Background: an optimization exercise with open tools, aiming at small area, a short achievable clock period and few clock cycles. Do not read the settings as production practice.
Where RTL was checked, it was by simulation tests only, not by an equivalence proof against the original.
Not every run is shown, and edits may drop behaviour that the tests do not exercise.
The RTL of runs 2 to 6, 9 and 10 was laid out without a check of its function.

**config.mk**
```make
export PLATFORM = sky130hd
export DESIGN_NAME = mips_div
export DESIGN_NICKNAME = mips_div
export VERILOG_FILES = /design/flow/design.v
export SDC_FILE = /design/flow/constraint.sdc
export NUM_CORES = 4
export LEC_CHECK = 0
export CAP_MARGIN = 20
export CORE_MARGIN = 2
export CORE_UTILIZATION = 40
export SLEW_MARGIN = 20
```
**constraint.sdc**
```tcl
create_clock -name core_clock -period 8.0 [get_ports {div_clk}]
set_input_delay 1.6000 -clock core_clock [delete_from_list [all_inputs] [get_ports {div_clk}]]
set_output_delay 1.6000 -clock core_clock [all_outputs]
set_load 0.01 [all_outputs]
```
**design.v**
```verilog
module mips_div(
    input         div_clk,
    input         resetn,
    input         div_signed,
    input         div,
    input  [31:0] x, 
    input  [31:0] y,
    output [31:0] s,       
    output [31:0] r,       
    output        complete
);
    reg [5 :0] count;
    reg [63:0] x_div;
    reg [32:0] y_div;
    reg [31:0] q_div;
    reg        div_signed_r;
    reg        complete_r;
    reg [32:0] temp_32;
    wire        x_signed = x[31] & div_signed;
    wire        y_signed = y[31] & div_signed;
    wire [63:0] x_abs = {32'd0, ({32{x_signed}}^x) + x_signed};
    wire [32:0] y_abs = {1'd0, ({32{y_signed}}^y) + y_signed};
    wire [31:0] r_abs;
    wire        s_signed = (x[31]^y[31])&div_signed_r;
    wire        r_signed = x[31] & div_signed_r;   
    wire [32:0] temp = count==6'd33 ? temp_32 : x_div[63:31] - y_div;
    always @(posedge div_clk) begin
      if(!resetn) begin
        count        <= 6'd0;
        x_div        <= 64'd0;
        y_div        <= 33'd0;
        q_div        <= 32'd0;
        complete_r   <= 1'd0;
        temp_32      <= 33'd0;
      end
      else if(div) begin
        y_div        <= y_abs;
        q_div        <= count==6'd33 ? 32'd0 : (q_div<<1) + {31'd0, ~temp[32]};
        count        <= count==6'd33 ? 6'd0  : (count + 6'd1);
        complete_r   <= count==6'd32;
        div_signed_r <= count==6'd0  ? div_signed : div_signed_r;
        temp_32      <= count==6'd32 ? x_div[63:31] - y_div : temp_32;
        x_div        <= count==6'd0  ? x_abs                  :
                        temp[32]     ? x_div << 1             :
                                      {temp, x_div[30:0]} << 1;
      end
      else begin
        complete_r   <= count==6'd33 ? 1'd0 : complete_r;
      end
    end
    assign complete = complete_r;
    assign r_abs    = temp[32] ? x_div[63:32] : temp[31:0];
    assign s        = ({32{s_signed}}^q_div) + {30'd0,s_signed};
    assign r        = ({32{r_signed}}^r_abs) + {30'd0,r_signed};
endmodule
```
**run.sh**
```bash
#!/bin/bash
# synth_recipe.tcl (not shown) runs the flow's synth.tcl, then flattens the netlist and writes it again
# the make line also repeats each setting of config.mk as NAME=value (left out here)
make -C /OpenROAD-flow-scripts/flow DESIGN_CONFIG=/design/flow/config.mk WORK_HOME=/design/flow/orfs CLKGATE_MAP_FILE= SYNTH_SCRIPT=/design/flow/synth_recipe.tcl finish
```
Run 1, power grid:
Pins as bars on the die edge. Tap cells in grey.
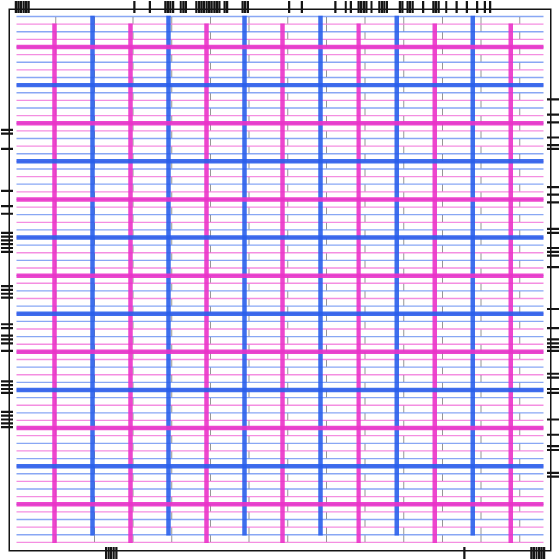
| colour | net |
|---|---|
| magenta | VSS |
| blue | VDD |
tap cells: 461
signal pins: 133
met5 straps: 13
met4 straps: 13
Die Ht: 192.7 µm
CORE AREA: 35310 µm²
Die X: 192.7 µm

Run 1, placement by cell class:
The bar under the picture is 50 µm long. Fill, decap, tap and diode cells in grey.
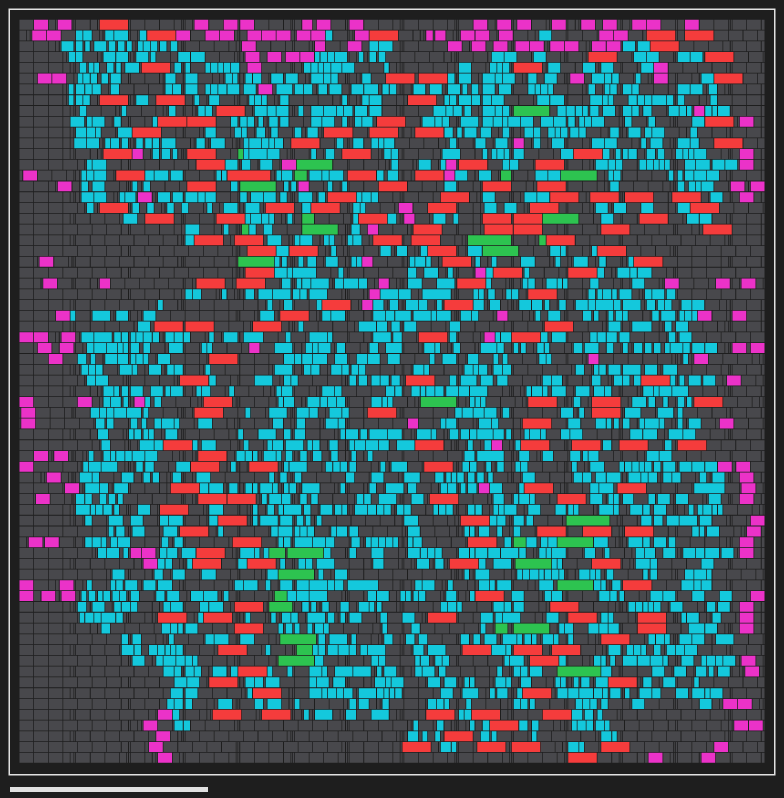
| colour | class | cells | share of their area |
|---|---|---|---|
| red | flip-flops | 169 | 21% |
| magenta | other buffers and delay cells | 157 | 9.5% |
| green | clock drivers and dummy loads | 32 | 3.9% |
| cyan | all other logic | 1609 | 65% |
design area: 16410 µm²
post-layout util: 0.4648
Seq area share: 0.2067

Run 1, routed clock nets over the placement:
The bar under the picture is 50 µm long.
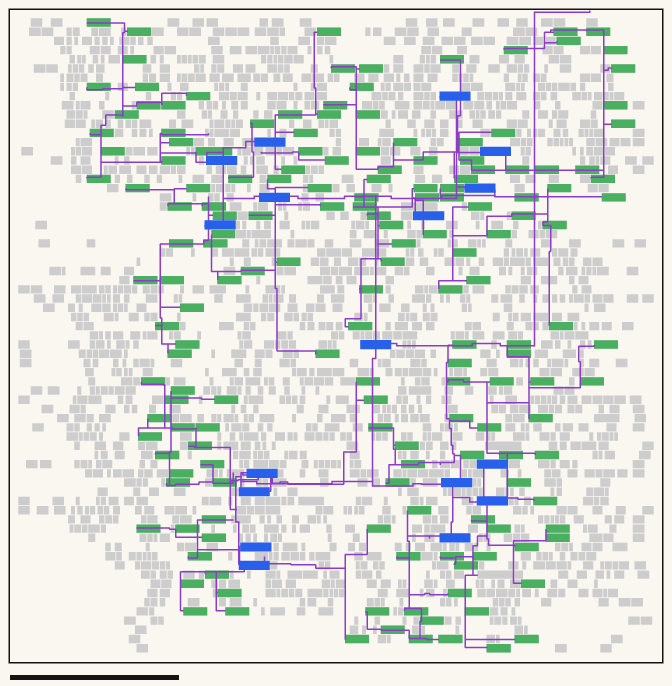
[green] flip-flops | count: 169
[purple] clock wires | length: 2630 µm
[blue] cells driving clock nets | count: 17
routed clock nets: 18
Final Skew: 12.98 ps
later-pin clock latency in the skew report: 440 ps

==> impl_metrics.toml, run 1 <==
[status]
status = "timing/DRC/antenna clean"

[synth]
yosysMostFrequentCell = "nand2_1"
synth_cell_type_count = 86
yosysTopAreaCell = "dfxtp_1"
synth_area_leaders = "dfxtp_1, xnor2_1, nand2_1"
synth_ff_type = "dfxtp_1"
synth.avg_cell_area_um2 = 7.425
async_reset_ff_frac = 0
ys_ff_latch = 169
synth_commonest_cells = "nand2_1, dfxtp_1, o21ai_0"
synthDominantCellAreaShare = 0.2360
synthCells = 1919
synth-seq-area-share = 0.2381
synthesis.nets = 2030
syn_area_um2 = 14250
ys_warn_count = 1
synth_edf_count = 1

[worst_setup_path]
arrival_ps = 5990
critPathMaxFanout = 7
start_kind = "flip-flop"
path_class = "reg -> out"
worstSetupEndpointType = "output port"
required_ps = 6400
cp_slowest_cell = "clkdlybuf4s50_1"
critPathBufInv = 2
cpMostUsedCell = "ha_1"
worst_path_dominant_cell_family = "simple AND/OR/NAND/NOR gates"

[timing]
fmax_ghz = 0.1317
slew_violations = 0
finalCriticalPeriod_ps = 7594
rsz0062_at_grt = "false"
setup_viol = 0
slew_headroom = 0.3352
fin_crit_sh = 0.9492
hold_viol = 0

[min_path]
min_path_type = "reg -> reg"

[cts]
root_buffer = "clkbuf_16"
cts.sinks = 169
hold_buffers = 0
htreeDepth = 4
cts_buffers = 17
clk_path_buf_depth = 2
cts_tree = "built"
clkSlewWorstSetupHoldPaths_ps = 70

[finish]
area_delta_synth_final_pct = 15.19
diodes = 0
fin_cells = 2428
final_cell_mix = "nand2_1, dfxtp_1, o21ai_0, xnor2_1, a21oi_1"
final_common_cell = "nand2_1"
fillers = 3569
drive_above_1_share = 0.05135
final_nets = 2065

[route]
first_pass_iters = 7
wl_per_cell_um = 17.88
vias_per_cell = 5.766
wirelength_mm = 43.41
drt_iter0_markers = 1106
drc = 0
vias = 14000

[grt]
grt_pass1_wl_mm = 67.81
grt_pass1_vias = 12590
grt_usage = 0.2296
grt_overflow = 0
grt_max_degree = 98
antenna_found_initial = 0

[die]
die_area_um2 = 37150
ioPinCount = 133
rows = 69

[placed_design]
gp_congestion = 0.9286
dp_cells = 2395
io_buffers = 132
dpl.hpwl_mm = 31.55
Testbench counts for the RTL of run 1, summed over its fixed seeds: cycles 167,992.
-- run 1: path summary, 6_finish.rpt --
path	from	end	slack, ps	depth (start not counted)
worst min register to register	temp_32[3]$_SDFFE_PN0P_	temp_32[3]$_SDFFE_PN0P_	470	2
worst max-delay path	x_div[31]$_SDFFE_PN0P_	r[30]	410	19
worst max register to register	x_div[35]$_SDFFE_PN0P_	x_div[63]$_SDFFE_PN0P_	4240	13
worst min-delay path	temp_32[3]$_SDFFE_PN0P_	temp_32[3]$_SDFFE_PN0P_	470	2
-- run 1: area by class of cell --
cell class	instances	area, µm²	share of cell area
multi-input combinational	1546	10090	0.6145
sequential	169	3393	0.2067
timing repair buffer	157	1501	0.09148
tap	461	576.8	0.03514
clock buffer	18	429.2	0.02615
inverter	63	236.5	0.01441
clock inverter	14	190.2	0.01159
-- run 1: logic make-up after synthesis --
| kind of cell | after synthesis | synth area share |
|---|---|---|
| buf+inv | 204 | 0.05690 |
| compound gates | 571 | 0.2618 |
| simple gates | 666 | 0.2359 |
| fa+ha+maj | 43 | 0.03829 |
| mux | 60 | 0.04241 |
| xor+xnor | 206 | 0.1266 |
| flops | 169 | 0.2381 |
-- run 1: registers in the layout, indices dropped and copies added, names as in the netlist --
| signal | flops |
|---|---|
| x_div | 64 |
| div_signed_r | 1 |
| q_div | 32 |
| complete_r | 1 |
| temp_32 | 33 |
| y_div | 32 |
| count | 6 |
-- run 1: per-stage QoR --
step	hold slack (ps)	setup WS, ps	util	cell area (µm²)
2_1_floorplan	424.9	1062	-	14250
3_3_place_gp	437.1	635.0	0.4465	15770
3_5_place_dp	458.7	455.7	0.4465	15770
4_1_cts	468.4	187.8	0.4641	16390
5_1_grt	484.4	3.580	0.4648	16410
6_report	466.8	406.2	0.4648	16410
-- run 1: repair_timing --
action                                  CTS  global route
pin swaps                                 0             2
buffers inserted                          0             1
resized for setup                         1             3
endpoints found under the setup margin    2             9
-- run 1: per-layer routing --
layer	track usage	up-vias	routed length, µm
li1	-	6933	-
met1	0.3401	6556	21340
met2	0.3398	455	18570
met3	0.03146	56	2589
met4	0.07223	0	908
met5	0	-	0
Run 1, signal wires by layer:
The bar under the picture is 50 µm long. Only two layers are drawn.
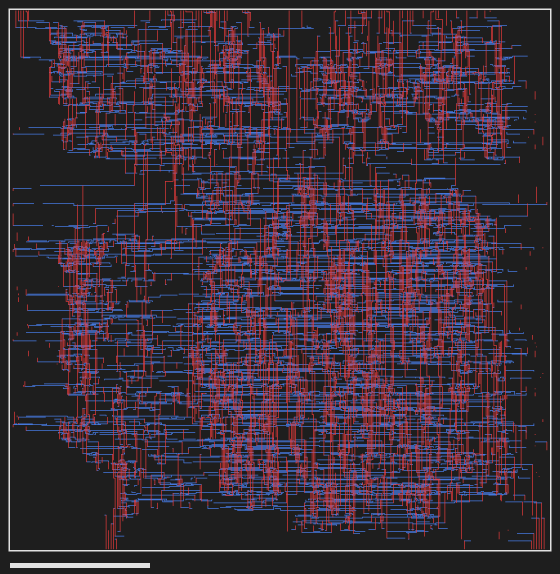

--- run 2 (diff from run 1) ---
==> design.v (replaced) <==
module mips_div(
    input         div_clk,
    input         resetn,
    input         div_signed,
    input         div,
    input  [31:0] x,
    input  [31:0] y,
    output [31:0] s,       
    output [31:0] r,       
    output        complete
);
    localparam ST_IDLE = 2'd0, ST_LZ = 2'd1, ST_SH = 2'd2, ST_IT = 2'd3;
    reg [1:0]  st;
    reg        complete_r;
    reg [32:0] rem;      
    reg [31:0] dv;       
    reg [31:0] q;
    reg [4:0]  cnt;
    reg        xn, yn;   
    wire sub  = ~(xn ^ yn);
    wire sneg = xn ^ yn;
    function [4:0] lzc;
        input [31:0] v;
        integer i;
        reg found;
        begin
            lzc = 5'd31;
            found = 1'b0;
            for (i = 31; i >= 1; i = i - 1)
                if (!found && v[i]) begin
                    lzc = 31 - i;
                    found = 1'b1;
                end
        end
    endfunction
    wire [4:0] lzx = lzc(rem[31:0] ^ {32{xn}});
    wire [4:0] lzy = lzc(dv ^ {32{yn}});
    wire [5:0] k   = {1'b0, lzy} - {1'b0, lzx} + {5'd0, xn};    
    wire [31:0] dsh = ((dv ^ {32{sub}}) << cnt) | ({32{sub}} & ~({32{1'b1}} << cnt));
    wire [32:0] b    = {~xn, dv};
    wire [32:0] t    = rem + b + {32'd0, sub};
    wire [32:0] pp   = rem ^ b;
    wire [32:0] kk   = {rem[31:0] | b[31:0], sub};
    wire        zero = (pp == kk);                         
    wire        acc  = xn ? (t[32] | zero) : ~t[32];
    wire        last = (cnt == 5'd0);
    wire [31:0] po;                                        
    genvar gi;
    generate
        for (gi = 0; gi < 32; gi = gi + 1) begin : g_po
            assign po[gi] = |q[gi:0];
        end
    endgenerate
    wire [31:0] negm = {po[29:0] | {30{acc}}, acc, 1'b0};
    wire [31:0] qn   = {q[30:0], acc} ^ ({32{last & sneg}} & negm);
    always @(posedge div_clk) begin
        if (!resetn) begin
            st         <= ST_IDLE;
            complete_r <= 1'b0;
        end else begin
            complete_r <= 1'b0;
            case (st)
            ST_IDLE: if (div) st <= ST_LZ;
            ST_LZ: begin
                if (!div) st <= ST_IDLE;
                else if (k[5]) begin
                    st         <= ST_IDLE;
                    complete_r <= 1'b1;
                end else st <= ST_SH;
            end
            ST_SH: st <= div ? ST_IT : ST_IDLE;
            ST_IT: begin
                if (!div) st <= ST_IDLE;
                else if (last) begin
                    st         <= ST_IDLE;
                    complete_r <= 1'b1;
                end
            end
            endcase
        end
    end
    always @(posedge div_clk) begin
        case (st)
        ST_IDLE: begin
            rem <= {div_signed & x[31], x};
            dv  <= y;
            xn  <= div_signed & x[31];
            yn  <= div_signed & y[31];
            q   <= 32'd0;
        end
        ST_LZ: cnt <= k[4:0];
        ST_SH: dv  <= dsh;
        ST_IT: begin
            if (acc) rem <= t;
            dv  <= {~xn, dv[31:1]};
            q   <= qn;
            cnt <= cnt - 5'd1;
        end
        endcase
    end
    assign complete = complete_r;
    assign s = q;
    assign r = rem[31:0];
endmodule
Run 2, signal wires by layer:
The bar under the picture is 50 µm long. Only two layers are drawn.
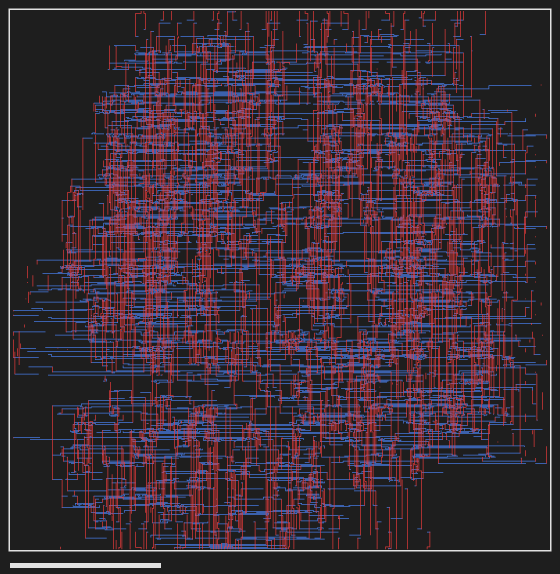
| colour | layer | wire length |
|---|---|---|
| blue | met1 | 17500 µm |
| red | met2 | 18600 µm |
total number of vias: 11295
GRT Util Overall: 0.2497

==> run 2 against run 1 <==
Still clean. Worst setup slack improved by 2000 ps. Count of clock-buffer cells in the layout fell by 8. Non-clock buffer count fell by 9. Wire length fell by 8.3%. Utilization fell by 0.83 points. First-iteration DRC count rose by 15%. Critical path type is now reg -> reg. Largest cell class unchanged.
==> impl_metrics.toml, run 2 <==
[worst_setup_path]
timing.rr.end = "q[15]$_SDFFCE_PN0P_"
arrival_ps = 5770
critPathMaxFanout = 39
r2r-start = "xn$_DFFE_PP_"
worstSetupEndpointType = "flip-flop"
r2r_setup_slack_ps = 2370
cp-startpoint = "xn$_DFFE_PP_"
start_kind = "flip-flop"
path_class = "reg -> reg"
worst_r2r_path_depth = 13
required_ps = 8140

[placed_design]
io_buffers = 132
dp_cells = 1845
gp_congestion = 0.9578
dpl.hpwl_mm = 30.01
place_area_um2 = 13570

[cts]
clkSlewWorstSetupHoldPaths_ps = 90
hold_buffers = 0
htreeDepth = 3
cts.sinks = 107
cts_setup_buffers = 0
clk_path_buf_depth = 2
clk_latency_ps = 390
cts_tree = "built"
cts_resized = 0
cts_buffers = 9
root_buffer = "clkbuf_16"

[finish]
fin_cells = 1861
drive_above_1_share = 0.07372
largest_registers = "rem (33), dv (32), q (32)"
diodes = 0
final_common_cell = "clkdlybuf4s50_1"
area_delta_synth_final_pct = 13.20
final_nets = 1613
top_register = "rem"
largest_register_ffs = 33
final_cell_area_um2 = 13860
final_cell_mix = "clkdlybuf4s50_1, edfxtp_1, nand2_1, inv_1, o21ai_0"

[timing]
slew_violations = 0
fmax_ghz = 0.1777
hold_ws_ps = 662.7
fin_setup_tns_ps = 0
finalCriticalPeriod_ps = 5628
fin_crit_sh = 0.7035
slew_headroom = 0.2892
hold_viol = 0
rsz0062_at_grt = "false"
setup_viol = 0
finClkSkew_ps = 22.02
tightest_slew_ps = 1065

[synth]
ys_warn_count = 1
synth_edf_count = 104
synth_area_leaders = "edfxtp_1, ha_1, xnor2_1"
synthDominantCellAreaShare = 0.2551
syn_area_um2 = 12240
ys_ff_latch = 107
synth-seq-area-share = 0.2600
async_reset_ff_frac = 0
synth_commonest_cells = "edfxtp_1, nand2_1, inv_1"
synthCells = 1439
synth_cell_type_count = 71
synthesis.nets = 1592
synth.avg_cell_area_um2 = 8.506
synth_ff_type = "edfxtp_1"
yosysMostFrequentCell = "edfxtp_1"
yosysTopAreaCell = "edfxtp_1"

[route]
drt_iter0_markers = 1272
wirelength_mm = 39.79
first_pass_iters = 7
ant_nets = 0
vias_per_cell = 6.069
wl_per_cell_um = 21.38
drc = 0

[die]
die_h_um = 178.9
core_um2 = 30350
die_area_um2 = 32020
rows = 64
initial_core_util = 0.4033
ioPinCount = 133
die_w_um = 178.9

[min_path]
min_path_type = "reg -> reg"
min_to = "st[0]$_SDFFE_PN0P_"
worstHoldStart = "st[0]$_SDFFE_PN0P_"
whs_path_depth = 2

[grt]
grt_pass1_vias = 10710
antenna_found_initial = 0
grt_overflow = 0
grt_max_degree = 75
grt_pass1_wl_mm = 61.36

[job]
cap_violations = 0

[status]
status = "timing/DRC/antenna clean"
Run 2, track usage over the die:
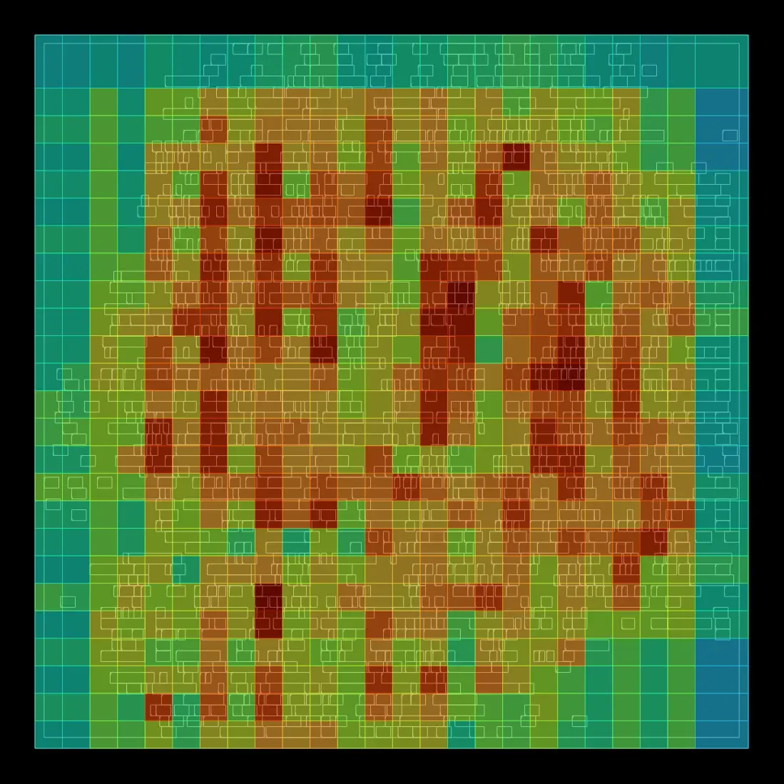
GR Util met1: 0.3328
post-layout util: 0.4565

-- run 2: cell types whose count changed after synthesis, moves of 30 or more --
cell / change
a21oi_1: -43
a22o_1: -37
buf_4: +30
dfxtp_1: -165
edfxtp_1: +103
ha_1: +40
inv_1: +39
nand2_1: -116
nor2_1: -38
nor2b_1: -32
o21ai_0: -63
xnor2_1: -69
xor2_1: -35
-- run 2: worst max-delay path by stage --
stage | to | cells past startpoint
floorplan | rem[0]$_DFFE_PP_ | 14
global placement | q[4]$_SDFFCE_PN0P_ | 13
detailed placement | q[4]$_SDFFCE_PN0P_ | 13
CTS | q[4]$_SDFFCE_PN0P_ | 13
global route | q[15]$_SDFFCE_PN0P_ | 13
finish | q[15]$_SDFFCE_PN0P_ | 13
-- run 2: final cells by class --
| type | count | area [µm²] |
|---|---|---|
| Multi-Input combinational cell | 1091 | 8065 |
| Clock inverter | 6 | 55.05 |
| Timing Repair Buffer | 148 | 1441 |
| Inverter | 103 | 386.6 |
| Clock buffer | 10 | 229.0 |
| Fill cell | 3027 | 16490 |
| Sequential cell | 107 | 3183 |
| Tap cell | 396 | 495.5 |
-- run 2: worst max-delay path, stage by stage (launching register included) --
cell	delay (ps)
edfxtp_1	780
xor2_4	180
buf_4	460
inv_2	430
fa_1	560
fa_1	450
a211oi_1	330
o211ai_1	210
nand2_1	230
a2111oi_0	220
nor2_1	420
nand3_1	490
o41ai_1	490
mux2i_1	120
-- run 2: logic make-up (layout without fill, tap and decap cells) --
logic type	count (synthesis)	after routing	share of synthesized area
compound gates	412	412	0.2196
flops	107	107	0.2600
buf+inv	241	267	0.08423
simple gates	396	396	0.1648
xor+xnor	102	102	0.07298
mux	96	96	0.1097
fa+ha+maj	85	85	0.08873
-- run 2: metrics by stage --
step | setup WS [ps]
floorplan | 3229
global placement | 2597
detailed placement | 2444
CTS | 2442
global route | 2034
finish | 2372
-- run 2: per-layer routing --
layer  track usage  vias up  share of wire
met4       0.09146        0          0.032
met5             0        -              0
li1              -     5326              -
met2        0.4063      437           0.47
met3       0.04177       72          0.062
met1        0.3328     5460           0.44
Run 2, routed clock nets over the placement:
The bar under the picture is 50 µm long.
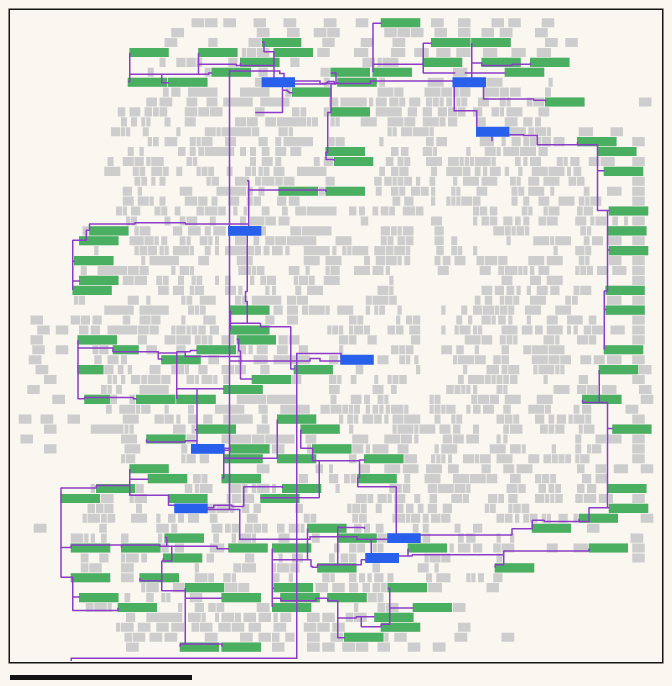

--- run 3 (diff from run 2) ---
--- a/design.v
+++ b/design.v
@@ -18,5 +18,7 @@
     reg [4:0]  cnt;
-    reg        xn, yn;   
-    wire sub  = ~(xn ^ yn);
-    wire sneg = xn ^ yn;
+    reg        xn, yn, sub;
+    wire sx     = div_signed & x[31];
+    wire sy     = div_signed & y[31];
+    wire sub_in = ~(sx ^ sy);
+    wire sneg   = ~sub;
     function [4:0] lzc;
@@ -36,7 +38,8 @@
     wire [4:0] lzx = lzc(rem[31:0] ^ {32{xn}});
-    wire [4:0] lzy = lzc(dv ^ {32{yn}});
-    wire [5:0] k   = {1'b0, lzy} - {1'b0, lzx} + {5'd0, xn};    
-    wire [31:0] dsh = ((dv ^ {32{sub}}) << cnt) | ({32{sub}} & ~({32{1'b1}} << cnt));
+    wire [4:0] lzy = lzc(dv ^ {32{~xn}});
+    wire [5:0] k   = {1'b0, lzy} - {1'b0, lzx} + {5'd0, xn};
+    wire [31:0] dsh = (dv << cnt) | ({32{sub}} & ~({32{1'b1}} << cnt));
     wire [32:0] b    = {~xn, dv};
-    wire [32:0] t    = rem + b + {32'd0, sub};
+    wire [33:0] sum  = {rem, 1'b1} + {b, sub};
+    wire [32:0] t    = sum[33:1];
     wire [32:0] pp   = rem ^ b;
@@ -45,12 +48,3 @@
     wire        acc  = xn ? (t[32] | zero) : ~t[32];
-    wire        last = (cnt == 5'd0);
-    wire [31:0] po;                                        
-    genvar gi;
-    generate
-        for (gi = 0; gi < 32; gi = gi + 1) begin : g_po
-            assign po[gi] = |q[gi:0];
-        end
-    endgenerate
-    wire [31:0] negm = {po[29:0] | {30{acc}}, acc, 1'b0};
-    wire [31:0] qn   = {q[30:0], acc} ^ ({32{last & sneg}} & negm);
+    wire        last = &cnt;                             
     always @(posedge div_clk) begin
@@ -65,3 +59,3 @@
                 if (!div) st <= ST_IDLE;
-                else if (k[5]) begin
+                else if (!acc) begin
                     st         <= ST_IDLE;
@@ -82,19 +76,17 @@
     always @(posedge div_clk) begin
+        xn  <= sx;
+        yn  <= sy;
+        sub <= sub_in;
+        cnt <= (st == ST_LZ) ? k[4:0] : cnt - 5'd1;
+        q   <= (st == ST_IT) ? {q[30:0], acc ^ sneg} : {32{sneg & (st == ST_SH)}};
         case (st)
-        ST_IDLE: begin
-            rem <= {div_signed & x[31], x};
-            dv  <= y;
-            xn  <= div_signed & x[31];
-            yn  <= div_signed & y[31];
-            q   <= 32'd0;
-        end
-        ST_LZ: cnt <= k[4:0];
-        ST_SH: dv  <= dsh;
-        ST_IT: begin
-            if (acc) rem <= t;
-            dv  <= {~xn, dv[31:1]};
-            q   <= qn;
-            cnt <= cnt - 5'd1;
-        end
+        ST_IDLE: dv <= y ^ {32{sub_in}};
+        ST_LZ:   dv <= y ^ {32{sub_in}};
+        ST_SH:   dv <= dsh;
+        default: dv <= {~xn, dv[31:1]};
         endcase
+        if (st == ST_IDLE)
+            rem <= {sx, x};
+        else if (acc && (st == ST_IT || (st == ST_LZ && sneg)))
+            rem <= t;
     end
--- a/config.mk
+++ b/config.mk
@@ -7,2 +7,3 @@
 export LEC_CHECK = 0
+export ABC_CLOCK_PERIOD_IN_PS = 3000
 export CAP_MARGIN = 20
@@ -10,2 +11,3 @@
 export CORE_UTILIZATION = 40
+export SETUP_SLACK_MARGIN = 5
 export SLEW_MARGIN = 20
Run 3, routed clock nets over the placement:
The bar under the picture is 50 µm long.
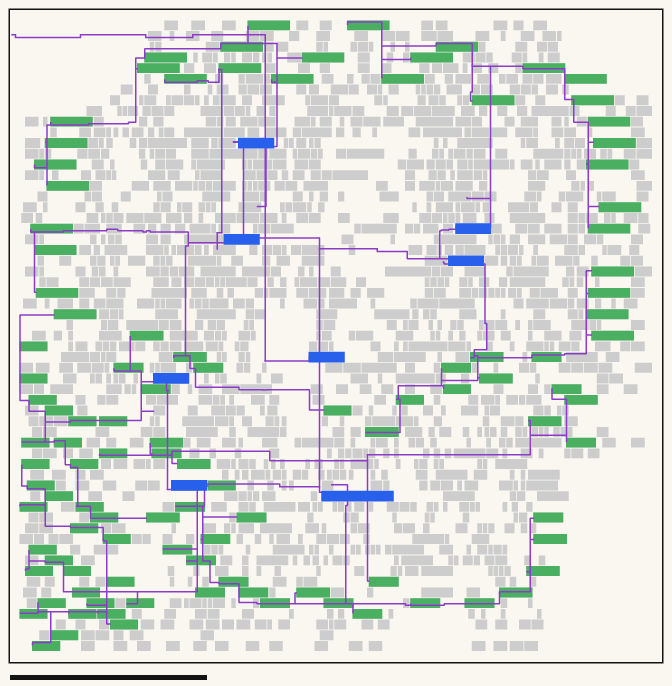
[green] flip-flops | count: 107
[purple] clock wires | length: 1920 µm
[blue] cells driving clock nets | count: 9
routed clock nets: 10

Run 3, power grid:
Pins as bars on the die edge. Tap cells in grey.
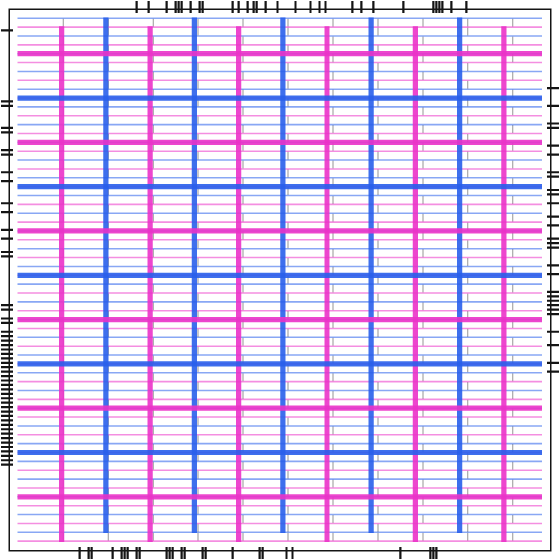
| colour | net |
|---|---|
| blue | VDD |
| magenta | VSS |
signal pins: 133
rows: 59
Die X: 165.7 µm
Die Ht: 165.7 µm

==> run 3 against run 2 <==
Still clean. Hold slack got worse by 210 ps. Sequential cell count unchanged. Worst setup slack improved by 1700 ps. Via count decreased by 6.9%. Critical endpoint is now cnt[4]$_DFF_P_. Highest routed layer unchanged.
==> impl_metrics.toml, run 3 <==
[status]
status = "timing/DRC/antenna clean"

[worst_setup_path]
timing.rr.end = "cnt[4]$_DFF_P_"
worst_r2r_path_depth = 22
r2r-start = "xn$_DFF_P_"
worstSetupEndpointType = "flip-flop"
path_class = "reg -> reg"
arrival_ps = 4230
required_ps = 8270
critPathMaxFanout = 6

[synth]
synth_ff_type = "dfxtp_1"
synth_area_leaders = "dfxtp_1, edfxtp_1, ha_1"
synth.avg_cell_area_um2 = 7.909
synth_mux_area_frac = 0.08095
synthSimpleGateAreaFrac = 0.1684
synthDominantCellAreaShare = 0.1416
synthesis.nets = 1470
synth_edf_count = 33
synth-seq-area-share = 0.2363
synth_top_family_by_area = "compound AO/OA/AOI/OAI gates"
syn_area_um2 = 10460
synthCells = 1323
async_reset_ff_frac = 0
ys_warn_count = 1
synth_cell_type_count = 81
yosysTopAreaCell = "dfxtp_1"
ys_ff_latch = 107
synth_commonest_cells = "nand2_1, a21oi_1, inv_1"
yosysMostFrequentCell = "nand2_1"
synthAdderAreaFrac = 0.09590

[finish]
largest_registers = "rem (33), dv (32), q (32)"
final_common_cell = "nand2_1"
top_register = "rem"
diodes = 0
multi_input_comb_area_um2 = 7729
fin_cells = 1812
final_cell_mix = "nand2_1, clkdlybuf4s50_1, buf_4, a21oi_1, inv_1"
final_nets = 1619
fillers = 2440
drive_above_1_share = 0.2167
area_delta_synth_final_pct = 32.26
seq_area_um2 = 2554
largest_register_ffs = 33

[cts]
clk_latency_ps = 380
cts_tree = "built"
clk_path_buf_depth = 2
htreeDepth = 3
cts.sinks = 107
clkSlewWorstSetupHoldPaths_ps = 100
hold_buffers = 0
cts_buffers = 9
root_buffer = "clkbuf_16"

[grt]
grt_overflow = 0
met1_usage = 0.3595
use_met2 = 0.4148
met3_usage = 0.05624
antenna_found_initial = 0
grt.busiest_layer = "met2"
grt_max_degree = 68
grt_usage = 0.2607

[timing]
rsz0062_at_grt = "true"
hold_viol = 0
fin_setup_tns_ps = 0
slew_headroom = 0.5702
finClkSkew_ps = 14.00
fin_crit_sh = 0.4947
fmax_ghz = 0.2527
layout_setup_ws_ps = 4042
finalCriticalPeriod_ps = 3958
setup_viol = 0
tightest_slew_ps = 644.7
slew_violations = 0

[die]
die_area_um2 = 27470
ioPinCount = 133
initial_core_util = 0.4050
rows = 59
core_um2 = 25840

[route]
vias_per_cell = 5.801
wl_per_cell_um = 20.79
drt_iter0_markers = 974
ant_nets = 0
vias = 10511
wirelength_mm = 37.66
first_pass_iters = 5

[placed_design]
gp_congestion = 0.9591
pre_cts_slack_ps = 3495
dp_cells = 1683
dpl.hpwl_mm = 26.01
io_buffers = 132

[job]
cap_violations = 0

[min_path]
whs_path_depth = 1
worstHoldStart = "q[0]$_DFF_P_"
==> run 3: metal layers <==
metal | up-vias | part of all wire | wire length [µm]
li1 | 4975 | - | -
met1 | 5002 | 0.45 | 16800
met2 | 472 | 0.46 | 17290
met3 | 62 | 0.073 | 2758
met4 | 0 | 0.022 | 825
met5 | - | 0 | 0
==> run 3: worst max-delay path, stage by stage (launching register included) <==
cell      delay, ps
dfxtp_4         420
buf_6           130
nand3_2         100
or4_4           440
o2bb2a_4        240
nand3_4          70
nand2b_4        160
or2_4           250
nor2_4          120
a21oi_2          50
nor4bb_4        160
ha_1            310
inv_2            70
ha_4            130
inv_2            40
fa_2            380
inv_1            60
a21o_1          130
a21oi_2          60
xnor2_1         190
xnor2_1         150
xnor2_1         140
o21ai_1          70
==> run 3: cell type report <==
cell class,count,area share
Tap cell,335,0.03029
Inverter,86,0.02450
Clock inverter,7,0.007142
Timing Repair Buffer,257,0.1788
Sequential cell,107,0.1845
Multi-Input combinational cell,1011,0.5584
Clock buffer,9,0.01627
==> run 3: timing repair <==
item,in CTS,in global routing
resized for setup,156,58
buffers inserted,77,32
gates cloned,4,0
pin swaps,45,37
endpoints found under the setup margin,118,79
==> run 3: per-stage QoR <==
stage,cell area [µm²],hold slack (ps),utilization
floorplan,10660,494.7,-
global placement,11890,432.9,0.4601
detailed placement,11890,435.3,0.4601
CTS,13350,458.5,0.5169
global route,13840,469.7,0.5356
finish,13840,448.2,0.5356
==> run 3: worst max-delay path by stage <==
| stage | to | slack [ps] | from | cells past startpoint |
|---|---|---|---|---|
| 2_1_floorplan | cnt[4]$_DFF_P_ | 4250 | dv[31]$_DFF_P_ | 20 |
| 3_3_place_gp | cnt[4]$_DFF_P_ | 3500 | xn$_DFF_P_ | 19 |
| 6_report | cnt[4]$_DFF_P_ | 4040 | xn$_DFF_P_ | 22 |
| 3_5_place_dp | cnt[4]$_DFF_P_ | 3490 | xn$_DFF_P_ | 19 |
| 5_1_grt | cnt[4]$_DFF_P_ | 3840 | xn$_DFF_P_ | 22 |
| 4_1_cts | cnt[4]$_DFF_P_ | 4100 | xn$_DFF_P_ | 18 |
--- run 4 (diff from run 3) ---
--- a/config.mk
+++ b/config.mk
@@ -7,3 +7,2 @@
 export LEC_CHECK = 0
-export ABC_CLOCK_PERIOD_IN_PS = 3000
 export CAP_MARGIN = 20
Run 4, placement by cell class:
The bar under the picture is 50 µm long. Fill, decap, tap and diode cells in grey.
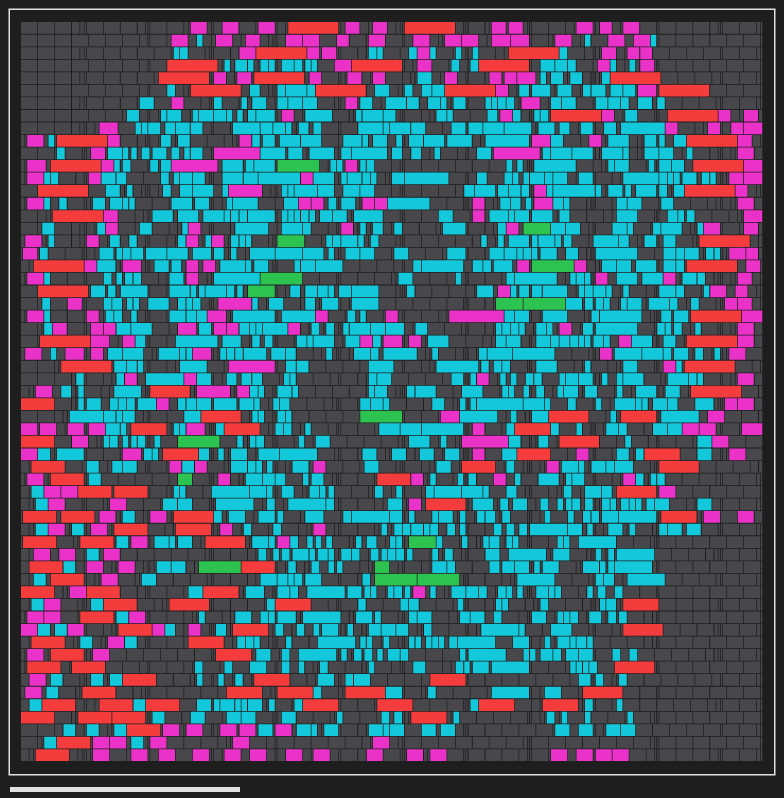
| colour | class | cells | share of their area |
|---|---|---|---|
| red | flip-flops | 107 | 19% |
| cyan | all other logic | 1097 | 60% |
| green | clock drivers and dummy loads | 16 | 2.4% |
| magenta | other buffers and delay cells | 257 | 18% |
design area: 13840 µm²
Site Rows: 59
post-layout util: 0.5356
Seq area share: 0.1845

Run 4, cell placement:
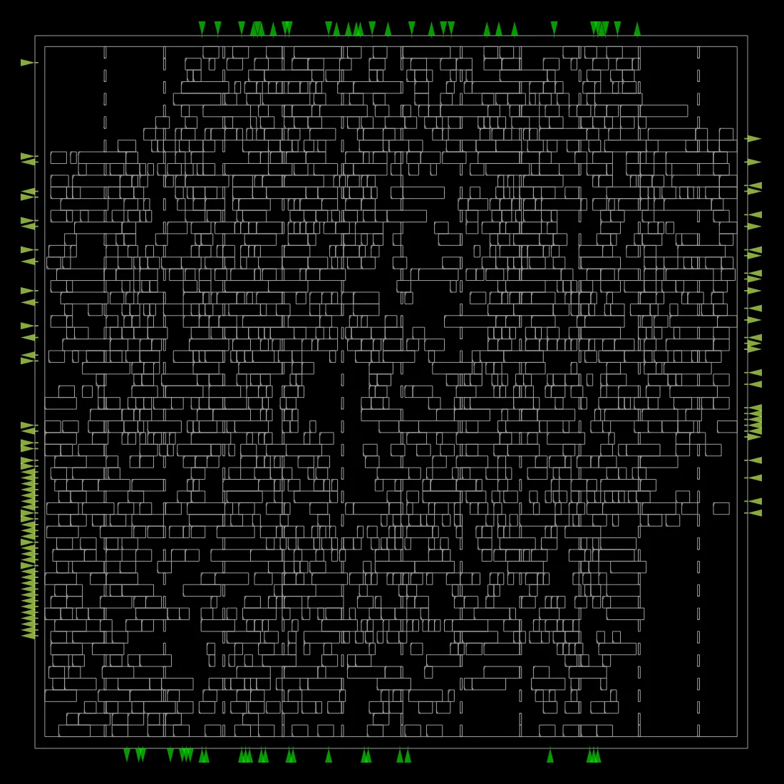
CORE AREA: 25840 µm²
# Taps: 335
Final Non-Filler Cells: 1812

==> run 4 against run 3 <==
Still clean on timing, DRC and antenna. Synthesized area stayed put. Sequential share of layout area stayed put. Critical path depth unchanged. Via count is the same. First-iteration DRC count unchanged. Non-clock buffer count stayed put. Clock skew is the same. Largest cell class unchanged.
==> impl_metrics.toml, run 4 <==
[grt]
grt_pass1_wl_mm = 56.72
grt.busiest_layer = "met2"
antenna_found_initial = 0
grt_max_degree = 68
grt_overflow = 0
met1_usage = 0.3595
grt_usage = 0.2607
met3_usage = 0.05624
use_met2 = 0.4148
grt_pass1_vias = 9772

[cts]
cts_setup_buffers = 77
root_buffer = "clkbuf_16"
hold_buffers = 0
htreeDepth = 3
clk_path_buf_depth = 2
cts_buffers = 9
cts_tree = "built"
clkSlewWorstSetupHoldPaths_ps = 100
clk_latency_ps = 380
cts_resized = 156
cts.sinks = 107

[worst_setup_path]
cpMostUsedCell = "xnor2_1"
required_ps = 8270
crit_chain = "buf_6 > nand3_2 > or4_4 > o2bb2a_4 > nand3_4 > nand2b_4 > or2_4 > nor2_4 > a21oi_2 > nor4bb_4 > ha_1 > inv_2 > ha_4 > inv_2 > fa_2 > inv_1 > a21o_1 > a21oi_2 > xnor2_1 > xnor2_1 > xnor2_1 > o21ai_1"
critPathMaxFanout = 6
cp_slowest_cell = "or4_4"
worst_path_dominant_cell_family = "simple AND/OR/NAND/NOR gates"
worstSetupEndpointType = "flip-flop"
path_class = "reg -> reg"
slowest_delay_ps = 440
arrival_ps = 4230
start_kind = "flip-flop"
critPathBufInv = 4

[finish]
largest_registers = "rem (33), dv (32), q (32)"
final_cell_mix = "nand2_1, clkdlybuf4s50_1, buf_4, a21oi_1, inv_1"
drive_above_1_share = 0.2167
largest_register_ffs = 33
final_common_cell = "nand2_1"
area_delta_synth_final_pct = 32.26
final_nets = 1619
diodes = 0
top_register = "rem"

[synth]
synth_cell_type_count = 81
synth.avg_cell_area_um2 = 7.909
ys_ff_latch = 107
yosysTopAreaCell = "dfxtp_1"
synth_edf_count = 33
synth_ff_type = "dfxtp_1"
synthCells = 1323
syn_area_um2 = 10460
ys_warn_count = 1
async_reset_ff_frac = 0
yosysMostFrequentCell = "nand2_1"
synthDominantCellAreaShare = 0.1416
synth_area_leaders = "dfxtp_1, edfxtp_1, ha_1"
synth_commonest_cells = "nand2_1, a21oi_1, inv_1"
synth-seq-area-share = 0.2363
synthesis.nets = 1470

[timing]
rsz0062_at_grt = "true"
tightest_slew_ps = 644.7
setup_viol = 0
fmax_ghz = 0.2527
slew_violations = 0
fin_crit_sh = 0.4947
finalCriticalPeriod_ps = 3958
fin_setup_tns_ps = 0
hold_viol = 0
slew_headroom = 0.5702
finClkSkew_ps = 14.00

[status]
status = "timing/DRC/antenna clean"

[die]
ioPinCount = 133
die_h_um = 165.7
die_w_um = 165.7
die_area_um2 = 27470
initial_core_util = 0.4050

[route]
drt_iter0_markers = 974
first_pass_iters = 5
vias_per_cell = 5.801
wl_per_cell_um = 20.79
wirelength_mm = 37.66
ant_nets = 0
drc = 0
vias = 10511

[min_path]
min_path_type = "reg -> reg"

[job]
cap_violations = 0

[placed_design]
gp_congestion = 0.9591
io_buffers = 132
place_area_um2 = 11890
dpl.hpwl_mm = 26.01
==> run 4: kinds of logic (layout without fill, tap and decap cells) <==
logic type,Yosys count,in the layout,share of synthesized area
AOI/OAI and AO/OA,392,392,0.2438
xor gates and xnor gates,104,104,0.08837
adders and majority gates,79,79,0.09590
buffers and inverters,205,359,0.08633
DFF,107,107,0.2363
muxes,56,56,0.08095
and+or+nand+nor,380,380,0.1684
==> run 4: worst register-to-register path, cell delays in order, from the launching register on <==
cell and delay, ps:
dfxtp_4 420, buf_6 130, nand3_2 100, or4_4 440, o2bb2a_4 240, nand3_4 70, nand2b_4 160, or2_4 250
nor2_4 120, a21oi_2 50, nor4bb_4 160, ha_1 310, inv_2 70, ha_4 130, inv_2 40, fa_2 380
inv_1 60, a21o_1 130, a21oi_2 60, xnor2_1 190, xnor2_1 150, xnor2_1 140, o21ai_1 70
==> run 4: layout make-up <==
cell class,instances,area (µm²)
multi-input cells,1011,7729
flip-flops and latches,107,2554
inverters,86,339.1
clock inverters,7,98.84
well taps,335,419.2
repair buffers,257,2475
clock buffers,9,225.2
fillers,2440,12000
==> run 4: metal layers <==
metal | part of all wire | vias up
li1 | - | 4975
met1 | 0.45 | 5002
met2 | 0.46 | 472
met3 | 0.073 | 62
met4 | 0.022 | 0
met5 | 0 | -
==> run 4: worst paths after layout <==
check,endpoint,slack (ps),cells after the start,start
setup / recovery,cnt[4]$_DFF_P_,4040,22,xn$_DFF_P_
hold / removal,q[1]$_DFF_P_,450,1,q[0]$_DFF_P_
setup reg to reg,cnt[4]$_DFF_P_,4040,22,xn$_DFF_P_
hold reg to reg,q[1]$_DFF_P_,450,1,q[0]$_DFF_P_
==> run 4: metrics by stage <==
| stage | hold WS [ps] | cells | worst slack (ps) |
|---|---|---|---|
| floorplan | 494.7 | 1323 | 4253 |
| global placement | 432.9 | 1683 | 3499 |
| detailed placement | 435.3 | 1683 | 3495 |
| CTS | 458.5 | 1780 | 4098 |
| global route | 469.7 | 1812 | 3843 |
| finish | 448.2 | 1812 | 4042 |
Run 4, signal wires by layer:
The bar under the picture is 50 µm long. Only two layers are drawn.
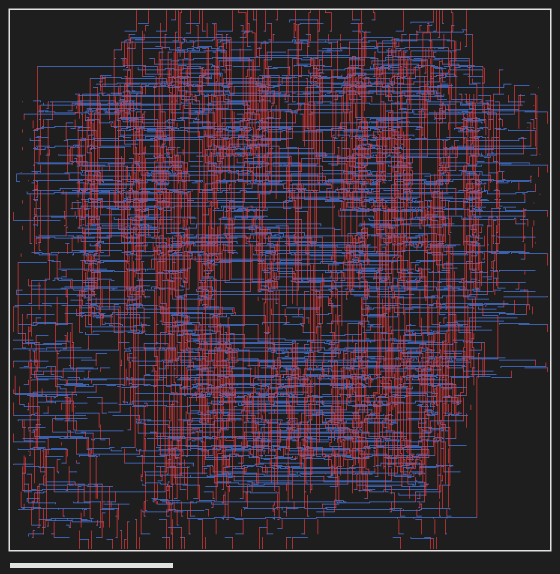

--- run 5 (diff from run 4) ---
--- a/design.v
+++ b/design.v
@@ -11,3 +11,3 @@
 );
-    localparam ST_IDLE = 2'd0, ST_LZ = 2'd1, ST_SH = 2'd2, ST_IT = 2'd3;
+    localparam ST_IDLE = 2'd0, ST_LZ = 2'd1, ST_IT = 2'd3;
     reg [1:0]  st;
@@ -18,2 +18,3 @@
     reg [4:0]  cnt;
+    reg [4:0]  lzx, lzy;
     reg        xn, yn, sub;
@@ -23,4 +24,4 @@
     wire sneg   = ~sub;
-    function [4:0] lzc;
-        input [31:0] v;
+    function [4:0] lzc31;
+        input [30:0] v;
         integer i;
@@ -28,7 +29,7 @@
         begin
-            lzc = 5'd31;
+            lzc31 = 5'd30;
             found = 1'b0;
-            for (i = 31; i >= 1; i = i - 1)
+            for (i = 30; i >= 1; i = i - 1)
                 if (!found && v[i]) begin
-                    lzc = 31 - i;
+                    lzc31 = 30 - i;
                     found = 1'b1;
@@ -37,9 +38,15 @@
     endfunction
-    wire [4:0] lzx = lzc(rem[31:0] ^ {32{xn}});
-    wire [4:0] lzy = lzc(dv ^ {32{~xn}});
-    wire [5:0] k   = {1'b0, lzy} - {1'b0, lzx} + {5'd0, xn};
-    wire [31:0] dsh = (dv << cnt) | ({32{sub}} & ~({32{1'b1}} << cnt));
+    function [4:0] lzs;
+        input [31:0] v;
+        input        sgn;
+        begin
+            if (v[31] & ~sgn) lzs = 5'd0;
+            else              lzs = 5'd1 + lzc31(v[30:0] ^ v[31:1]);
+        end
+    endfunction
+    wire [5:0] k = {1'b0, lzy} - {1'b0, lzx} + {5'd0, xn};
+    wire [31:0] dsh = (dv << k[4:0]) | ({32{sub}} & ~({32{1'b1}} << k[4:0]));
     wire [32:0] b    = {~xn, dv};
-    wire [33:0] sum  = {rem, 1'b1} + {b, sub};
-    wire [32:0] t    = sum[33:1];
+    wire [32:0] t;
+    bk_add #(33) u_add(.a(rem), .b(b), .cin(sub), .s(t));
     wire [32:0] pp   = rem ^ b;
@@ -48,3 +55,3 @@
     wire        acc  = xn ? (t[32] | zero) : ~t[32];
-    wire        last = &cnt;                             
+    wire        last = (cnt == 5'd0);
     always @(posedge div_clk) begin
@@ -62,6 +69,5 @@
                     complete_r <= 1'b1;
-                end else st <= ST_SH;
+                end else st <= ST_IT;
             end
-            ST_SH: st <= div ? ST_IT : ST_IDLE;
-            ST_IT: begin
+            default: begin
                 if (!div) st <= ST_IDLE;
@@ -79,8 +85,9 @@
         sub <= sub_in;
+        lzx <= lzs(x, div_signed);
+        lzy <= lzs(y, div_signed);
         cnt <= (st == ST_LZ) ? k[4:0] : cnt - 5'd1;
-        q   <= (st == ST_IT) ? {q[30:0], acc ^ sneg} : {32{sneg & (st == ST_SH)}};
+        q   <= (st == ST_IT) ? {q[30:0], acc ^ sneg} : {32{sneg & acc & (st == ST_LZ)}};
         case (st)
         ST_IDLE: dv <= y ^ {32{sub_in}};
-        ST_LZ:   dv <= y ^ {32{sub_in}};
-        ST_SH:   dv <= dsh;
+        ST_LZ:   dv <= dsh;
         default: dv <= {~xn, dv[31:1]};
@@ -96 +103,44 @@
 endmodule
+module bk_add #(parameter N = 33) (
+    input  [N-1:0] a,
+    input  [N-1:0] b,
+    input          cin,
+    output [N-1:0] s
+);
+    localparam L = $clog2(N);
+    wire [N-1:0] p = a ^ b;
+    wire [N-1:0] g = (a & b) | {{(N-1){1'b0}}, p[0] & cin};
+    genvar l, i;
+    generate
+        for (l = 0; l <= 2*L; l = l + 1) begin : lv
+            wire [N-1:0] G, P;
+            if (l == 0) begin : z
+                assign G = g;
+                assign P = p;
+            end else if (l <= L) begin : u
+                for (i = 0; i < N; i = i + 1) begin : b
+                    if (((i + 1) % (1 << l)) == 0) begin : m
+                        assign G[i] = lv[l-1].G[i] | (lv[l-1].P[i] & lv[l-1].G[i - (1 << (l-1))]);
+                        assign P[i] = lv[l-1].P[i] & lv[l-1].P[i - (1 << (l-1))];
+                    end else begin : k
+                        assign G[i] = lv[l-1].G[i];
+                        assign P[i] = lv[l-1].P[i];
+                    end
+                end
+            end else begin : d
+                localparam integer S = 1 << (2*L - l);
+                for (i = 0; i < N; i = i + 1) begin : b
+                    if (((i + 1) % (2*S)) == S && i >= 2*S) begin : m
+                        assign G[i] = lv[l-1].G[i] | (lv[l-1].P[i] & lv[l-1].G[i - S]);
+                        assign P[i] = lv[l-1].P[i] & lv[l-1].P[i - S];
+                    end else begin : k
+                        assign G[i] = lv[l-1].G[i];
+                        assign P[i] = lv[l-1].P[i];
+                    end
+                end
+            end
+        end
+    endgenerate
+    wire [N-1:0] c = lv[2*L].G;
+    assign s = p ^ {c[N-2:0], cin};
+endmodule
Run 5, signal wires by layer:
The bar under the picture is 50 µm long. Only two layers are drawn.
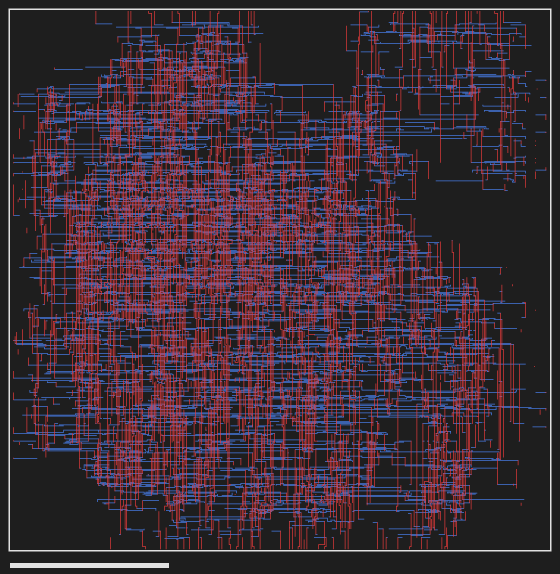
total number of vias: 11045
Post-Route WL: 40.21 mm

==> run 5 against run 4 <==
Synthesized cell count is 3.7% lower. Sequential share of layout area is 1.4 points lower. Register-to-register slack better by 390 ps. Die area is 4.5% higher. Via count is 5.1% higher. Sequential cell count is 10 higher. Non-clock buffer count is 34 higher. Count of clock-buffer cells in the layout is 10 higher. Final cell count is 1.4% higher. Worst setup slack better by 390 ps. Largest cell class unchanged. Highest routed layer unchanged.
==> impl_metrics.toml, run 5 <==
[status]
status = "timing/DRC/antenna clean"

[worst_setup_path]
required_ps = 8320
cp_slowest_cell = "fa_4"
arrival_ps = 3890
path_class = "reg -> reg"
crit_chain = "inv_2 > ha_4 > inv_4 > ha_4 > fa_4 > mux4_2 > mux2i_1 > mux2i_1 > a311oi_2 > o22ai_2 > mux2_4"
r2r-start = "xn$_DFF_P_"
critPathMaxFanout = 3
worstSetupEndpointType = "flip-flop"
slowest_delay_ps = 810
worst_path_dominant_cell_family = "multiplexers"
start_kind = "flip-flop"

[grt]
grt_usage = 0.2631
antenna_found_initial = 0
grt_max_degree = 64
grt_overflow = 0
grt_pass1_wl_mm = 58.93

[cts]
cts_buffers = 17
clkSlewWorstSetupHoldPaths_ps = 60
clk_path_buf_depth = 2
clk_latency_ps = 440
cts_tree = "built"
cts.sinks = 117
hold_buffers = 0
root_buffer = "clkbuf_16"
htreeDepth = 4

[timing]
slew_violations = 0
finClkSkew_ps = 11.19
slew_headroom = 0.3526
fmax_ghz = 0.2801
tightest_slew_ps = 969.2

[synth]
synth-seq-area-share = 0.2443
yosysTopAreaCell = "dfxtp_1"
synth_area_leaders = "dfxtp_1, edfxtp_1, ha_1"
yosysMostFrequentCell = "nand2_1"
synthDominantCellAreaShare = 0.1537
synth_ff_type = "dfxtp_1"
ys_warn_count = 1
synth_commonest_cells = "nand2_1, inv_1, dfxtp_1"
async_reset_ff_frac = 0
synthCells = 1274
synthesis.nets = 1435

[finish]
final_nets = 1644
drive_above_1_share = 0.3650
final_cell_area_um2 = 15890
top_register = "rem"
diodes = 0
area_delta_synth_final_pct = 45.21
final_common_cell = "nand2_1"

[route]
wl_per_cell_um = 21.89
highest_layer = "met4"
dr_wl_met2_mm = 18.42
drc = 0
ant_nets = 0
first_pass_iters = 6
wl_met1_mm = 16.70
vias_per_cell = 6.013
drt_iter0_markers = 1295

[min_path]
worstHoldStart = "q[26]$_DFF_P_"

[die]
core_um2 = 26880
initial_core_util = 0.4071
die_h_um = 169.4
die_area_um2 = 28690
rows = 60
die_w_um = 169.4

[placed_design]
dpl.hpwl_mm = 25.21
gp_congestion = 0.8893
pre_cts_slack_ps = 3211
io_buffers = 132
Run 5, routed clock nets over the placement:
The bar under the picture is 50 µm long.
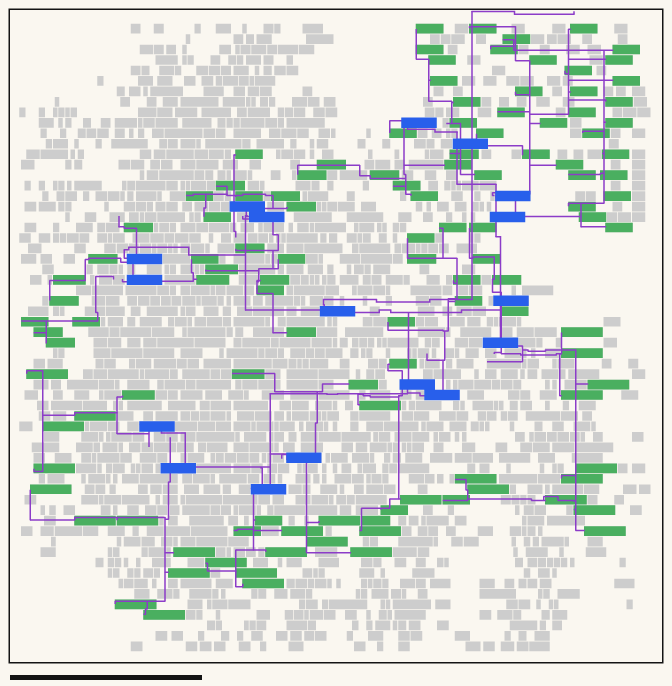
[blue] cells driving clock nets | count: 17
[purple] clock wires | length: 2040 µm
[green] flip-flops | count: 117
routed clock nets: 18

run 5: timing repair:
item | 4_1_cts | 5_1_grt
resized for setup | 461 | 193
endpoints found under the setup margin | 160 | 134
cloned | 9 | 3
endpoints found under the hold margin | 0 | 0
pin swaps | 101 | 76
buffers inserted | 95 | 45
run 5: layout make-up:
type	instances	area, µm²
clock buffers	19	454.2
clock inverters	13	112.6
fillers	2210	10990
inverters	93	351.6
multi-input cells	963	8934
flip-flops and latches	117	2715
well taps	341	426.7
repair buffers	291	2895
run 5: path summary, 6_finish.rpt:
kind                    endpoint  slack (ps)  depth (start not counted)
setup reg to reg  dv[26]$_DFF_P_        4430                         11
hold reg to reg    q[27]$_DFF_P_         450                          1
hold / removal     q[27]$_DFF_P_         450                          1
setup / recovery  dv[26]$_DFF_P_        4430                         11
run 5: routing by layer:
metal | global-route usage | vias up
met2 | 0.4121 | 580
met1 | 0.3602 | 5333
li1 | - | 4985
met3 | 0.05900 | 147
met5 | 0 | -
met4 | 0.08510 | 0
run 5: stage by stage:
step	instances	utilization
finish	1837	0.5912
global route	1837	0.5912
CTS	1789	0.5507
detailed placement	1653	0.4602
global placement	1653	0.4602
floorplan	1274	-
run 5: logic make-up (layout without fill, tap and decap cells):
family | after synthesis | count (layout) | synth area share
compound gates | 322 | 322 | 0.2027
flops | 117 | 117 | 0.2443
fa+ha+maj | 93 | 93 | 0.1187
xor+xnor | 97 | 98 | 0.07890
simple gates | 364 | 367 | 0.1679
buf+inv | 198 | 416 | 0.08782
mux | 83 | 83 | 0.09971
run 5: worst reg2reg max path: stages, from the launching register on:
cell and delay, ps:
dfxtp_2 340, inv_2 60, ha_4 270, inv_4 40, ha_4 150, fa_4 810
mux4_2 560, mux2i_1 290, mux2i_1 210, a311oi_2 290, o22ai_2 160, mux2_4 290
Run 5, track usage over the die:
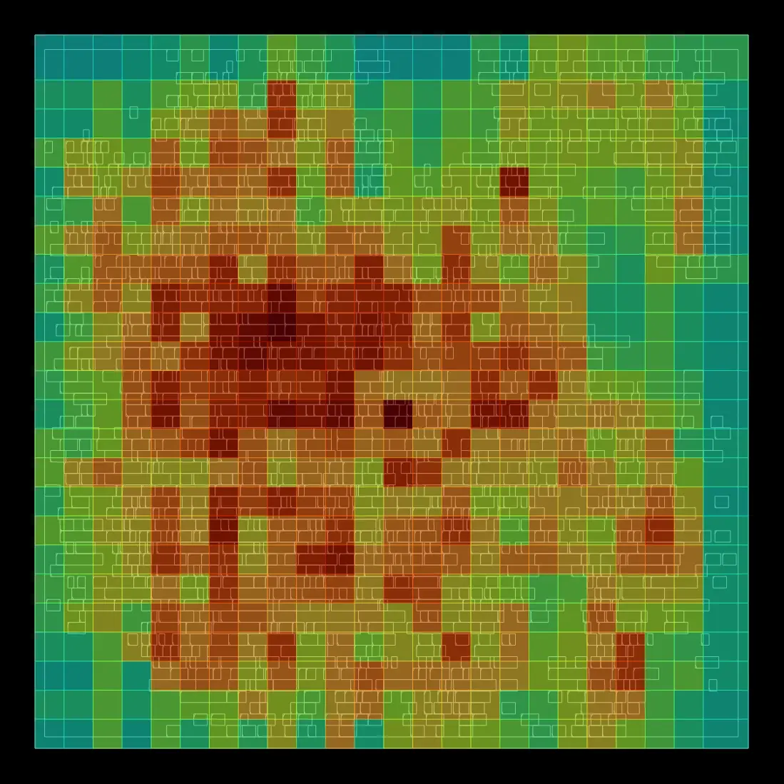

--- run 6 (diff from run 5) ---
--- a/config.mk
+++ b/config.mk
@@ -12 +12,2 @@
 export SLEW_MARGIN = 20
+export TNS_END_PERCENT = 0
Run 6, track usage over the die:
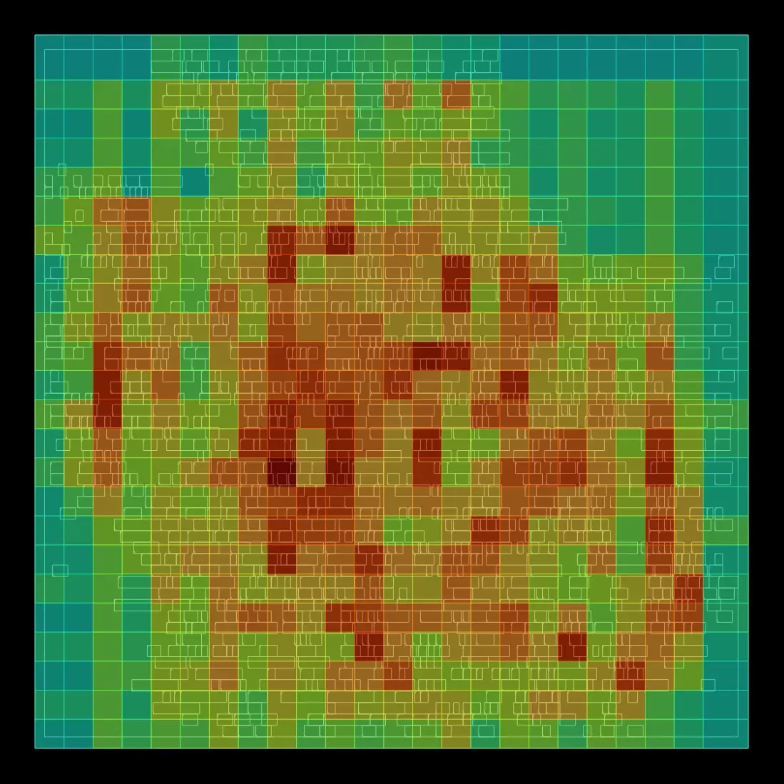
Most Crowded Layer GR: met2
routed len/inst: 19.87 µm
GRT Util Overall: 0.2369
grt met2 use: 0.3748
GR Util met1: 0.3255

==> run 6 against run 5 <==
Still clean. First-iteration DRC count decreased by 38%. Design area fell by 15%. Die area unchanged. Critical path depth is 1 lower. Count of clock-buffer cells in the layout down 1. Final cell count shrank 6.7%. Highest routed layer unchanged.
==> impl_metrics.toml, run 6 <==
[finish]
final_nets = 1521
fin_cells = 1714
drive_above_1_share = 0.1879
final_common_cell = "nand2_1"
diodes = 0
final_cell_area_um2 = 13430
final_cell_mix = "nand2_1, inv_1, clkdlybuf4s50_1, dfxtp_1"
top_register = "rem"
fillers = 2531
area_delta_synth_final_pct = 22.77
post-route-util = 0.4998
largest_registers = "rem (33), dv (32), q (32)"

[min_path]
min_to = "q[16]$_DFF_P_"
worstHoldStart = "q[15]$_DFF_P_"
min_path_type = "reg -> reg"
whs_path_depth = 1

[grt]
grt_pass1_vias = 9372
grt_overflow = 0
antenna_found_initial = 0
grt_max_degree = 54
grt_pass1_wl_mm = 52.71

[cts]
htreeDepth = 4
cts_setup_buffers = 20
root_buffer = "clkbuf_16"
cts_buffers = 17
cts.sinks = 117
clkSlewWorstSetupHoldPaths_ps = 60
hold_buffers = 0
cts_resized = 163
clk_path_buf_depth = 2
cts_tree = "built"

[synth]
synthDominantCellAreaShare = 0.1537
synth_commonest_cells = "nand2_1, inv_1, dfxtp_1"
ys_warn_count = 1
synthCells = 1274
synthSimpleGateAreaFrac = 0.1679
synth.avg_cell_area_um2 = 8.588
synth_edf_count = 33
synthAdderAreaFrac = 0.1187
yosysTopAreaCell = "dfxtp_1"
ys_ff_latch = 117
synth_compound_area_frac = 0.2027
synthXorXnorAreaFrac = 0.07890
synthesis.nets = 1435
synth_area_leaders = "dfxtp_1, edfxtp_1, ha_1"
synth_ff_type = "dfxtp_1"
yosysMostFrequentCell = "nand2_1"
synth-seq-area-share = 0.2443
synth_mux_area_frac = 0.09971
async_reset_ff_frac = 0
synth_top_family_by_area = "compound AO/OA/AOI/OAI gates"

[timing]
fin_crit_sh = 0.4405
slew_headroom = 0.4375
finalCriticalPeriod_ps = 3524
setup_viol = 0
hold_viol = 0
slew_violations = 0
tightest_slew_ps = 839.6
fin_setup_tns_ps = 0
fmax_ghz = 0.2837

[die]
core_um2 = 26880
initial_core_util = 0.4071
die_area_um2 = 28690
die_w_um = 169.4
die_h_um = 169.4
ioPinCount = 133
rows = 60

[worst_setup_path]
timing.rr.end = "dv[14]$_DFF_P_"
slowest_delay_ps = 480
cp_slowest_cell = "or4_4"
worst_r2r_path_depth = 12
path_class = "in -> reg"
start_kind = "primary input"
arrival_ps = 3890
worstSetupEndpointType = "flip-flop"
required_ps = 8360
r2r_setup_slack_ps = 4530
critPathMaxFanout = 11
crit_chain = "clkdlybuf4s15_2 > or4_4 > mux2i_4 > o2111ai_4 > a31oi_1 > a2111oi_4 > ha_4 > o2111a_1 > a211o_1 > a21oi_1"
r2r-start = "xn$_DFF_P_"

[route]
vias_per_cell = 5.793
ant_nets = 0
first_pass_iters = 5
vias = 9929
drc = 0
drt_iter0_markers = 809
wirelength_mm = 34.06

[status]
status = "timing/DRC/antenna clean"

[placed_design]
dp_cells = 1655
pre_cts_slack_ps = 3282
dpl.hpwl_mm = 25.17
place_area_um2 = 12300
io_buffers = 132
gp_congestion = 0.9220

[job]
cap_violations = 0
Run 6, routed clock nets over the placement:
The bar under the picture is 50 µm long.
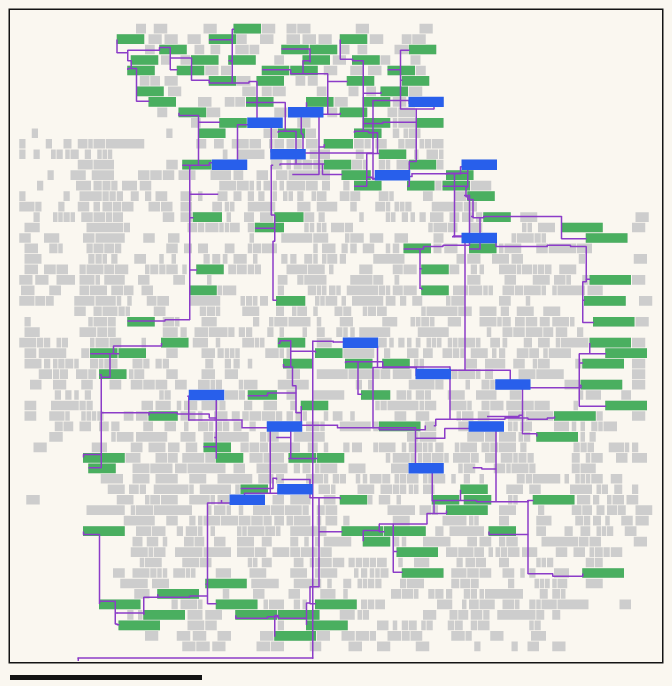
Final Skew: 9.745 ps
later-pin clock latency in the skew report: 430 ps

==> run 6: cell counts after synthesis <==
Identical to the previous run, type by type.
==> run 6: how the worst max path moves through the flow <==
| stage | from | cells past startpoint | end | slack (ps) |
|---|---|---|---|---|
| 5_1_grt | x[29] | 12 | lzx[4]$_SDFF_PP0_ | 4410 |
| 3_5_place_dp | x[31] | 10 | lzx[4]$_SDFF_PP0_ | 3280 |
| 3_3_place_gp | x[31] | 10 | lzx[4]$_SDFF_PP0_ | 3380 |
| 4_1_cts | sub$_DFF_P_ | 12 | rem[30]$_DFFE_PP_ | 4490 |
| 2_1_floorplan | x[31] | 12 | lzx[4]$_SDFF_PP0_ | 4290 |
| 6_report | x[16] | 10 | lzx[4]$_SDFF_PP0_ | 4480 |
==> run 6: critical path: cells and delay by family <==
kind	cells	cell delay [ps]
adder cells (fa/ha/maj)	1	200
buffers and inverters	1	300
AO/OA/AOI/OAI	6	1120
AND/OR/NAND/NOR	1	480
multiplexers	1	200
==> run 6: layout make-up <==
class                      count  area (µm²)  area share
sequential                   117        2686      0.2000
tap                          341       426.7     0.03176
clock buffer                  18       450.4     0.03353
inverter                      93       349.1     0.02599
multi-input combinational    960        7799      0.5806
clock inverter                14       140.1     0.01043
timing repair buffer         171        1582      0.1177
==> run 6: metal layers <==
metal / vias to the layer above / part of all wire / track usage / wire [µm]
li1: 4728 / - / - / -
met1: 4722 / 0.44 / 0.3255 / 15010
met2: 413 / 0.45 / 0.3748 / 15490
met3: 66 / 0.081 / 0.05107 / 2775
met4: 0 / 0.023 / 0.06912 / 781
met5: - / 0 / 0 / 0
==> run 6: cell families (layout without fill, tap and decap cells) <==
| kind of cell | after synthesis | count (layout) |
|---|---|---|
| AO/OA/AOI/OAI | 322 | 322 |
| XOR/XNOR | 97 | 98 |
| adder cells (fa/ha/maj) | 93 | 93 |
| buffers and inverters | 198 | 296 |
| flip-flops | 117 | 117 |
| multiplexers | 83 | 83 |
| AND/OR/NAND/NOR | 364 | 364 |
--- run 7 (diff from run 6) ---
--- a/design.v
+++ b/design.v
@@ -109,3 +109,3 @@
 );
-    localparam L = $clog2(N);
+    localparam L = 6;             
     wire [N-1:0] p = a ^ b;
Run 7, cell placement:
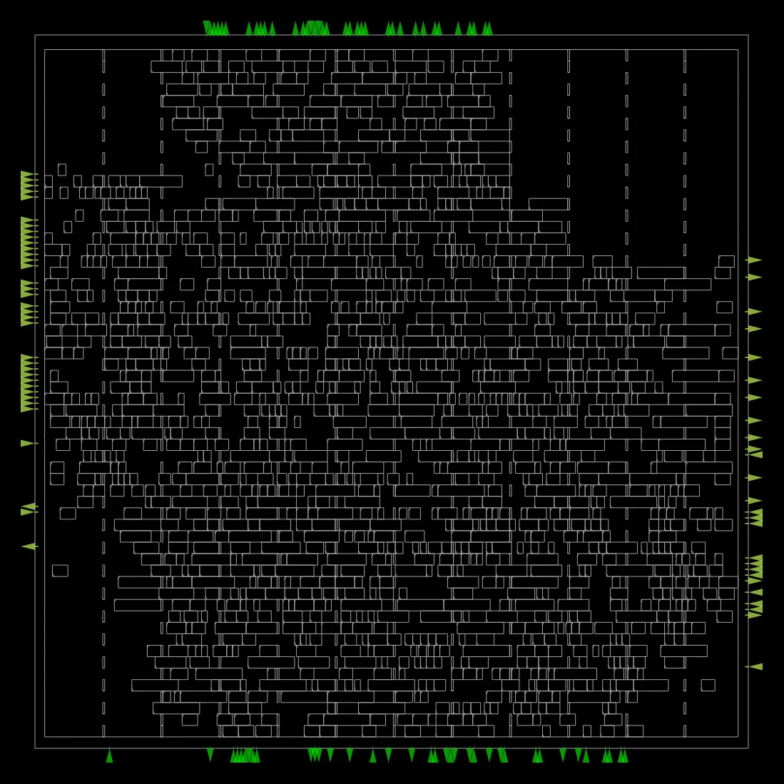
Seq area share: 0.2000
FFs & Latches: 117
# Taps: 341
Final Non-Filler Cells: 1714
Site Rows: 60

Run 7, power grid:
Pins as bars on the die edge. Tap cells in grey.
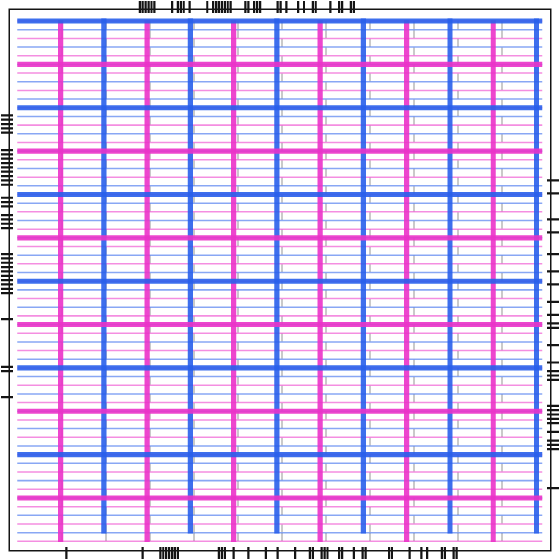
| colour | net |
|---|---|
| magenta | VSS |
| blue | VDD |
tap cells: 341
signal pins: 133
met5 straps: 12
met4 straps: 12
met1 rails: 61
Die Ht: 169.4 µm
Die X: 169.4 µm
CORE AREA: 26880 µm²

==> run 7 against run 6 <==
First-iteration DRC count stayed put. Critical endpoint unchanged. Wire length stayed put. Non-clock buffer count stayed put.
==> impl_metrics.toml, run 7 <==
[cts]
root_buffer = "clkbuf_16"
clkSlewWorstSetupHoldPaths_ps = 60
clk_latency_ps = 430
clk_path_buf_depth = 2
cts_tree = "built"
cts.sinks = 117
htreeDepth = 4
hold_buffers = 0
cts_buffers = 17

[synth]
synth-seq-area-share = 0.2443
synth_cell_type_count = 92
synthCells = 1274
synth.avg_cell_area_um2 = 8.588
syn_area_um2 = 10940
yosysTopAreaCell = "dfxtp_1"
synth_area_leaders = "dfxtp_1, edfxtp_1, ha_1"
yosysMostFrequentCell = "nand2_1"
synth_commonest_cells = "nand2_1, inv_1, dfxtp_1"
synthDominantCellAreaShare = 0.1537
synth_edf_count = 33
synth_ff_type = "dfxtp_1"
async_reset_ff_frac = 0
synthesis.nets = 1435
ys_ff_latch = 117
ys_warn_count = 1

[min_path]
min_path_type = "reg -> reg"
whs_path_depth = 1
min_to = "q[16]$_DFF_P_"
worstHoldStart = "q[15]$_DFF_P_"

[placed_design]
place_area_um2 = 12300
io_buffers = 132
gp_congestion = 0.9220
dp_cells = 1655
dpl.hpwl_mm = 25.17

[grt]
grt_max_degree = 54
grt_pass1_vias = 9372
antenna_found_initial = 0
grt_overflow = 0
grt_usage = 0.2369
grt_pass1_wl_mm = 52.71

[status]
status = "timing/DRC/antenna clean"

[worst_setup_path]
timing.rr.end = "dv[14]$_DFF_P_"
r2r-start = "xn$_DFF_P_"
worst_r2r_path_depth = 12
required_ps = 8360
worstSetupEndpointType = "flip-flop"
start_kind = "primary input"
r2r_setup_slack_ps = 4530
critPathMaxFanout = 11
path_class = "in -> reg"
arrival_ps = 3890

[timing]
finClkSkew_ps = 9.745
tightest_slew_ps = 839.6
finalCriticalPeriod_ps = 3524
hold_viol = 0
slew_violations = 0
slew_headroom = 0.4375
fin_crit_sh = 0.4405
fin_setup_tns_ps = 0
fmax_ghz = 0.2837
setup_viol = 0

[route]
drc = 0
wl_per_cell_um = 19.87
wirelength_mm = 34.06
ant_nets = 0
drt_iter0_markers = 809
vias_per_cell = 5.793
vias = 9929
first_pass_iters = 5

[finish]
drive_above_1_share = 0.1879
top_register = "rem"
final_nets = 1521
final_cell_area_um2 = 13430
area_delta_synth_final_pct = 22.77
final_cell_mix = "nand2_1, inv_1, clkdlybuf4s50_1, dfxtp_1"
largest_registers = "rem (33), dv (32), q (32)"
post-route-util = 0.4998
diodes = 0
fillers = 2531
final_common_cell = "nand2_1"

[job]
cap_violations = 0

[die]
initial_core_util = 0.4071
ioPinCount = 133
die_area_um2 = 28690
Testbench counts for the RTL of run 7, summed over its fixed seeds: cycles 42,337.
run 7: cell counts after synthesis:
No cell type changed its count.
run 7: area by class of cell:
class,instances,area [µm²],share of cell area
Clock buffer,18,450.4,0.03353
Inverter,93,349.1,0.02599
Timing Repair Buffer,171,1582,0.1177
Multi-Input combinational cell,960,7799,0.5806
Tap cell,341,426.7,0.03176
Clock inverter,14,140.1,0.01043
Sequential cell,117,2686,0.2000
run 7: per-layer routing:
layer  track usage  routed length, µm
met2        0.3748              15490
met4       0.06912                781
met3       0.05107               2775
met1        0.3255              15010
met5             0                  0
run 7: critical path, cell delays in order:
cell and delay [ps]:
clkdlybuf4s15_2 300, or4_4 480, mux2i_4 200, o2111ai_4 200, a31oi_1 290, a2111oi_4 80
ha_4 200, o2111a_1 130, a211o_1 290, a21oi_1 130
run 7: repair_timing:
item,4_1_cts,5_1_grt
gates resized for setup,163,76
setup endpoints to repair,161,166
gates cloned,1,0
pin swaps,30,27
setup buffers,20,6
run 7: worst max-delay path by stage:
stage	startpoint	to	slack, ps	cells past startpoint
finish	x[16]	lzx[4]$_SDFF_PP0_	4480	10
global route	x[29]	lzx[4]$_SDFF_PP0_	4410	12
CTS	sub$_DFF_P_	rem[30]$_DFFE_PP_	4490	12
detailed placement	x[31]	lzx[4]$_SDFF_PP0_	3280	10
global placement	x[31]	lzx[4]$_SDFF_PP0_	3380	10
floorplan	x[31]	lzx[4]$_SDFF_PP0_	4290	12
run 7: kinds of logic after synthesis:
| group | share of synthesized area |
|---|---|
| AND/OR/NAND/NOR | 0.1679 |
| AO/OA/AOI/OAI | 0.2027 |
| buffers and inverters | 0.08782 |
| flip-flops | 0.2443 |
| XOR/XNOR | 0.07890 |
| adder cells (fa/ha/maj) | 0.1187 |
| multiplexers | 0.09971 |
run 7: metrics by stage:
| step | hold slack [ps] | worst slack [ps] |
|---|---|---|
| floorplan | 429.2 | 4289 |
| global placement | 432.0 | 3382 |
| detailed placement | 433.9 | 3282 |
| CTS | 447.5 | 4487 |
| global route | 459.0 | 4410 |
| finish | 444.4 | 4476 |
Run 7, signal wires by layer:
The bar under the picture is 50 µm long. Only two layers are drawn.
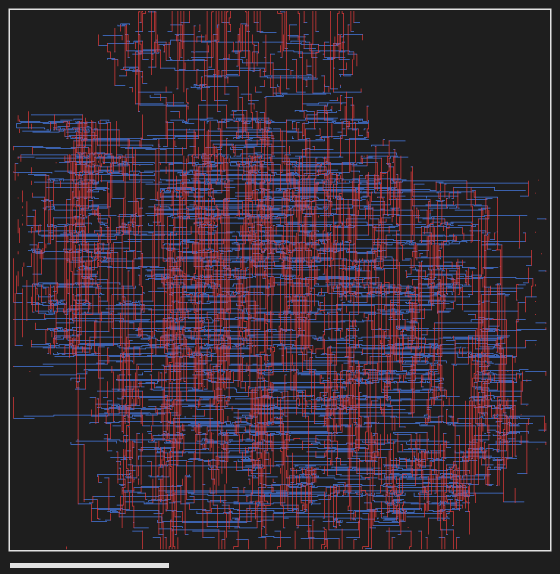

--- run 8 (diff from run 7) ---
==> flow/run.sh (new file) <==
#!/bin/bash
# The standard layout (standard.sh, unchanged synthesis), except that the
# port buffers are plain buf_2 cells instead of the default delay-buffer cell.
set -euo pipefail
bash standard.sh BUFFER_PORTS_ARGS="-buffer_cell sky130_fd_sc_hd__buf_2" finish > make_finish.log 2>&1
==> standard.sh (new file) <==
#!/bin/bash
# synth_recipe.tcl (not shown) runs the flow's synth.tcl, then flattens the netlist and writes it again
# the make line also repeats each setting of config.mk as NAME=value (left out here)
make -C /OpenROAD-flow-scripts/flow DESIGN_CONFIG=/design/flow/config.mk WORK_HOME=/design/flow/orfs CLKGATE_MAP_FILE= SYNTH_SCRIPT=/design/flow/synth_recipe.tcl "${@:-finish}"
removed: run.sh
Run 8, signal wires by layer:
The bar under the picture is 50 µm long. Only two layers are drawn.
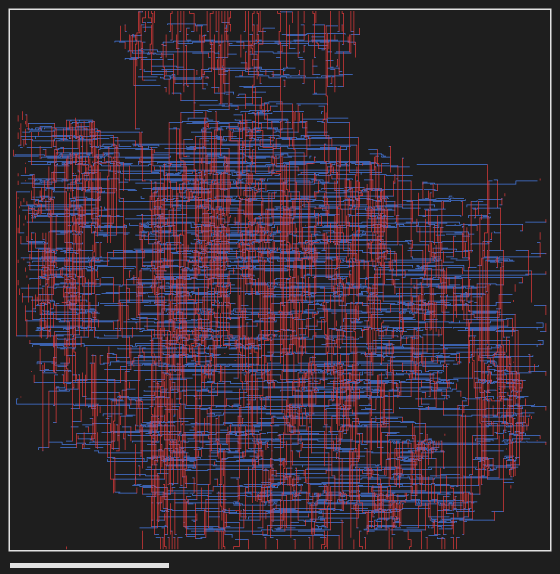
| colour | layer | wire length |
|---|---|---|
| red | met2 | 15300 µm |
| blue | met1 | 15500 µm |
routed len/inst: 19.64 µm
total number of vias: 9857
Post-Route WL: 33.81 mm
GRT Util Overall: 0.2346

Run 8, track usage over the die:
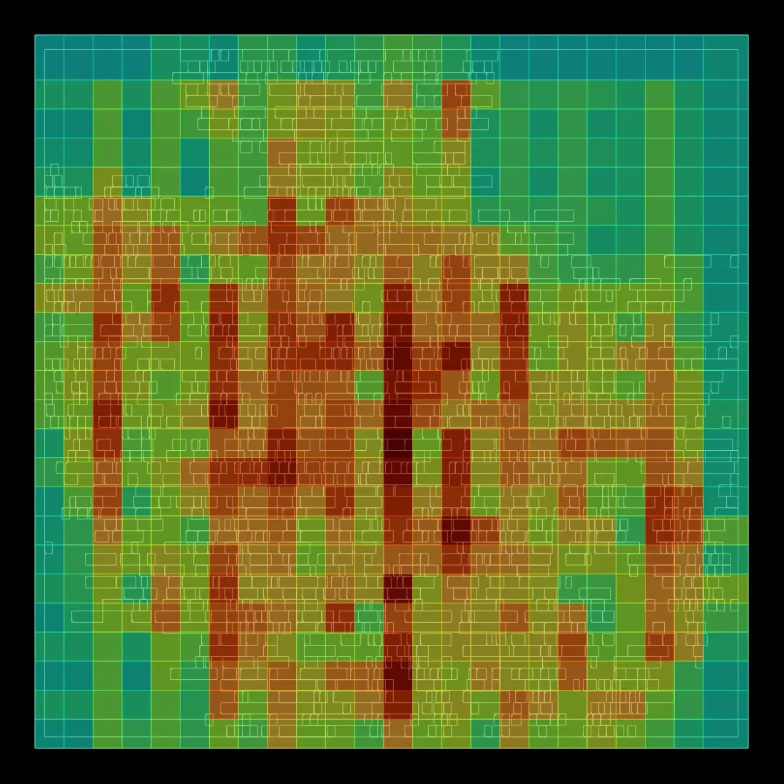
met3 GRT Util: 0.03825
post-layout util: 0.4801

==> run 8 against run 7 <==
Worst setup slack got worse by 22 ps. Sequential cell count stayed put. Design area is 3.9% lower. Register-to-register slack about the same. Global-route usage is 0.23 points lower. First-iteration DRC count is 11% higher. Clock skew grew 4.6 ps. Fmax is 0.62% lower. Non-clock buffer count rose by 9. Wire length is 0.72% lower.
==> impl_metrics.toml, run 8 <==
[grt]
grt_overflow = 0
grt_max_degree = 56
use_met2 = 0.3661
grt.busiest_layer = "met2"
antenna_found_initial = 0
grt_pass1_wl_mm = 52.76
met1_usage = 0.3324
grt_pass1_vias = 9336

[worst_setup_path]
crit_chain = "buf_8 > or4_4 > nor3_4 > o2111ai_4 > nor2_4 > a21o_1 > or2_4 > a31o_4 > ha_4 > o2111a_1 > o211ai_1 > a21oi_1"
worstSetupEndpointType = "flip-flop"
path_class = "in -> reg"
critPathMaxFanout = 4
start_kind = "primary input"
required_ps = 8350
arrival_ps = 3900
critPathBufInv = 1
worst_path_dominant_cell_family = "simple AND/OR/NAND/NOR gates"
cp_slowest_cell = "or4_4"
slowest_delay_ps = 550

[synth]
synthesis.nets = 1435
synthAdderAreaFrac = 0.1187
synth-seq-area-share = 0.2443
yosysTopAreaCell = "dfxtp_1"
synthXorXnorAreaFrac = 0.07890
synth_ff_type = "dfxtp_1"
async_reset_ff_frac = 0
synth_cell_type_count = 92
synthSimpleGateAreaFrac = 0.1679
synth.avg_cell_area_um2 = 8.588
ys_ff_latch = 117
synth_mux_area_frac = 0.09971
yosysMostFrequentCell = "nand2_1"
ys_warn_count = 1
synth_area_leaders = "dfxtp_1, edfxtp_1, ha_1"
syn_area_um2 = 10940
synth_commonest_cells = "nand2_1, inv_1, dfxtp_1"
synthCells = 1274
synth_edf_count = 33
synth_top_family_by_area = "compound AO/OA/AOI/OAI gates"
synthDominantCellAreaShare = 0.1537
synth_compound_area_frac = 0.2027

[finish]
final_cell_mix = "buf_2, nand2_1, inv_1, dfxtp_1"
multi_input_comb_area_um2 = 7665
fillers = 2627
fin_cells = 1722
largest_registers = "rem (33), dv (32), q (32)"
drive_above_1_share = 0.2505
diodes = 0
final_cell_area_um2 = 12900
seq_area_um2 = 2680
final_nets = 1529
final_common_cell = "buf_2"
top_register = "rem"
largest_register_ffs = 33
area_delta_synth_final_pct = 17.93

[die]
initial_core_util = 0.4071
ioPinCount = 133
die_area_um2 = 28690
die_w_um = 169.4
die_h_um = 169.4
rows = 60
core_um2 = 26880

[cts]
cts_buffers = 17
clk_path_buf_depth = 2
cts.sinks = 117
root_buffer = "clkbuf_16"
hold_buffers = 0
clk_latency_ps = 430
clkSlewWorstSetupHoldPaths_ps = 60
htreeDepth = 4
cts_tree = "built"

[timing]
rsz0062_at_grt = "true"
tightest_slew_ps = 1003
fmax_ghz = 0.2820
layout_setup_ws_ps = 4454
slew_headroom = 0.3287
setup_viol = 0
hold_viol = 0
hold_ws_ps = 443.6
fin_crit_sh = 0.4433
finClkSkew_ps = 14.30
fin_setup_tns_ps = 0
finalCriticalPeriod_ps = 3546
slew_violations = 0

[route]
vias_per_cell = 5.724
first_pass_iters = 5
drt_iter0_markers = 898
ant_nets = 0
drc = 0

[job]
cap_violations = 0

[status]
status = "timing/DRC/antenna clean"

[placed_design]
dp_cells = 1658
place_area_um2 = 11650
dpl.hpwl_mm = 25.00
io_buffers = 132
pre_cts_slack_ps = 3821
gp_congestion = 0.9403

[min_path]
min_path_type = "reg -> reg"
-- run 8: cell counts after synthesis --
No cell type changed its count.
-- run 8: cells by family after synthesis --
logic type / after synthesis
AND/OR/NAND/NOR: 364
multiplexers: 83
buffers and inverters: 198
XOR/XNOR: 97
AO/OA/AOI/OAI: 322
adder cells (fa/ha/maj): 93
flip-flops: 117
-- run 8: cell type report --
cell class | count | share of cell area
Clock inverter | 11 | 0.01038
Tap cell | 341 | 0.03307
Sequential cell | 117 | 0.2077
Timing Repair Buffer | 180 | 0.08882
Multi-Input combinational cell | 959 | 0.5940
Clock buffer | 21 | 0.03898
Inverter | 93 | 0.02705
-- run 8: what timing repair did --
action / CTS / global route
endpoints found under the setup margin: 132 / 131
pin swaps: 20 / 17
endpoints found under the hold margin: 0 / 0
buffers inserted: 17 / 13
gates resized for setup: 47 / 29
gates cloned: 2 / 0
-- run 8: metal layers --
layer	wire length, µm	vias to the layer above	share of wire
met5	0	-	0
met4	729	0	0.022
met3	2297	48	0.068
met2	15280	381	0.45
met1	15500	4679	0.46
li1	-	4749	-
-- run 8: final timing paths --
path | endpoint | startpoint | depth (start not counted) | slack, ps
worst max-delay path | lzx[4]$_SDFF_PP0_ | x[28] | 12 | 4450
worst min-delay path | q[6]$_DFF_P_ | q[5]$_DFF_P_ | 1 | 440
worst max register to register | rem[30]$_DFFE_PP_ | dv[3]$_DFF_P_ | 11 | 4540
worst min register to register | q[6]$_DFF_P_ | q[5]$_DFF_P_ | 1 | 440
-- run 8: through the flow --
stage / util
detailed placement: 0.4336
CTS: 0.4719
finish: 0.4801
floorplan: -
global route: 0.4801
global placement: 0.4336
Run 8, cell placement:
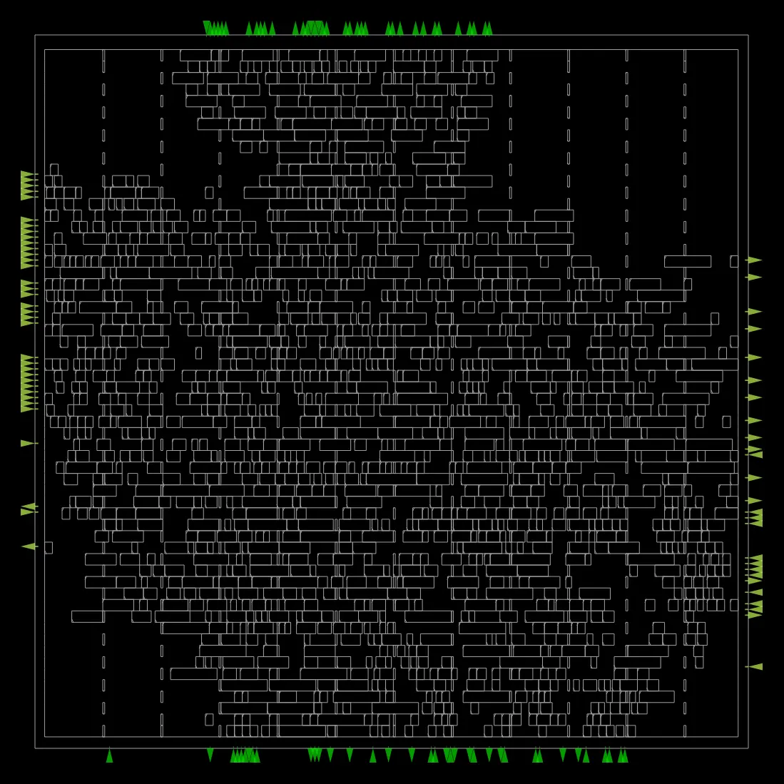

--- run 9 (diff from run 8) ---
--- a/design.v
+++ b/design.v
@@ -46,4 +46,6 @@
     endfunction
-    wire [5:0] k = {1'b0, lzy} - {1'b0, lzx} + {5'd0, xn};
-    wire [31:0] dsh = (dv << k[4:0]) | ({32{sub}} & ~({32{1'b1}} << k[4:0]));
+    wire [5:0] k0  = {1'b0, lzy} - {1'b0, lzx};
+    wire [5:0] k   = k0 + {5'd0, xn};
+    wire [31:0] dv1 = xn ? {dv[30:0], sub} : dv;
+    wire [31:0] dsh = (dv1 << k0[4:0]) | ({32{sub}} & ~({32{1'b1}} << k0[4:0]));
     wire [32:0] b    = {~xn, dv};
@@ -109,3 +111,3 @@
 );
-    localparam L = 6;             
+    localparam L = $clog2(N);
     wire [N-1:0] p = a ^ b;
==> run.sh (new file) <==
#!/bin/bash
# synth_recipe.tcl (not shown) runs the flow's synth.tcl, then flattens the netlist and writes it again
# the make line also repeats each setting of config.mk as NAME=value (left out here)
make -C /OpenROAD-flow-scripts/flow DESIGN_CONFIG=/design/flow/config.mk WORK_HOME=/design/flow/orfs CLKGATE_MAP_FILE= SYNTH_SCRIPT=/design/flow/synth_recipe.tcl finish
removed: flow/run.sh
removed: standard.sh
Run 9, cell placement:
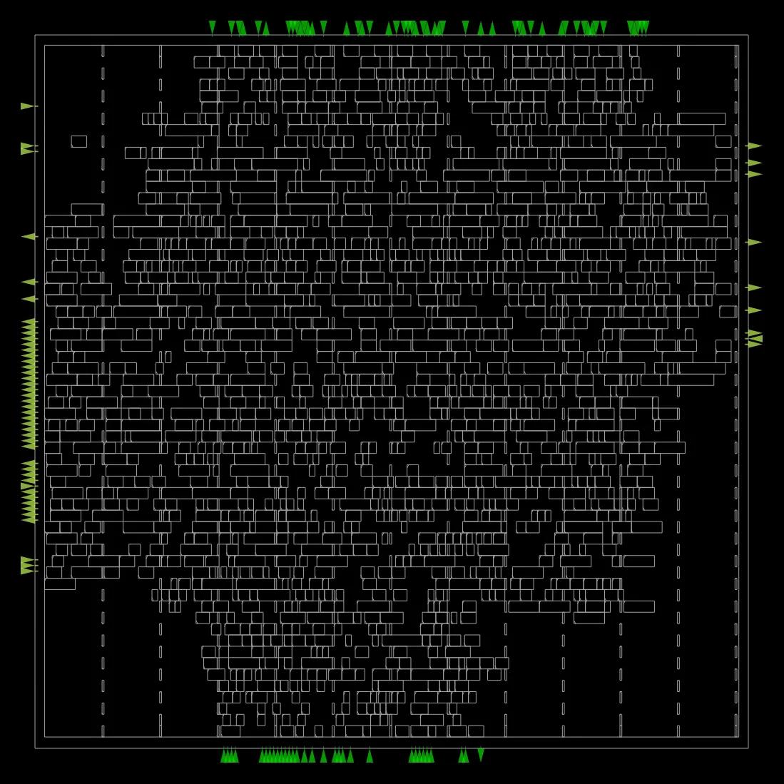
post-layout util: 0.4898
Final Non-Filler Cells: 1789

==> run 9 against run 8 <==
Synthesized area grew 2.1%. Clock skew down 4.2 ps. Via count up 5.3%. Final cell count is 3.9% higher. Fmax decreased by 4.9%. Worst setup slack got worse by 180 ps. Sequential cell count unchanged. Hold slack better by 8.5 ps. Utilization increased by 0.97 points. Count of clock-buffer cells in the layout rose by 3.
==> impl_metrics.toml, run 9 <==
[finish]
drive_above_1_share = 0.1580
dominant_cells = "multi-input gates"
signal_buffers = 171
non_clock_inverter_count = 91
final_common_cell = "nand2_1"
final_nets = 1557
largest_register_ffs = 33
diodes = 0
largest_registers = "rem (33), dv (32), q (32)"
top_register = "rem"
final_cell_area_um2 = 13530
seq_area_um2 = 2674
nMultiInputCombCells = 1000
multi_input_comb_area_um2 = 7936
area_delta_synth_final_pct = 21.17
multi_input_area_share = 0.5864
fillers = 2758
seq_share = 0.1976

[timing]
tightest_slew_ps = 919.6
setup_viol = 0
hold_ws_ps = 452.1
fmax_ghz = 0.2682
slew_headroom = 0.3839
fin_setup_tns_ps = 0
layout_setup_ws_ps = 4271
fin_crit_sh = 0.4661
finClkSkew_ps = 10.12
hold_viol = 0
slew_violations = 0
rsz0062_at_grt = "true"
finalCriticalPeriod_ps = 3729

[placed_design]
pre_cts_slack_ps = 2985
place_area_um2 = 12600
dpl.hpwl_mm = 27.32
dp_cells = 1734
gp_congestion = 0.9337

[die]
die_w_um = 171.1
die_area_um2 = 29270
initial_core_util = 0.4042
core_um2 = 27630
ioPinCount = 133
die_h_um = 171.1
tap_cells = 378

[worst_setup_path]
cp-startpoint = "x[31]"
critPathBufInv = 1
critPathMaxFanout = 10
slowest_delay_ps = 520
arrival_ps = 4100
start_kind = "primary input"
cp.depth = 10
r2r-start = "sub$_DFF_P_"
crit_chain = "buf_4 > or4_4 > nor3_4 > o211ai_4 > nor3_4 > a31oi_2 > and4_1 > ha_2 > or3_1 > a21oi_2"
r2r_setup_slack_ps = 4280
required_ps = 8380
crit_end = "lzx[2]$_SDFF_PP0_"
worstSetupEndpointType = "flip-flop"
path_class = "in -> reg"
worst_r2r_path_depth = 12

[cts]
htreeDepth = 4
clkSlewWorstSetupHoldPaths_ps = 60
cts.sinks = 117
cts_buffers = 17
root_buffer = "clkbuf_16"
clk_path_buf_depth = 2
cts_tree = "built"
clk_latency_ps = 440

[synth]
syn_area_um2 = 11170
synthSimpleGateAreaFrac = 0.1556
synth_compound_area_frac = 0.2035
synth_cell_type_count = 88
synthXorXnorAreaFrac = 0.07573
synth_edf_count = 33
synthCells = 1321
synth_commonest_cells = "nand2_1, mux2i_1, inv_1"
synth_ff_type = "dfxtp_1"
synth.avg_cell_area_um2 = 8.454
yosysTopAreaCell = "dfxtp_1"
synthAdderAreaFrac = 0.1140
async_reset_ff_frac = 0
ys_warn_count = 1
yosysMostFrequentCell = "nand2_1"
ys_ff_latch = 117
synth_area_leaders = "dfxtp_1, edfxtp_1, ha_1"
synth_top_family_by_area = "compound AO/OA/AOI/OAI gates"
synthDominantCellAreaShare = 0.1506

[route]
wirelength_mm = 36.26
ant_nets = 0
vias_per_cell = 5.803
first_pass_iters = 5
drt_iter0_markers = 1057
vias = 10382
drc = 0

[status]
status = "timing/DRC/antenna clean"

[grt]
grt_pass1_vias = 9919
grt_overflow = 0
antenna_found_initial = 0
grt_max_degree = 49
grt_pass1_wl_mm = 56.77
grt_usage = 0.2511

[min_path]
min_path_type = "reg -> reg"

[job]
cap_violations = 0
Run 9, track usage over the die:
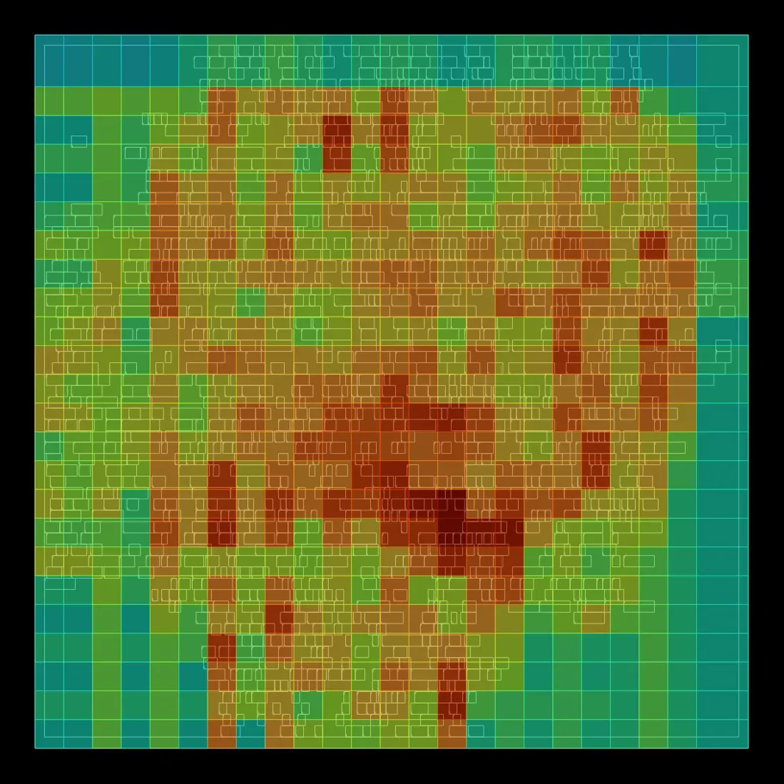
GR Util met1: 0.3438
met3 GRT Util: 0.05228
routed len/inst: 20.27 µm

run 9: changes by cell type after synthesis, moves of 6 or more:
cell and delta:
buf_1 +6, a221oi_1 +6, nand2_1 -17, o22ai_1 +6, mux4_2 -12, clkbuf_1 +14, xnor2_1 -6, mux2_2 +9
mux2i_1 +53, and3_1 +7, nor3b_1 +9, o2111ai_1 -6
run 9: worst min path at each step:
stage	start	end	slack [ps]	cells after the start
floorplan	cnt[0]$_DFF_P_	cnt[0]$_DFF_P_	450	1
global placement	q[11]$_DFF_P_	q[12]$_DFF_P_	430	1
detailed placement	q[30]$_DFF_P_	q[31]$_DFF_P_	440	1
CTS	q[7]$_DFF_P_	q[8]$_DFF_P_	450	1
global route	q[20]$_DFF_P_	q[21]$_DFF_P_	470	1
finish	q[7]$_DFF_P_	q[8]$_DFF_P_	450	1
run 9: per-layer routing:
metal | up-vias | part of all wire | wire length, µm | track usage
li1 | 4884 | - | - | -
met1 | 4989 | 0.44 | 15960 | 0.3438
met2 | 446 | 0.45 | 16400 | 0.3894
met3 | 63 | 0.075 | 2731 | 0.05228
met4 | 0 | 0.032 | 1167 | 0.09211
met5 | - | 0 | 0 | 0
run 9: logic make-up after synthesis:
group,Yosys count
AOI/OAI and AO/OA,333
xor gates and xnor gates,95
adders and majority gates,91
buffers and inverters,204
DFF,117
muxes,133
and+or+nand+nor,348
run 9: worst reg2reg max path: cells and delay by family, from the launching register on:
| kind | cells | cell delay [ps] |
|---|---|---|
| adder cells (fa/ha/maj) | 3 | 1310 |
| AO/OA/AOI/OAI | 5 | 1040 |
| AND/OR/NAND/NOR | 2 | 350 |
| flip-flops | 1 | 300 |
| multiplexers | 1 | 270 |
| buffers and inverters | 1 | 210 |
run 9: repair_timing:
item / in CTS / in global routing
pin swaps: 22 / 20
hold buffers: 0 / 0
resized for setup: 132 / 69
cloned: 0 / 0
endpoints found under the hold margin: 0 / 0
buffers inserted: 17 / 6
endpoints found under the setup margin: 158 / 166
Run 9, signal wires by layer:
The bar under the picture is 50 µm long. Only two layers are drawn.
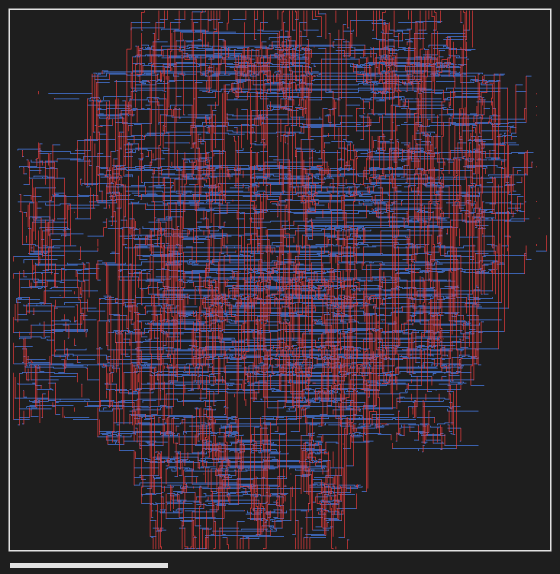

--- run 10 (diff from run 9) ---
--- a/design.v
+++ b/design.v
@@ -20,2 +20,3 @@
     reg        xn, yn, sub;
+    reg        first;    
     wire sx     = div_signed & x[31];
@@ -24,28 +25,9 @@
     wire sneg   = ~sub;
-    function [4:0] lzc31;
-        input [30:0] v;
-        integer i;
-        reg found;
-        begin
-            lzc31 = 5'd30;
-            found = 1'b0;
-            for (i = 30; i >= 1; i = i - 1)
-                if (!found && v[i]) begin
-                    lzc31 = 30 - i;
-                    found = 1'b1;
-                end
-        end
-    endfunction
-    function [4:0] lzs;
-        input [31:0] v;
-        input        sgn;
-        begin
-            if (v[31] & ~sgn) lzs = 5'd0;
-            else              lzs = 5'd1 + lzc31(v[30:0] ^ v[31:1]);
-        end
-    endfunction
-    wire [5:0] k0  = {1'b0, lzy} - {1'b0, lzx};
-    wire [5:0] k   = k0 + {5'd0, xn};
-    wire [31:0] dv1 = xn ? {dv[30:0], sub} : dv;
-    wire [31:0] dsh = (dv1 << k0[4:0]) | ({32{sub}} & ~({32{1'b1}} << k0[4:0]));
+    wire [30:0] ux = x[30:0] ^ x[31:1];
+    wire [30:0] uy = y[30:0] ^ y[31:1];
+    wire [4:0]  lx, ly;
+    lzc32 u_lzx(.v({1'b0, ux[30:1], 1'b1}), .z(lx));
+    lzc32 u_lzy(.v({1'b0, uy[30:1], 1'b1}), .z(ly));
+    wire [5:0] k = {1'b0, lzy} - {1'b0, lzx} + {5'd0, xn};
+    wire [31:0] dsh = (dv << k[4:0]) | ({32{sub}} & ~({32{1'b1}} << k[4:0]));
     wire [32:0] b    = {~xn, dv};
@@ -87,6 +69,8 @@
         sub <= sub_in;
-        lzx <= lzs(x, div_signed);
-        lzy <= lzs(y, div_signed);
+        lzx <= (x[31] & ~div_signed) ? 5'd0 : lx;
+        lzy <= (y[31] & ~div_signed) ? 5'd0 : ly;
         cnt <= (st == ST_LZ) ? k[4:0] : cnt - 5'd1;
-        q   <= (st == ST_IT) ? {q[30:0], acc ^ sneg} : {32{sneg & acc & (st == ST_LZ)}};
+        first <= (st == ST_LZ);
+        if (st == ST_IT) q <= {(first ? {31{sneg}} : q[30:0]), acc ^ sneg};
+        else             q <= 32'd0;
         case (st)
@@ -111,3 +95,3 @@
 );
-    localparam L = $clog2(N);
+    localparam L = 6;             
     wire [N-1:0] p = a ^ b;
@@ -148 +132,33 @@
 endmodule
+module lzc32(
+    input  [31:0] v,
+    output [4:0]  z
+);
+    wire [15:0] a1, z1;
+    wire [7:0]  a2;
+    wire [15:0] z2;
+    wire [3:0]  a3;
+    wire [11:0] z3;
+    wire [1:0]  a4;
+    wire [7:0]  z4;
+    genvar i;
+    generate
+        for (i = 0; i < 16; i = i + 1) begin : l1
+            assign a1[i] = v[2*i+1] | v[2*i];
+            assign z1[i] = ~v[2*i+1];
+        end
+        for (i = 0; i < 8; i = i + 1) begin : l2
+            assign a2[i] = a1[2*i+1] | a1[2*i];
+            assign z2[2*i+1:2*i] = a1[2*i+1] ? {1'b0, z1[2*i+1]} : {1'b1, z1[2*i]};
+        end
+        for (i = 0; i < 4; i = i + 1) begin : l3
+            assign a3[i] = a2[2*i+1] | a2[2*i];
+            assign z3[3*i+2:3*i] = a2[2*i+1] ? {1'b0, z2[4*i+3:4*i+2]} : {1'b1, z2[4*i+1:4*i]};
+        end
+        for (i = 0; i < 2; i = i + 1) begin : l4
+            assign a4[i] = a3[2*i+1] | a3[2*i];
+            assign z4[4*i+3:4*i] = a3[2*i+1] ? {1'b0, z3[6*i+5:6*i+3]} : {1'b1, z3[6*i+2:6*i]};
+        end
+    endgenerate
+    assign z = a4[1] ? {1'b0, z4[7:4]} : {1'b1, z4[3:0]};
+endmodule
==> flow/run.sh (new file) <==
#!/bin/bash
# The standard layout (standard.sh, unchanged synthesis), except that the
# port buffers are plain buf_2 cells instead of the default delay-buffer cell.
set -euo pipefail
bash standard.sh BUFFER_PORTS_ARGS="-buffer_cell sky130_fd_sc_hd__buf_2" finish > make_finish.log 2>&1
==> standard.sh (new file) <==
#!/bin/bash
# synth_recipe.tcl (not shown) runs the flow's synth.tcl, then flattens the netlist and writes it again
# the make line also repeats each setting of config.mk as NAME=value (left out here)
make -C /OpenROAD-flow-scripts/flow DESIGN_CONFIG=/design/flow/config.mk WORK_HOME=/design/flow/orfs CLKGATE_MAP_FILE= SYNTH_SCRIPT=/design/flow/synth_recipe.tcl "${@:-finish}"
removed: run.sh
Run 10, signal wires by layer:
The bar under the picture is 50 µm long. Only two layers are drawn.
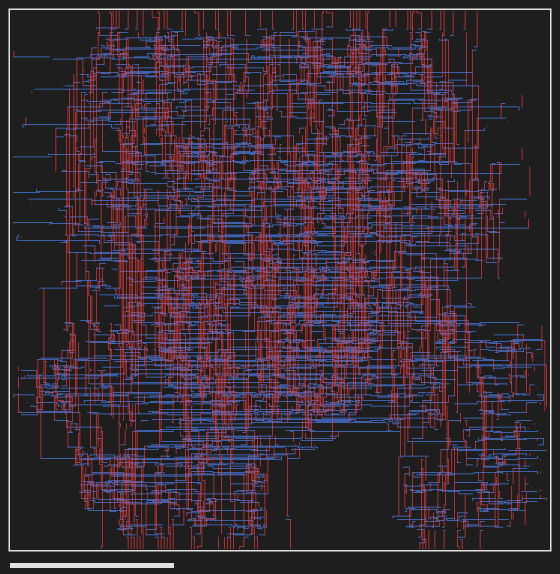
| colour | layer | wire length |
|---|---|---|
| blue | met1 | 14400 µm |
| red | met2 | 14800 µm |
routed len/inst: 19.20 µm
GRT Util Overall: 0.2383

==> run 10 against run 9 <==
Critical path type is now reg -> reg. Synthesized cell count shrank 3.5%. Wire length down 11%. Synthesized area down 7.0%.
==> impl_metrics.toml, run 10 <==
[synth]
yosysTopAreaCell = "dfxtp_1"
synth.avg_cell_area_um2 = 8.144
synth-seq-area-share = 0.2593
synth_area_leaders = "dfxtp_1, edfxtp_1, ha_1"
synthesis.nets = 1433
ys_warn_count = 1
synth_commonest_cells = "nand2_1, a21oi_1, inv_1"
synthDominantCellAreaShare = 0.1639
synth_cell_type_count = 66
async_reset_ff_frac = 0
yosysMostFrequentCell = "nand2_1"
synthCells = 1275
synth_ff_type = "dfxtp_1"
syn_area_um2 = 10380
synth_edf_count = 33
ys_ff_latch = 118

[route]
vias_per_cell = 5.598
drt_iter0_markers = 930
drc = 0
ant_nets = 0
vias = 9410
wirelength_mm = 32.28
first_pass_iters = 6

[timing]
fin_crit_sh = 0.4920
slew_headroom = 0.3368
slew_violations = 0
finalCriticalPeriod_ps = 3936
setup_viol = 0
tightest_slew_ps = 992.4
rsz0062_at_grt = "true"
hold_viol = 0
layout_setup_ws_ps = 4064
fmax_ghz = 0.2540
fin_setup_tns_ps = 0

[cts]
clk_latency_ps = 430
htreeDepth = 4
cts_tree = "built"
root_buffer = "clkbuf_16"
clkSlewWorstSetupHoldPaths_ps = 60
cts_buffers = 17
cts.sinks = 118
hold_buffers = 0
clk_path_buf_depth = 2

[finish]
final_common_cell = "buf_2"
fillers = 2560
diodes = 0
drive_above_1_share = 0.1821
post-route-util = 0.4638
largest_register_ffs = 33
area_delta_synth_final_pct = 13.13
top_register = "rem"
largest_registers = "rem (33), dv (32), q (32)"
final_nets = 1496
seq_area_um2 = 2703
multi_input_comb_area_um2 = 6878
final_cell_mix = "buf_2, nand2_1, a21oi_1, inv_1, o21ai_0"

[worst_setup_path]
path_class = "reg -> reg"
cpMostUsedCell = "fa_2"
crit_chain = "fa_2 > fa_2 > a211oi_2 > o211a_1 > nor4_1 > o31a_1 > a311o_1 > or2_2 > a21o_1 > a21o_1 > fa_2 > xor2_1 > mux2_2"
slowest_delay_ps = 400
cp_slowest_cell = "fa_2"
required_ps = 8190
worst_r2r_path_depth = 13
worstSetupEndpointType = "flip-flop"
start_kind = "flip-flop"
arrival_ps = 4120
critPathMaxFanout = 10

[die]
die_w_um = 165.1
initial_core_util = 0.4100
die_area_um2 = 27260
die_h_um = 165.1
ioPinCount = 133
core_um2 = 25330
rows = 58

[grt]
grt_overflow = 0
grt_pass1_vias = 8764
grt_max_degree = 62
antenna_found_initial = 1
grt_pass1_wl_mm = 49.31

[placed_design]
pre_cts_slack_ps = 3763
dpl.hpwl_mm = 24.43
io_buffers = 132
gp_congestion = 0.9057

[status]
status = "timing/DRC/antenna clean"

[min_path]
min_path_type = "reg -> reg"
whs_path_depth = 2

[job]
cap_violations = 0
Run 10, routed clock nets over the placement:
The bar under the picture is 50 µm long.
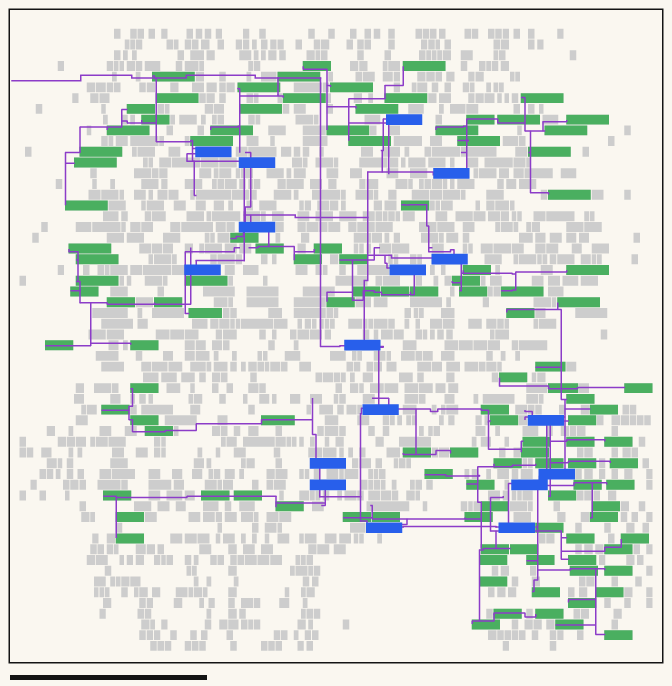
Final Skew: 12.15 ps

==> run 10: logic make-up after synthesis <==
kind of cell | count (synthesis) | synth area share
simple gates | 356 | 0.1598
buf+inv | 202 | 0.08639
mux | 78 | 0.09616
compound gates | 340 | 0.2001
xor+xnor | 91 | 0.07676
flops | 118 | 0.2593
fa+ha+maj | 90 | 0.1215
==> run 10: repair_timing <==
item	CTS	global route
endpoints found under the setup margin	92	92
buffers inserted	5	0
gates cloned	0	0
pin swaps	4	1
resized for setup	4	0
==> run 10: layer usage <==
| layer | track usage | part of all wire | vias to the layer above |
|---|---|---|---|
| met4 | 0.07075 | 0.024 | 0 |
| met1 | 0.3227 | 0.45 | 4448 |
| met2 | 0.3822 | 0.46 | 332 |
| met5 | 0 | 0 | - |
| li1 | - | - | 4570 |
| met3 | 0.05070 | 0.071 | 60 |
==> run 10: worst max-delay path: cells and delay by family (launching register included) <==
| family | cells | cell delay [ps] |
|---|---|---|
| adder cells (fa/ha/maj) | 3 | 1090 |
| multiplexers | 1 | 260 |
| AND/OR/NAND/NOR | 2 | 390 |
| flip-flops | 1 | 380 |
| AO/OA/AOI/OAI | 6 | 1410 |
| XOR/XNOR | 1 | 160 |
==> run 10: metrics by stage <==
stage | hold WS, ps | area [µm²] | instances
6_report | 464.4 | 11750 | 1681
5_1_grt | 481.9 | 11750 | 1681
4_1_cts | 458.7 | 11740 | 1681
3_5_place_dp | 457.3 | 11090 | 1644
3_3_place_gp | 452.9 | 11090 | 1644
2_1_floorplan | 449.7 | 10410 | 1275
==> run 10: worst paths after layout <==
kind | startpoint | end | slack, ps
hold / removal | q[14]$_SDFF_PP0_ | q[15]$_SDFF_PP0_ | 460
hold reg to reg | q[14]$_SDFF_PP0_ | q[15]$_SDFF_PP0_ | 460
setup / recovery | dv[0]$_DFF_P_ | rem[31]$_DFFE_PP_ | 4060
setup reg to reg | dv[0]$_DFF_P_ | rem[31]$_DFFE_PP_ | 4060
==> run 10: area by class of cell <==
type / count / area share
Clock buffer: 19 / 0.04047
Clock inverter: 13 / 0.01076
Inverter: 97 / 0.03099
Multi-Input combinational cell: 955 / 0.5855
Sequential cell: 118 / 0.2301
Tap cell: 330 / 0.03515
Timing Repair Buffer: 149 / 0.06710

==> gallery <==
Placement by cell class.
The bar under the picture is 50 µm long. Fill, decap, tap and diode cells in grey.
Plate I
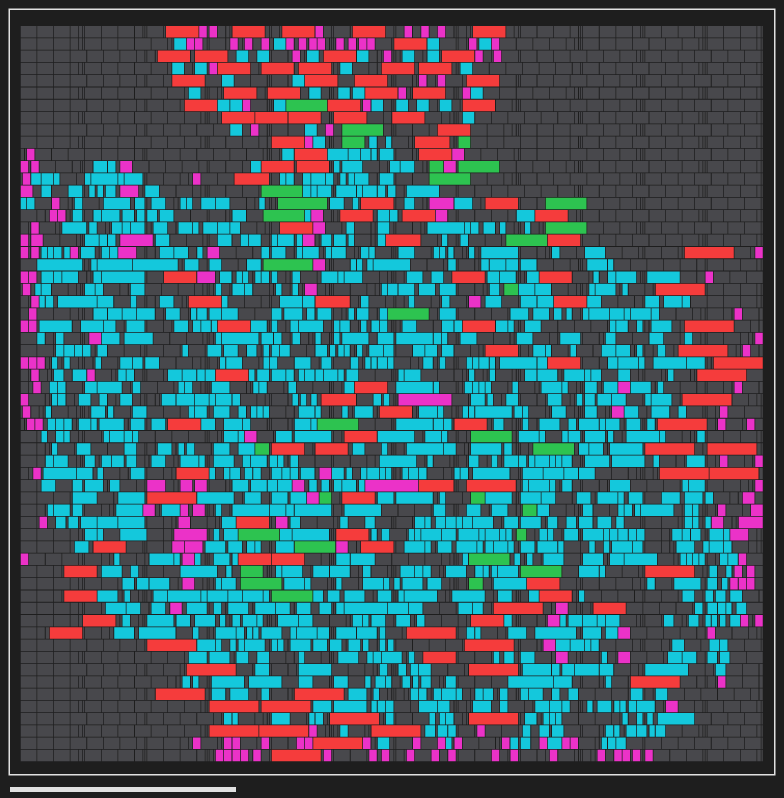
Plate II
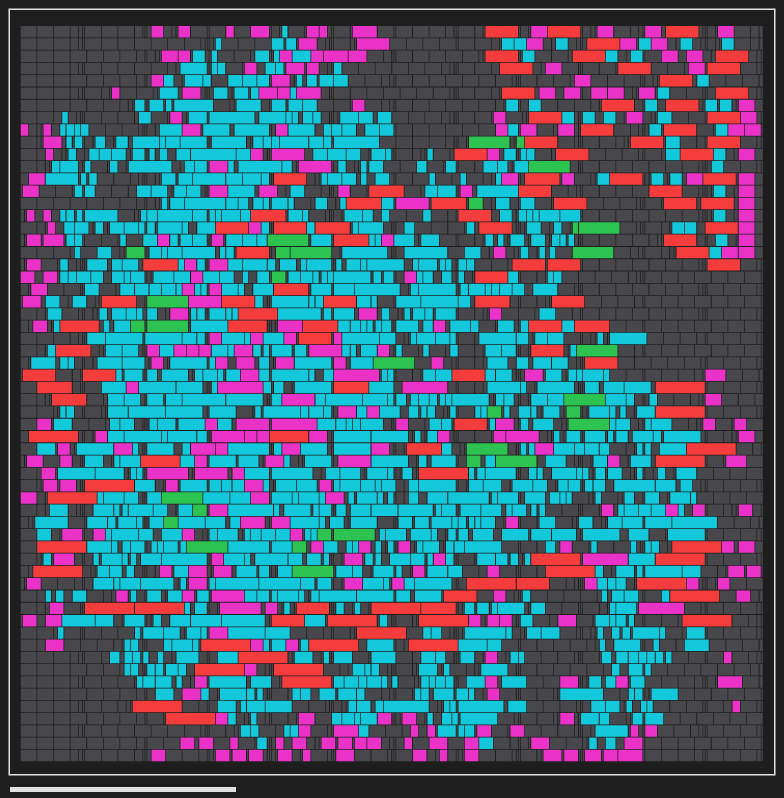
Plate III
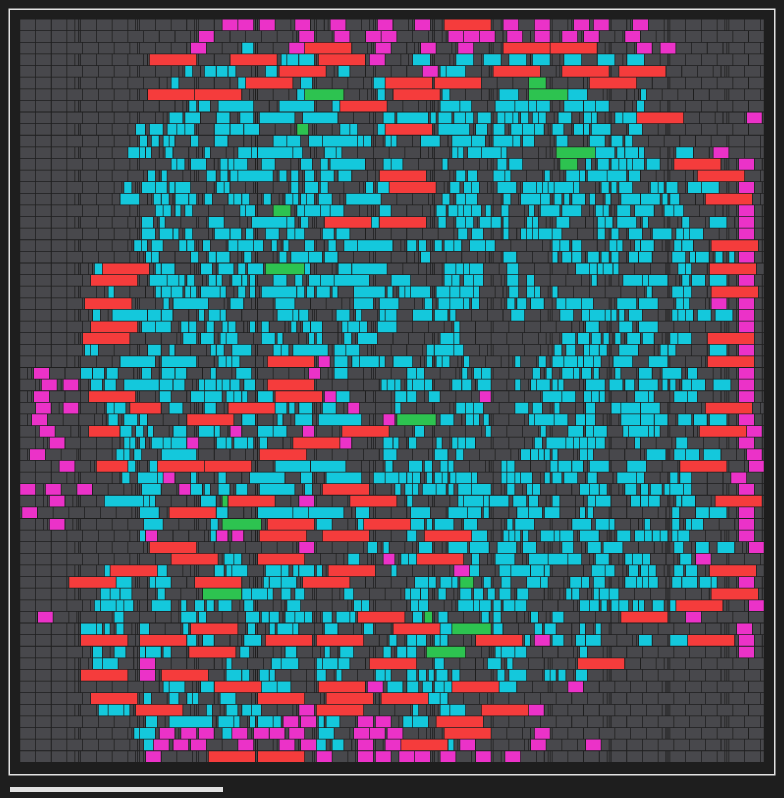
Plate IV
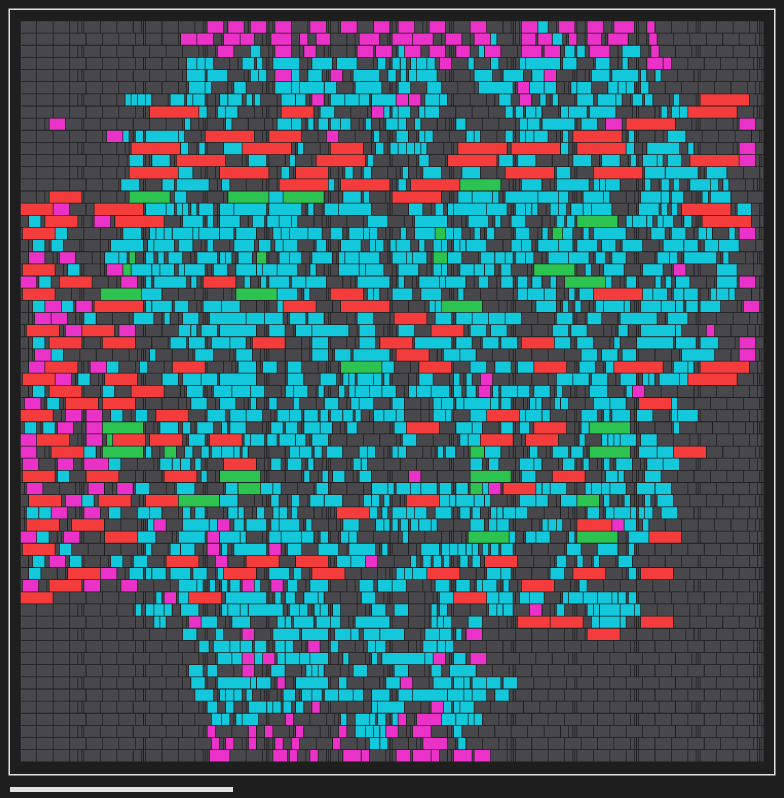
Plate V
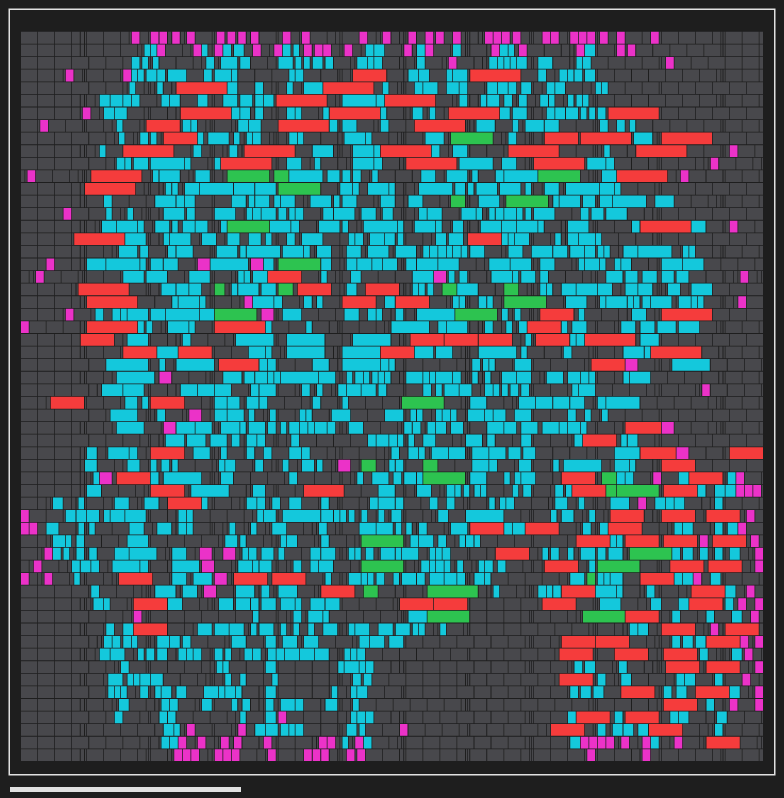
run 5 -> Plate II
run 10 -> Plate V
run 9 -> Plate IV
run 8 -> Plate I
run 2 -> Plate III

Key to Plate IV:
| colour | class | cells | share of their area |
|---|---|---|---|
| green | clock drivers and dummy loads | 32 | 4.5% |
| red | flip-flops | 117 | 20% |
| magenta | other buffers and delay cells | 171 | 12% |
| cyan | all other logic | 1091 | 63% |


==> layout pictures side by side <==
Track usage over the die.
panel A
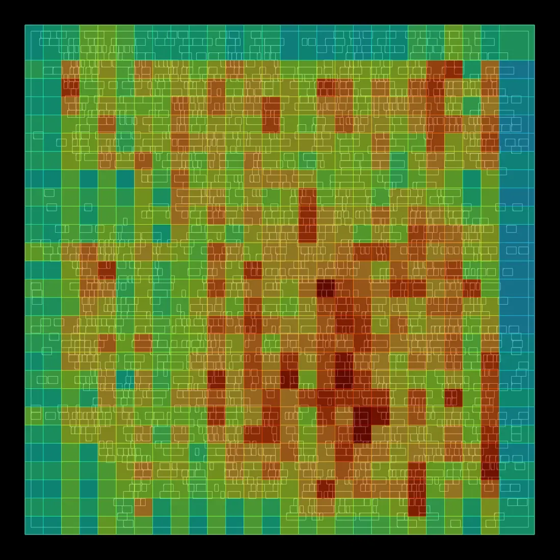
panel B
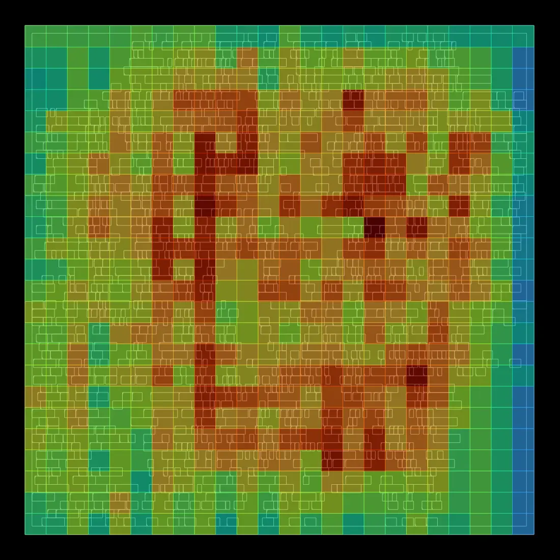
panel C
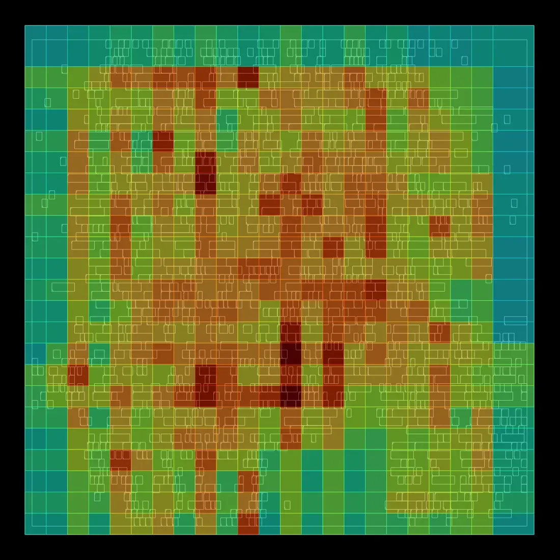
- highest utilization: panel B
Panel A is run 1.
Panel C is run 10.
Panel B is run 3.

[afterwards: timing with drivers on the ports]
Ports are ideal in the flow. The routed layouts listed here were re-timed in OpenROAD.
Step 1 sets driving cells, clkbuf_16 on the clock port and buf_2 on the other inputs (assumed; they add their load-dependent delay and slew).
Step 2 also shifts input and output timing later by t, the mid clock arrival at the registers, as if the neighbouring blocks saw the same clock.
Three values: no drivers, after step 1, after step 2; two values: the first two.
run	shift t [ns]	slack for setup (ns)	clock arrival spread, ns	worst register clock-pin slew, ns	worst slew at a driven data input, ns
run 1	0.492	0.406 / 0.354 / 0.597	0.016 / 0.016	0.08 / 0.08	0.05
run 2	0.429	2.372 / 2.372 / 2.372	0.022 / 0.022	0.09 / 0.09	0.07
run 3	0.423	4.042 / 4.042 / 4.042	0.014 / 0.014	0.10 / 0.10	0.05
run 4	0.423	4.042 / 4.042 / 4.042	0.014 / 0.014	0.10 / 0.10	0.05
run 5	0.482	4.430 / 4.430 / 4.116	0.012 / 0.011	0.07 / 0.07	0.06
run 6	0.474	4.476 / 4.482 / 4.008	0.010 / 0.010	0.06 / 0.06	0.05
run 7	0.474	4.476 / 4.482 / 4.008	0.010 / 0.010	0.06 / 0.06	0.05
run 8	0.471	4.454 / 4.465 / 3.994	0.014 / 0.015	0.06 / 0.06	0.05
run 9	0.483	4.271 / 4.280 / 3.797	0.011 / 0.010	0.06 / 0.06	0.05
run 10	0.475	4.064 / 4.064 / 4.064	0.013 / 0.013	0.06 / 0.06	0.06
After both steps setup and hold are still met in every run listed. The setup slack of run 9, which loses most, moves by +0.009 ns with the drivers and by -0.474 ns with both steps.
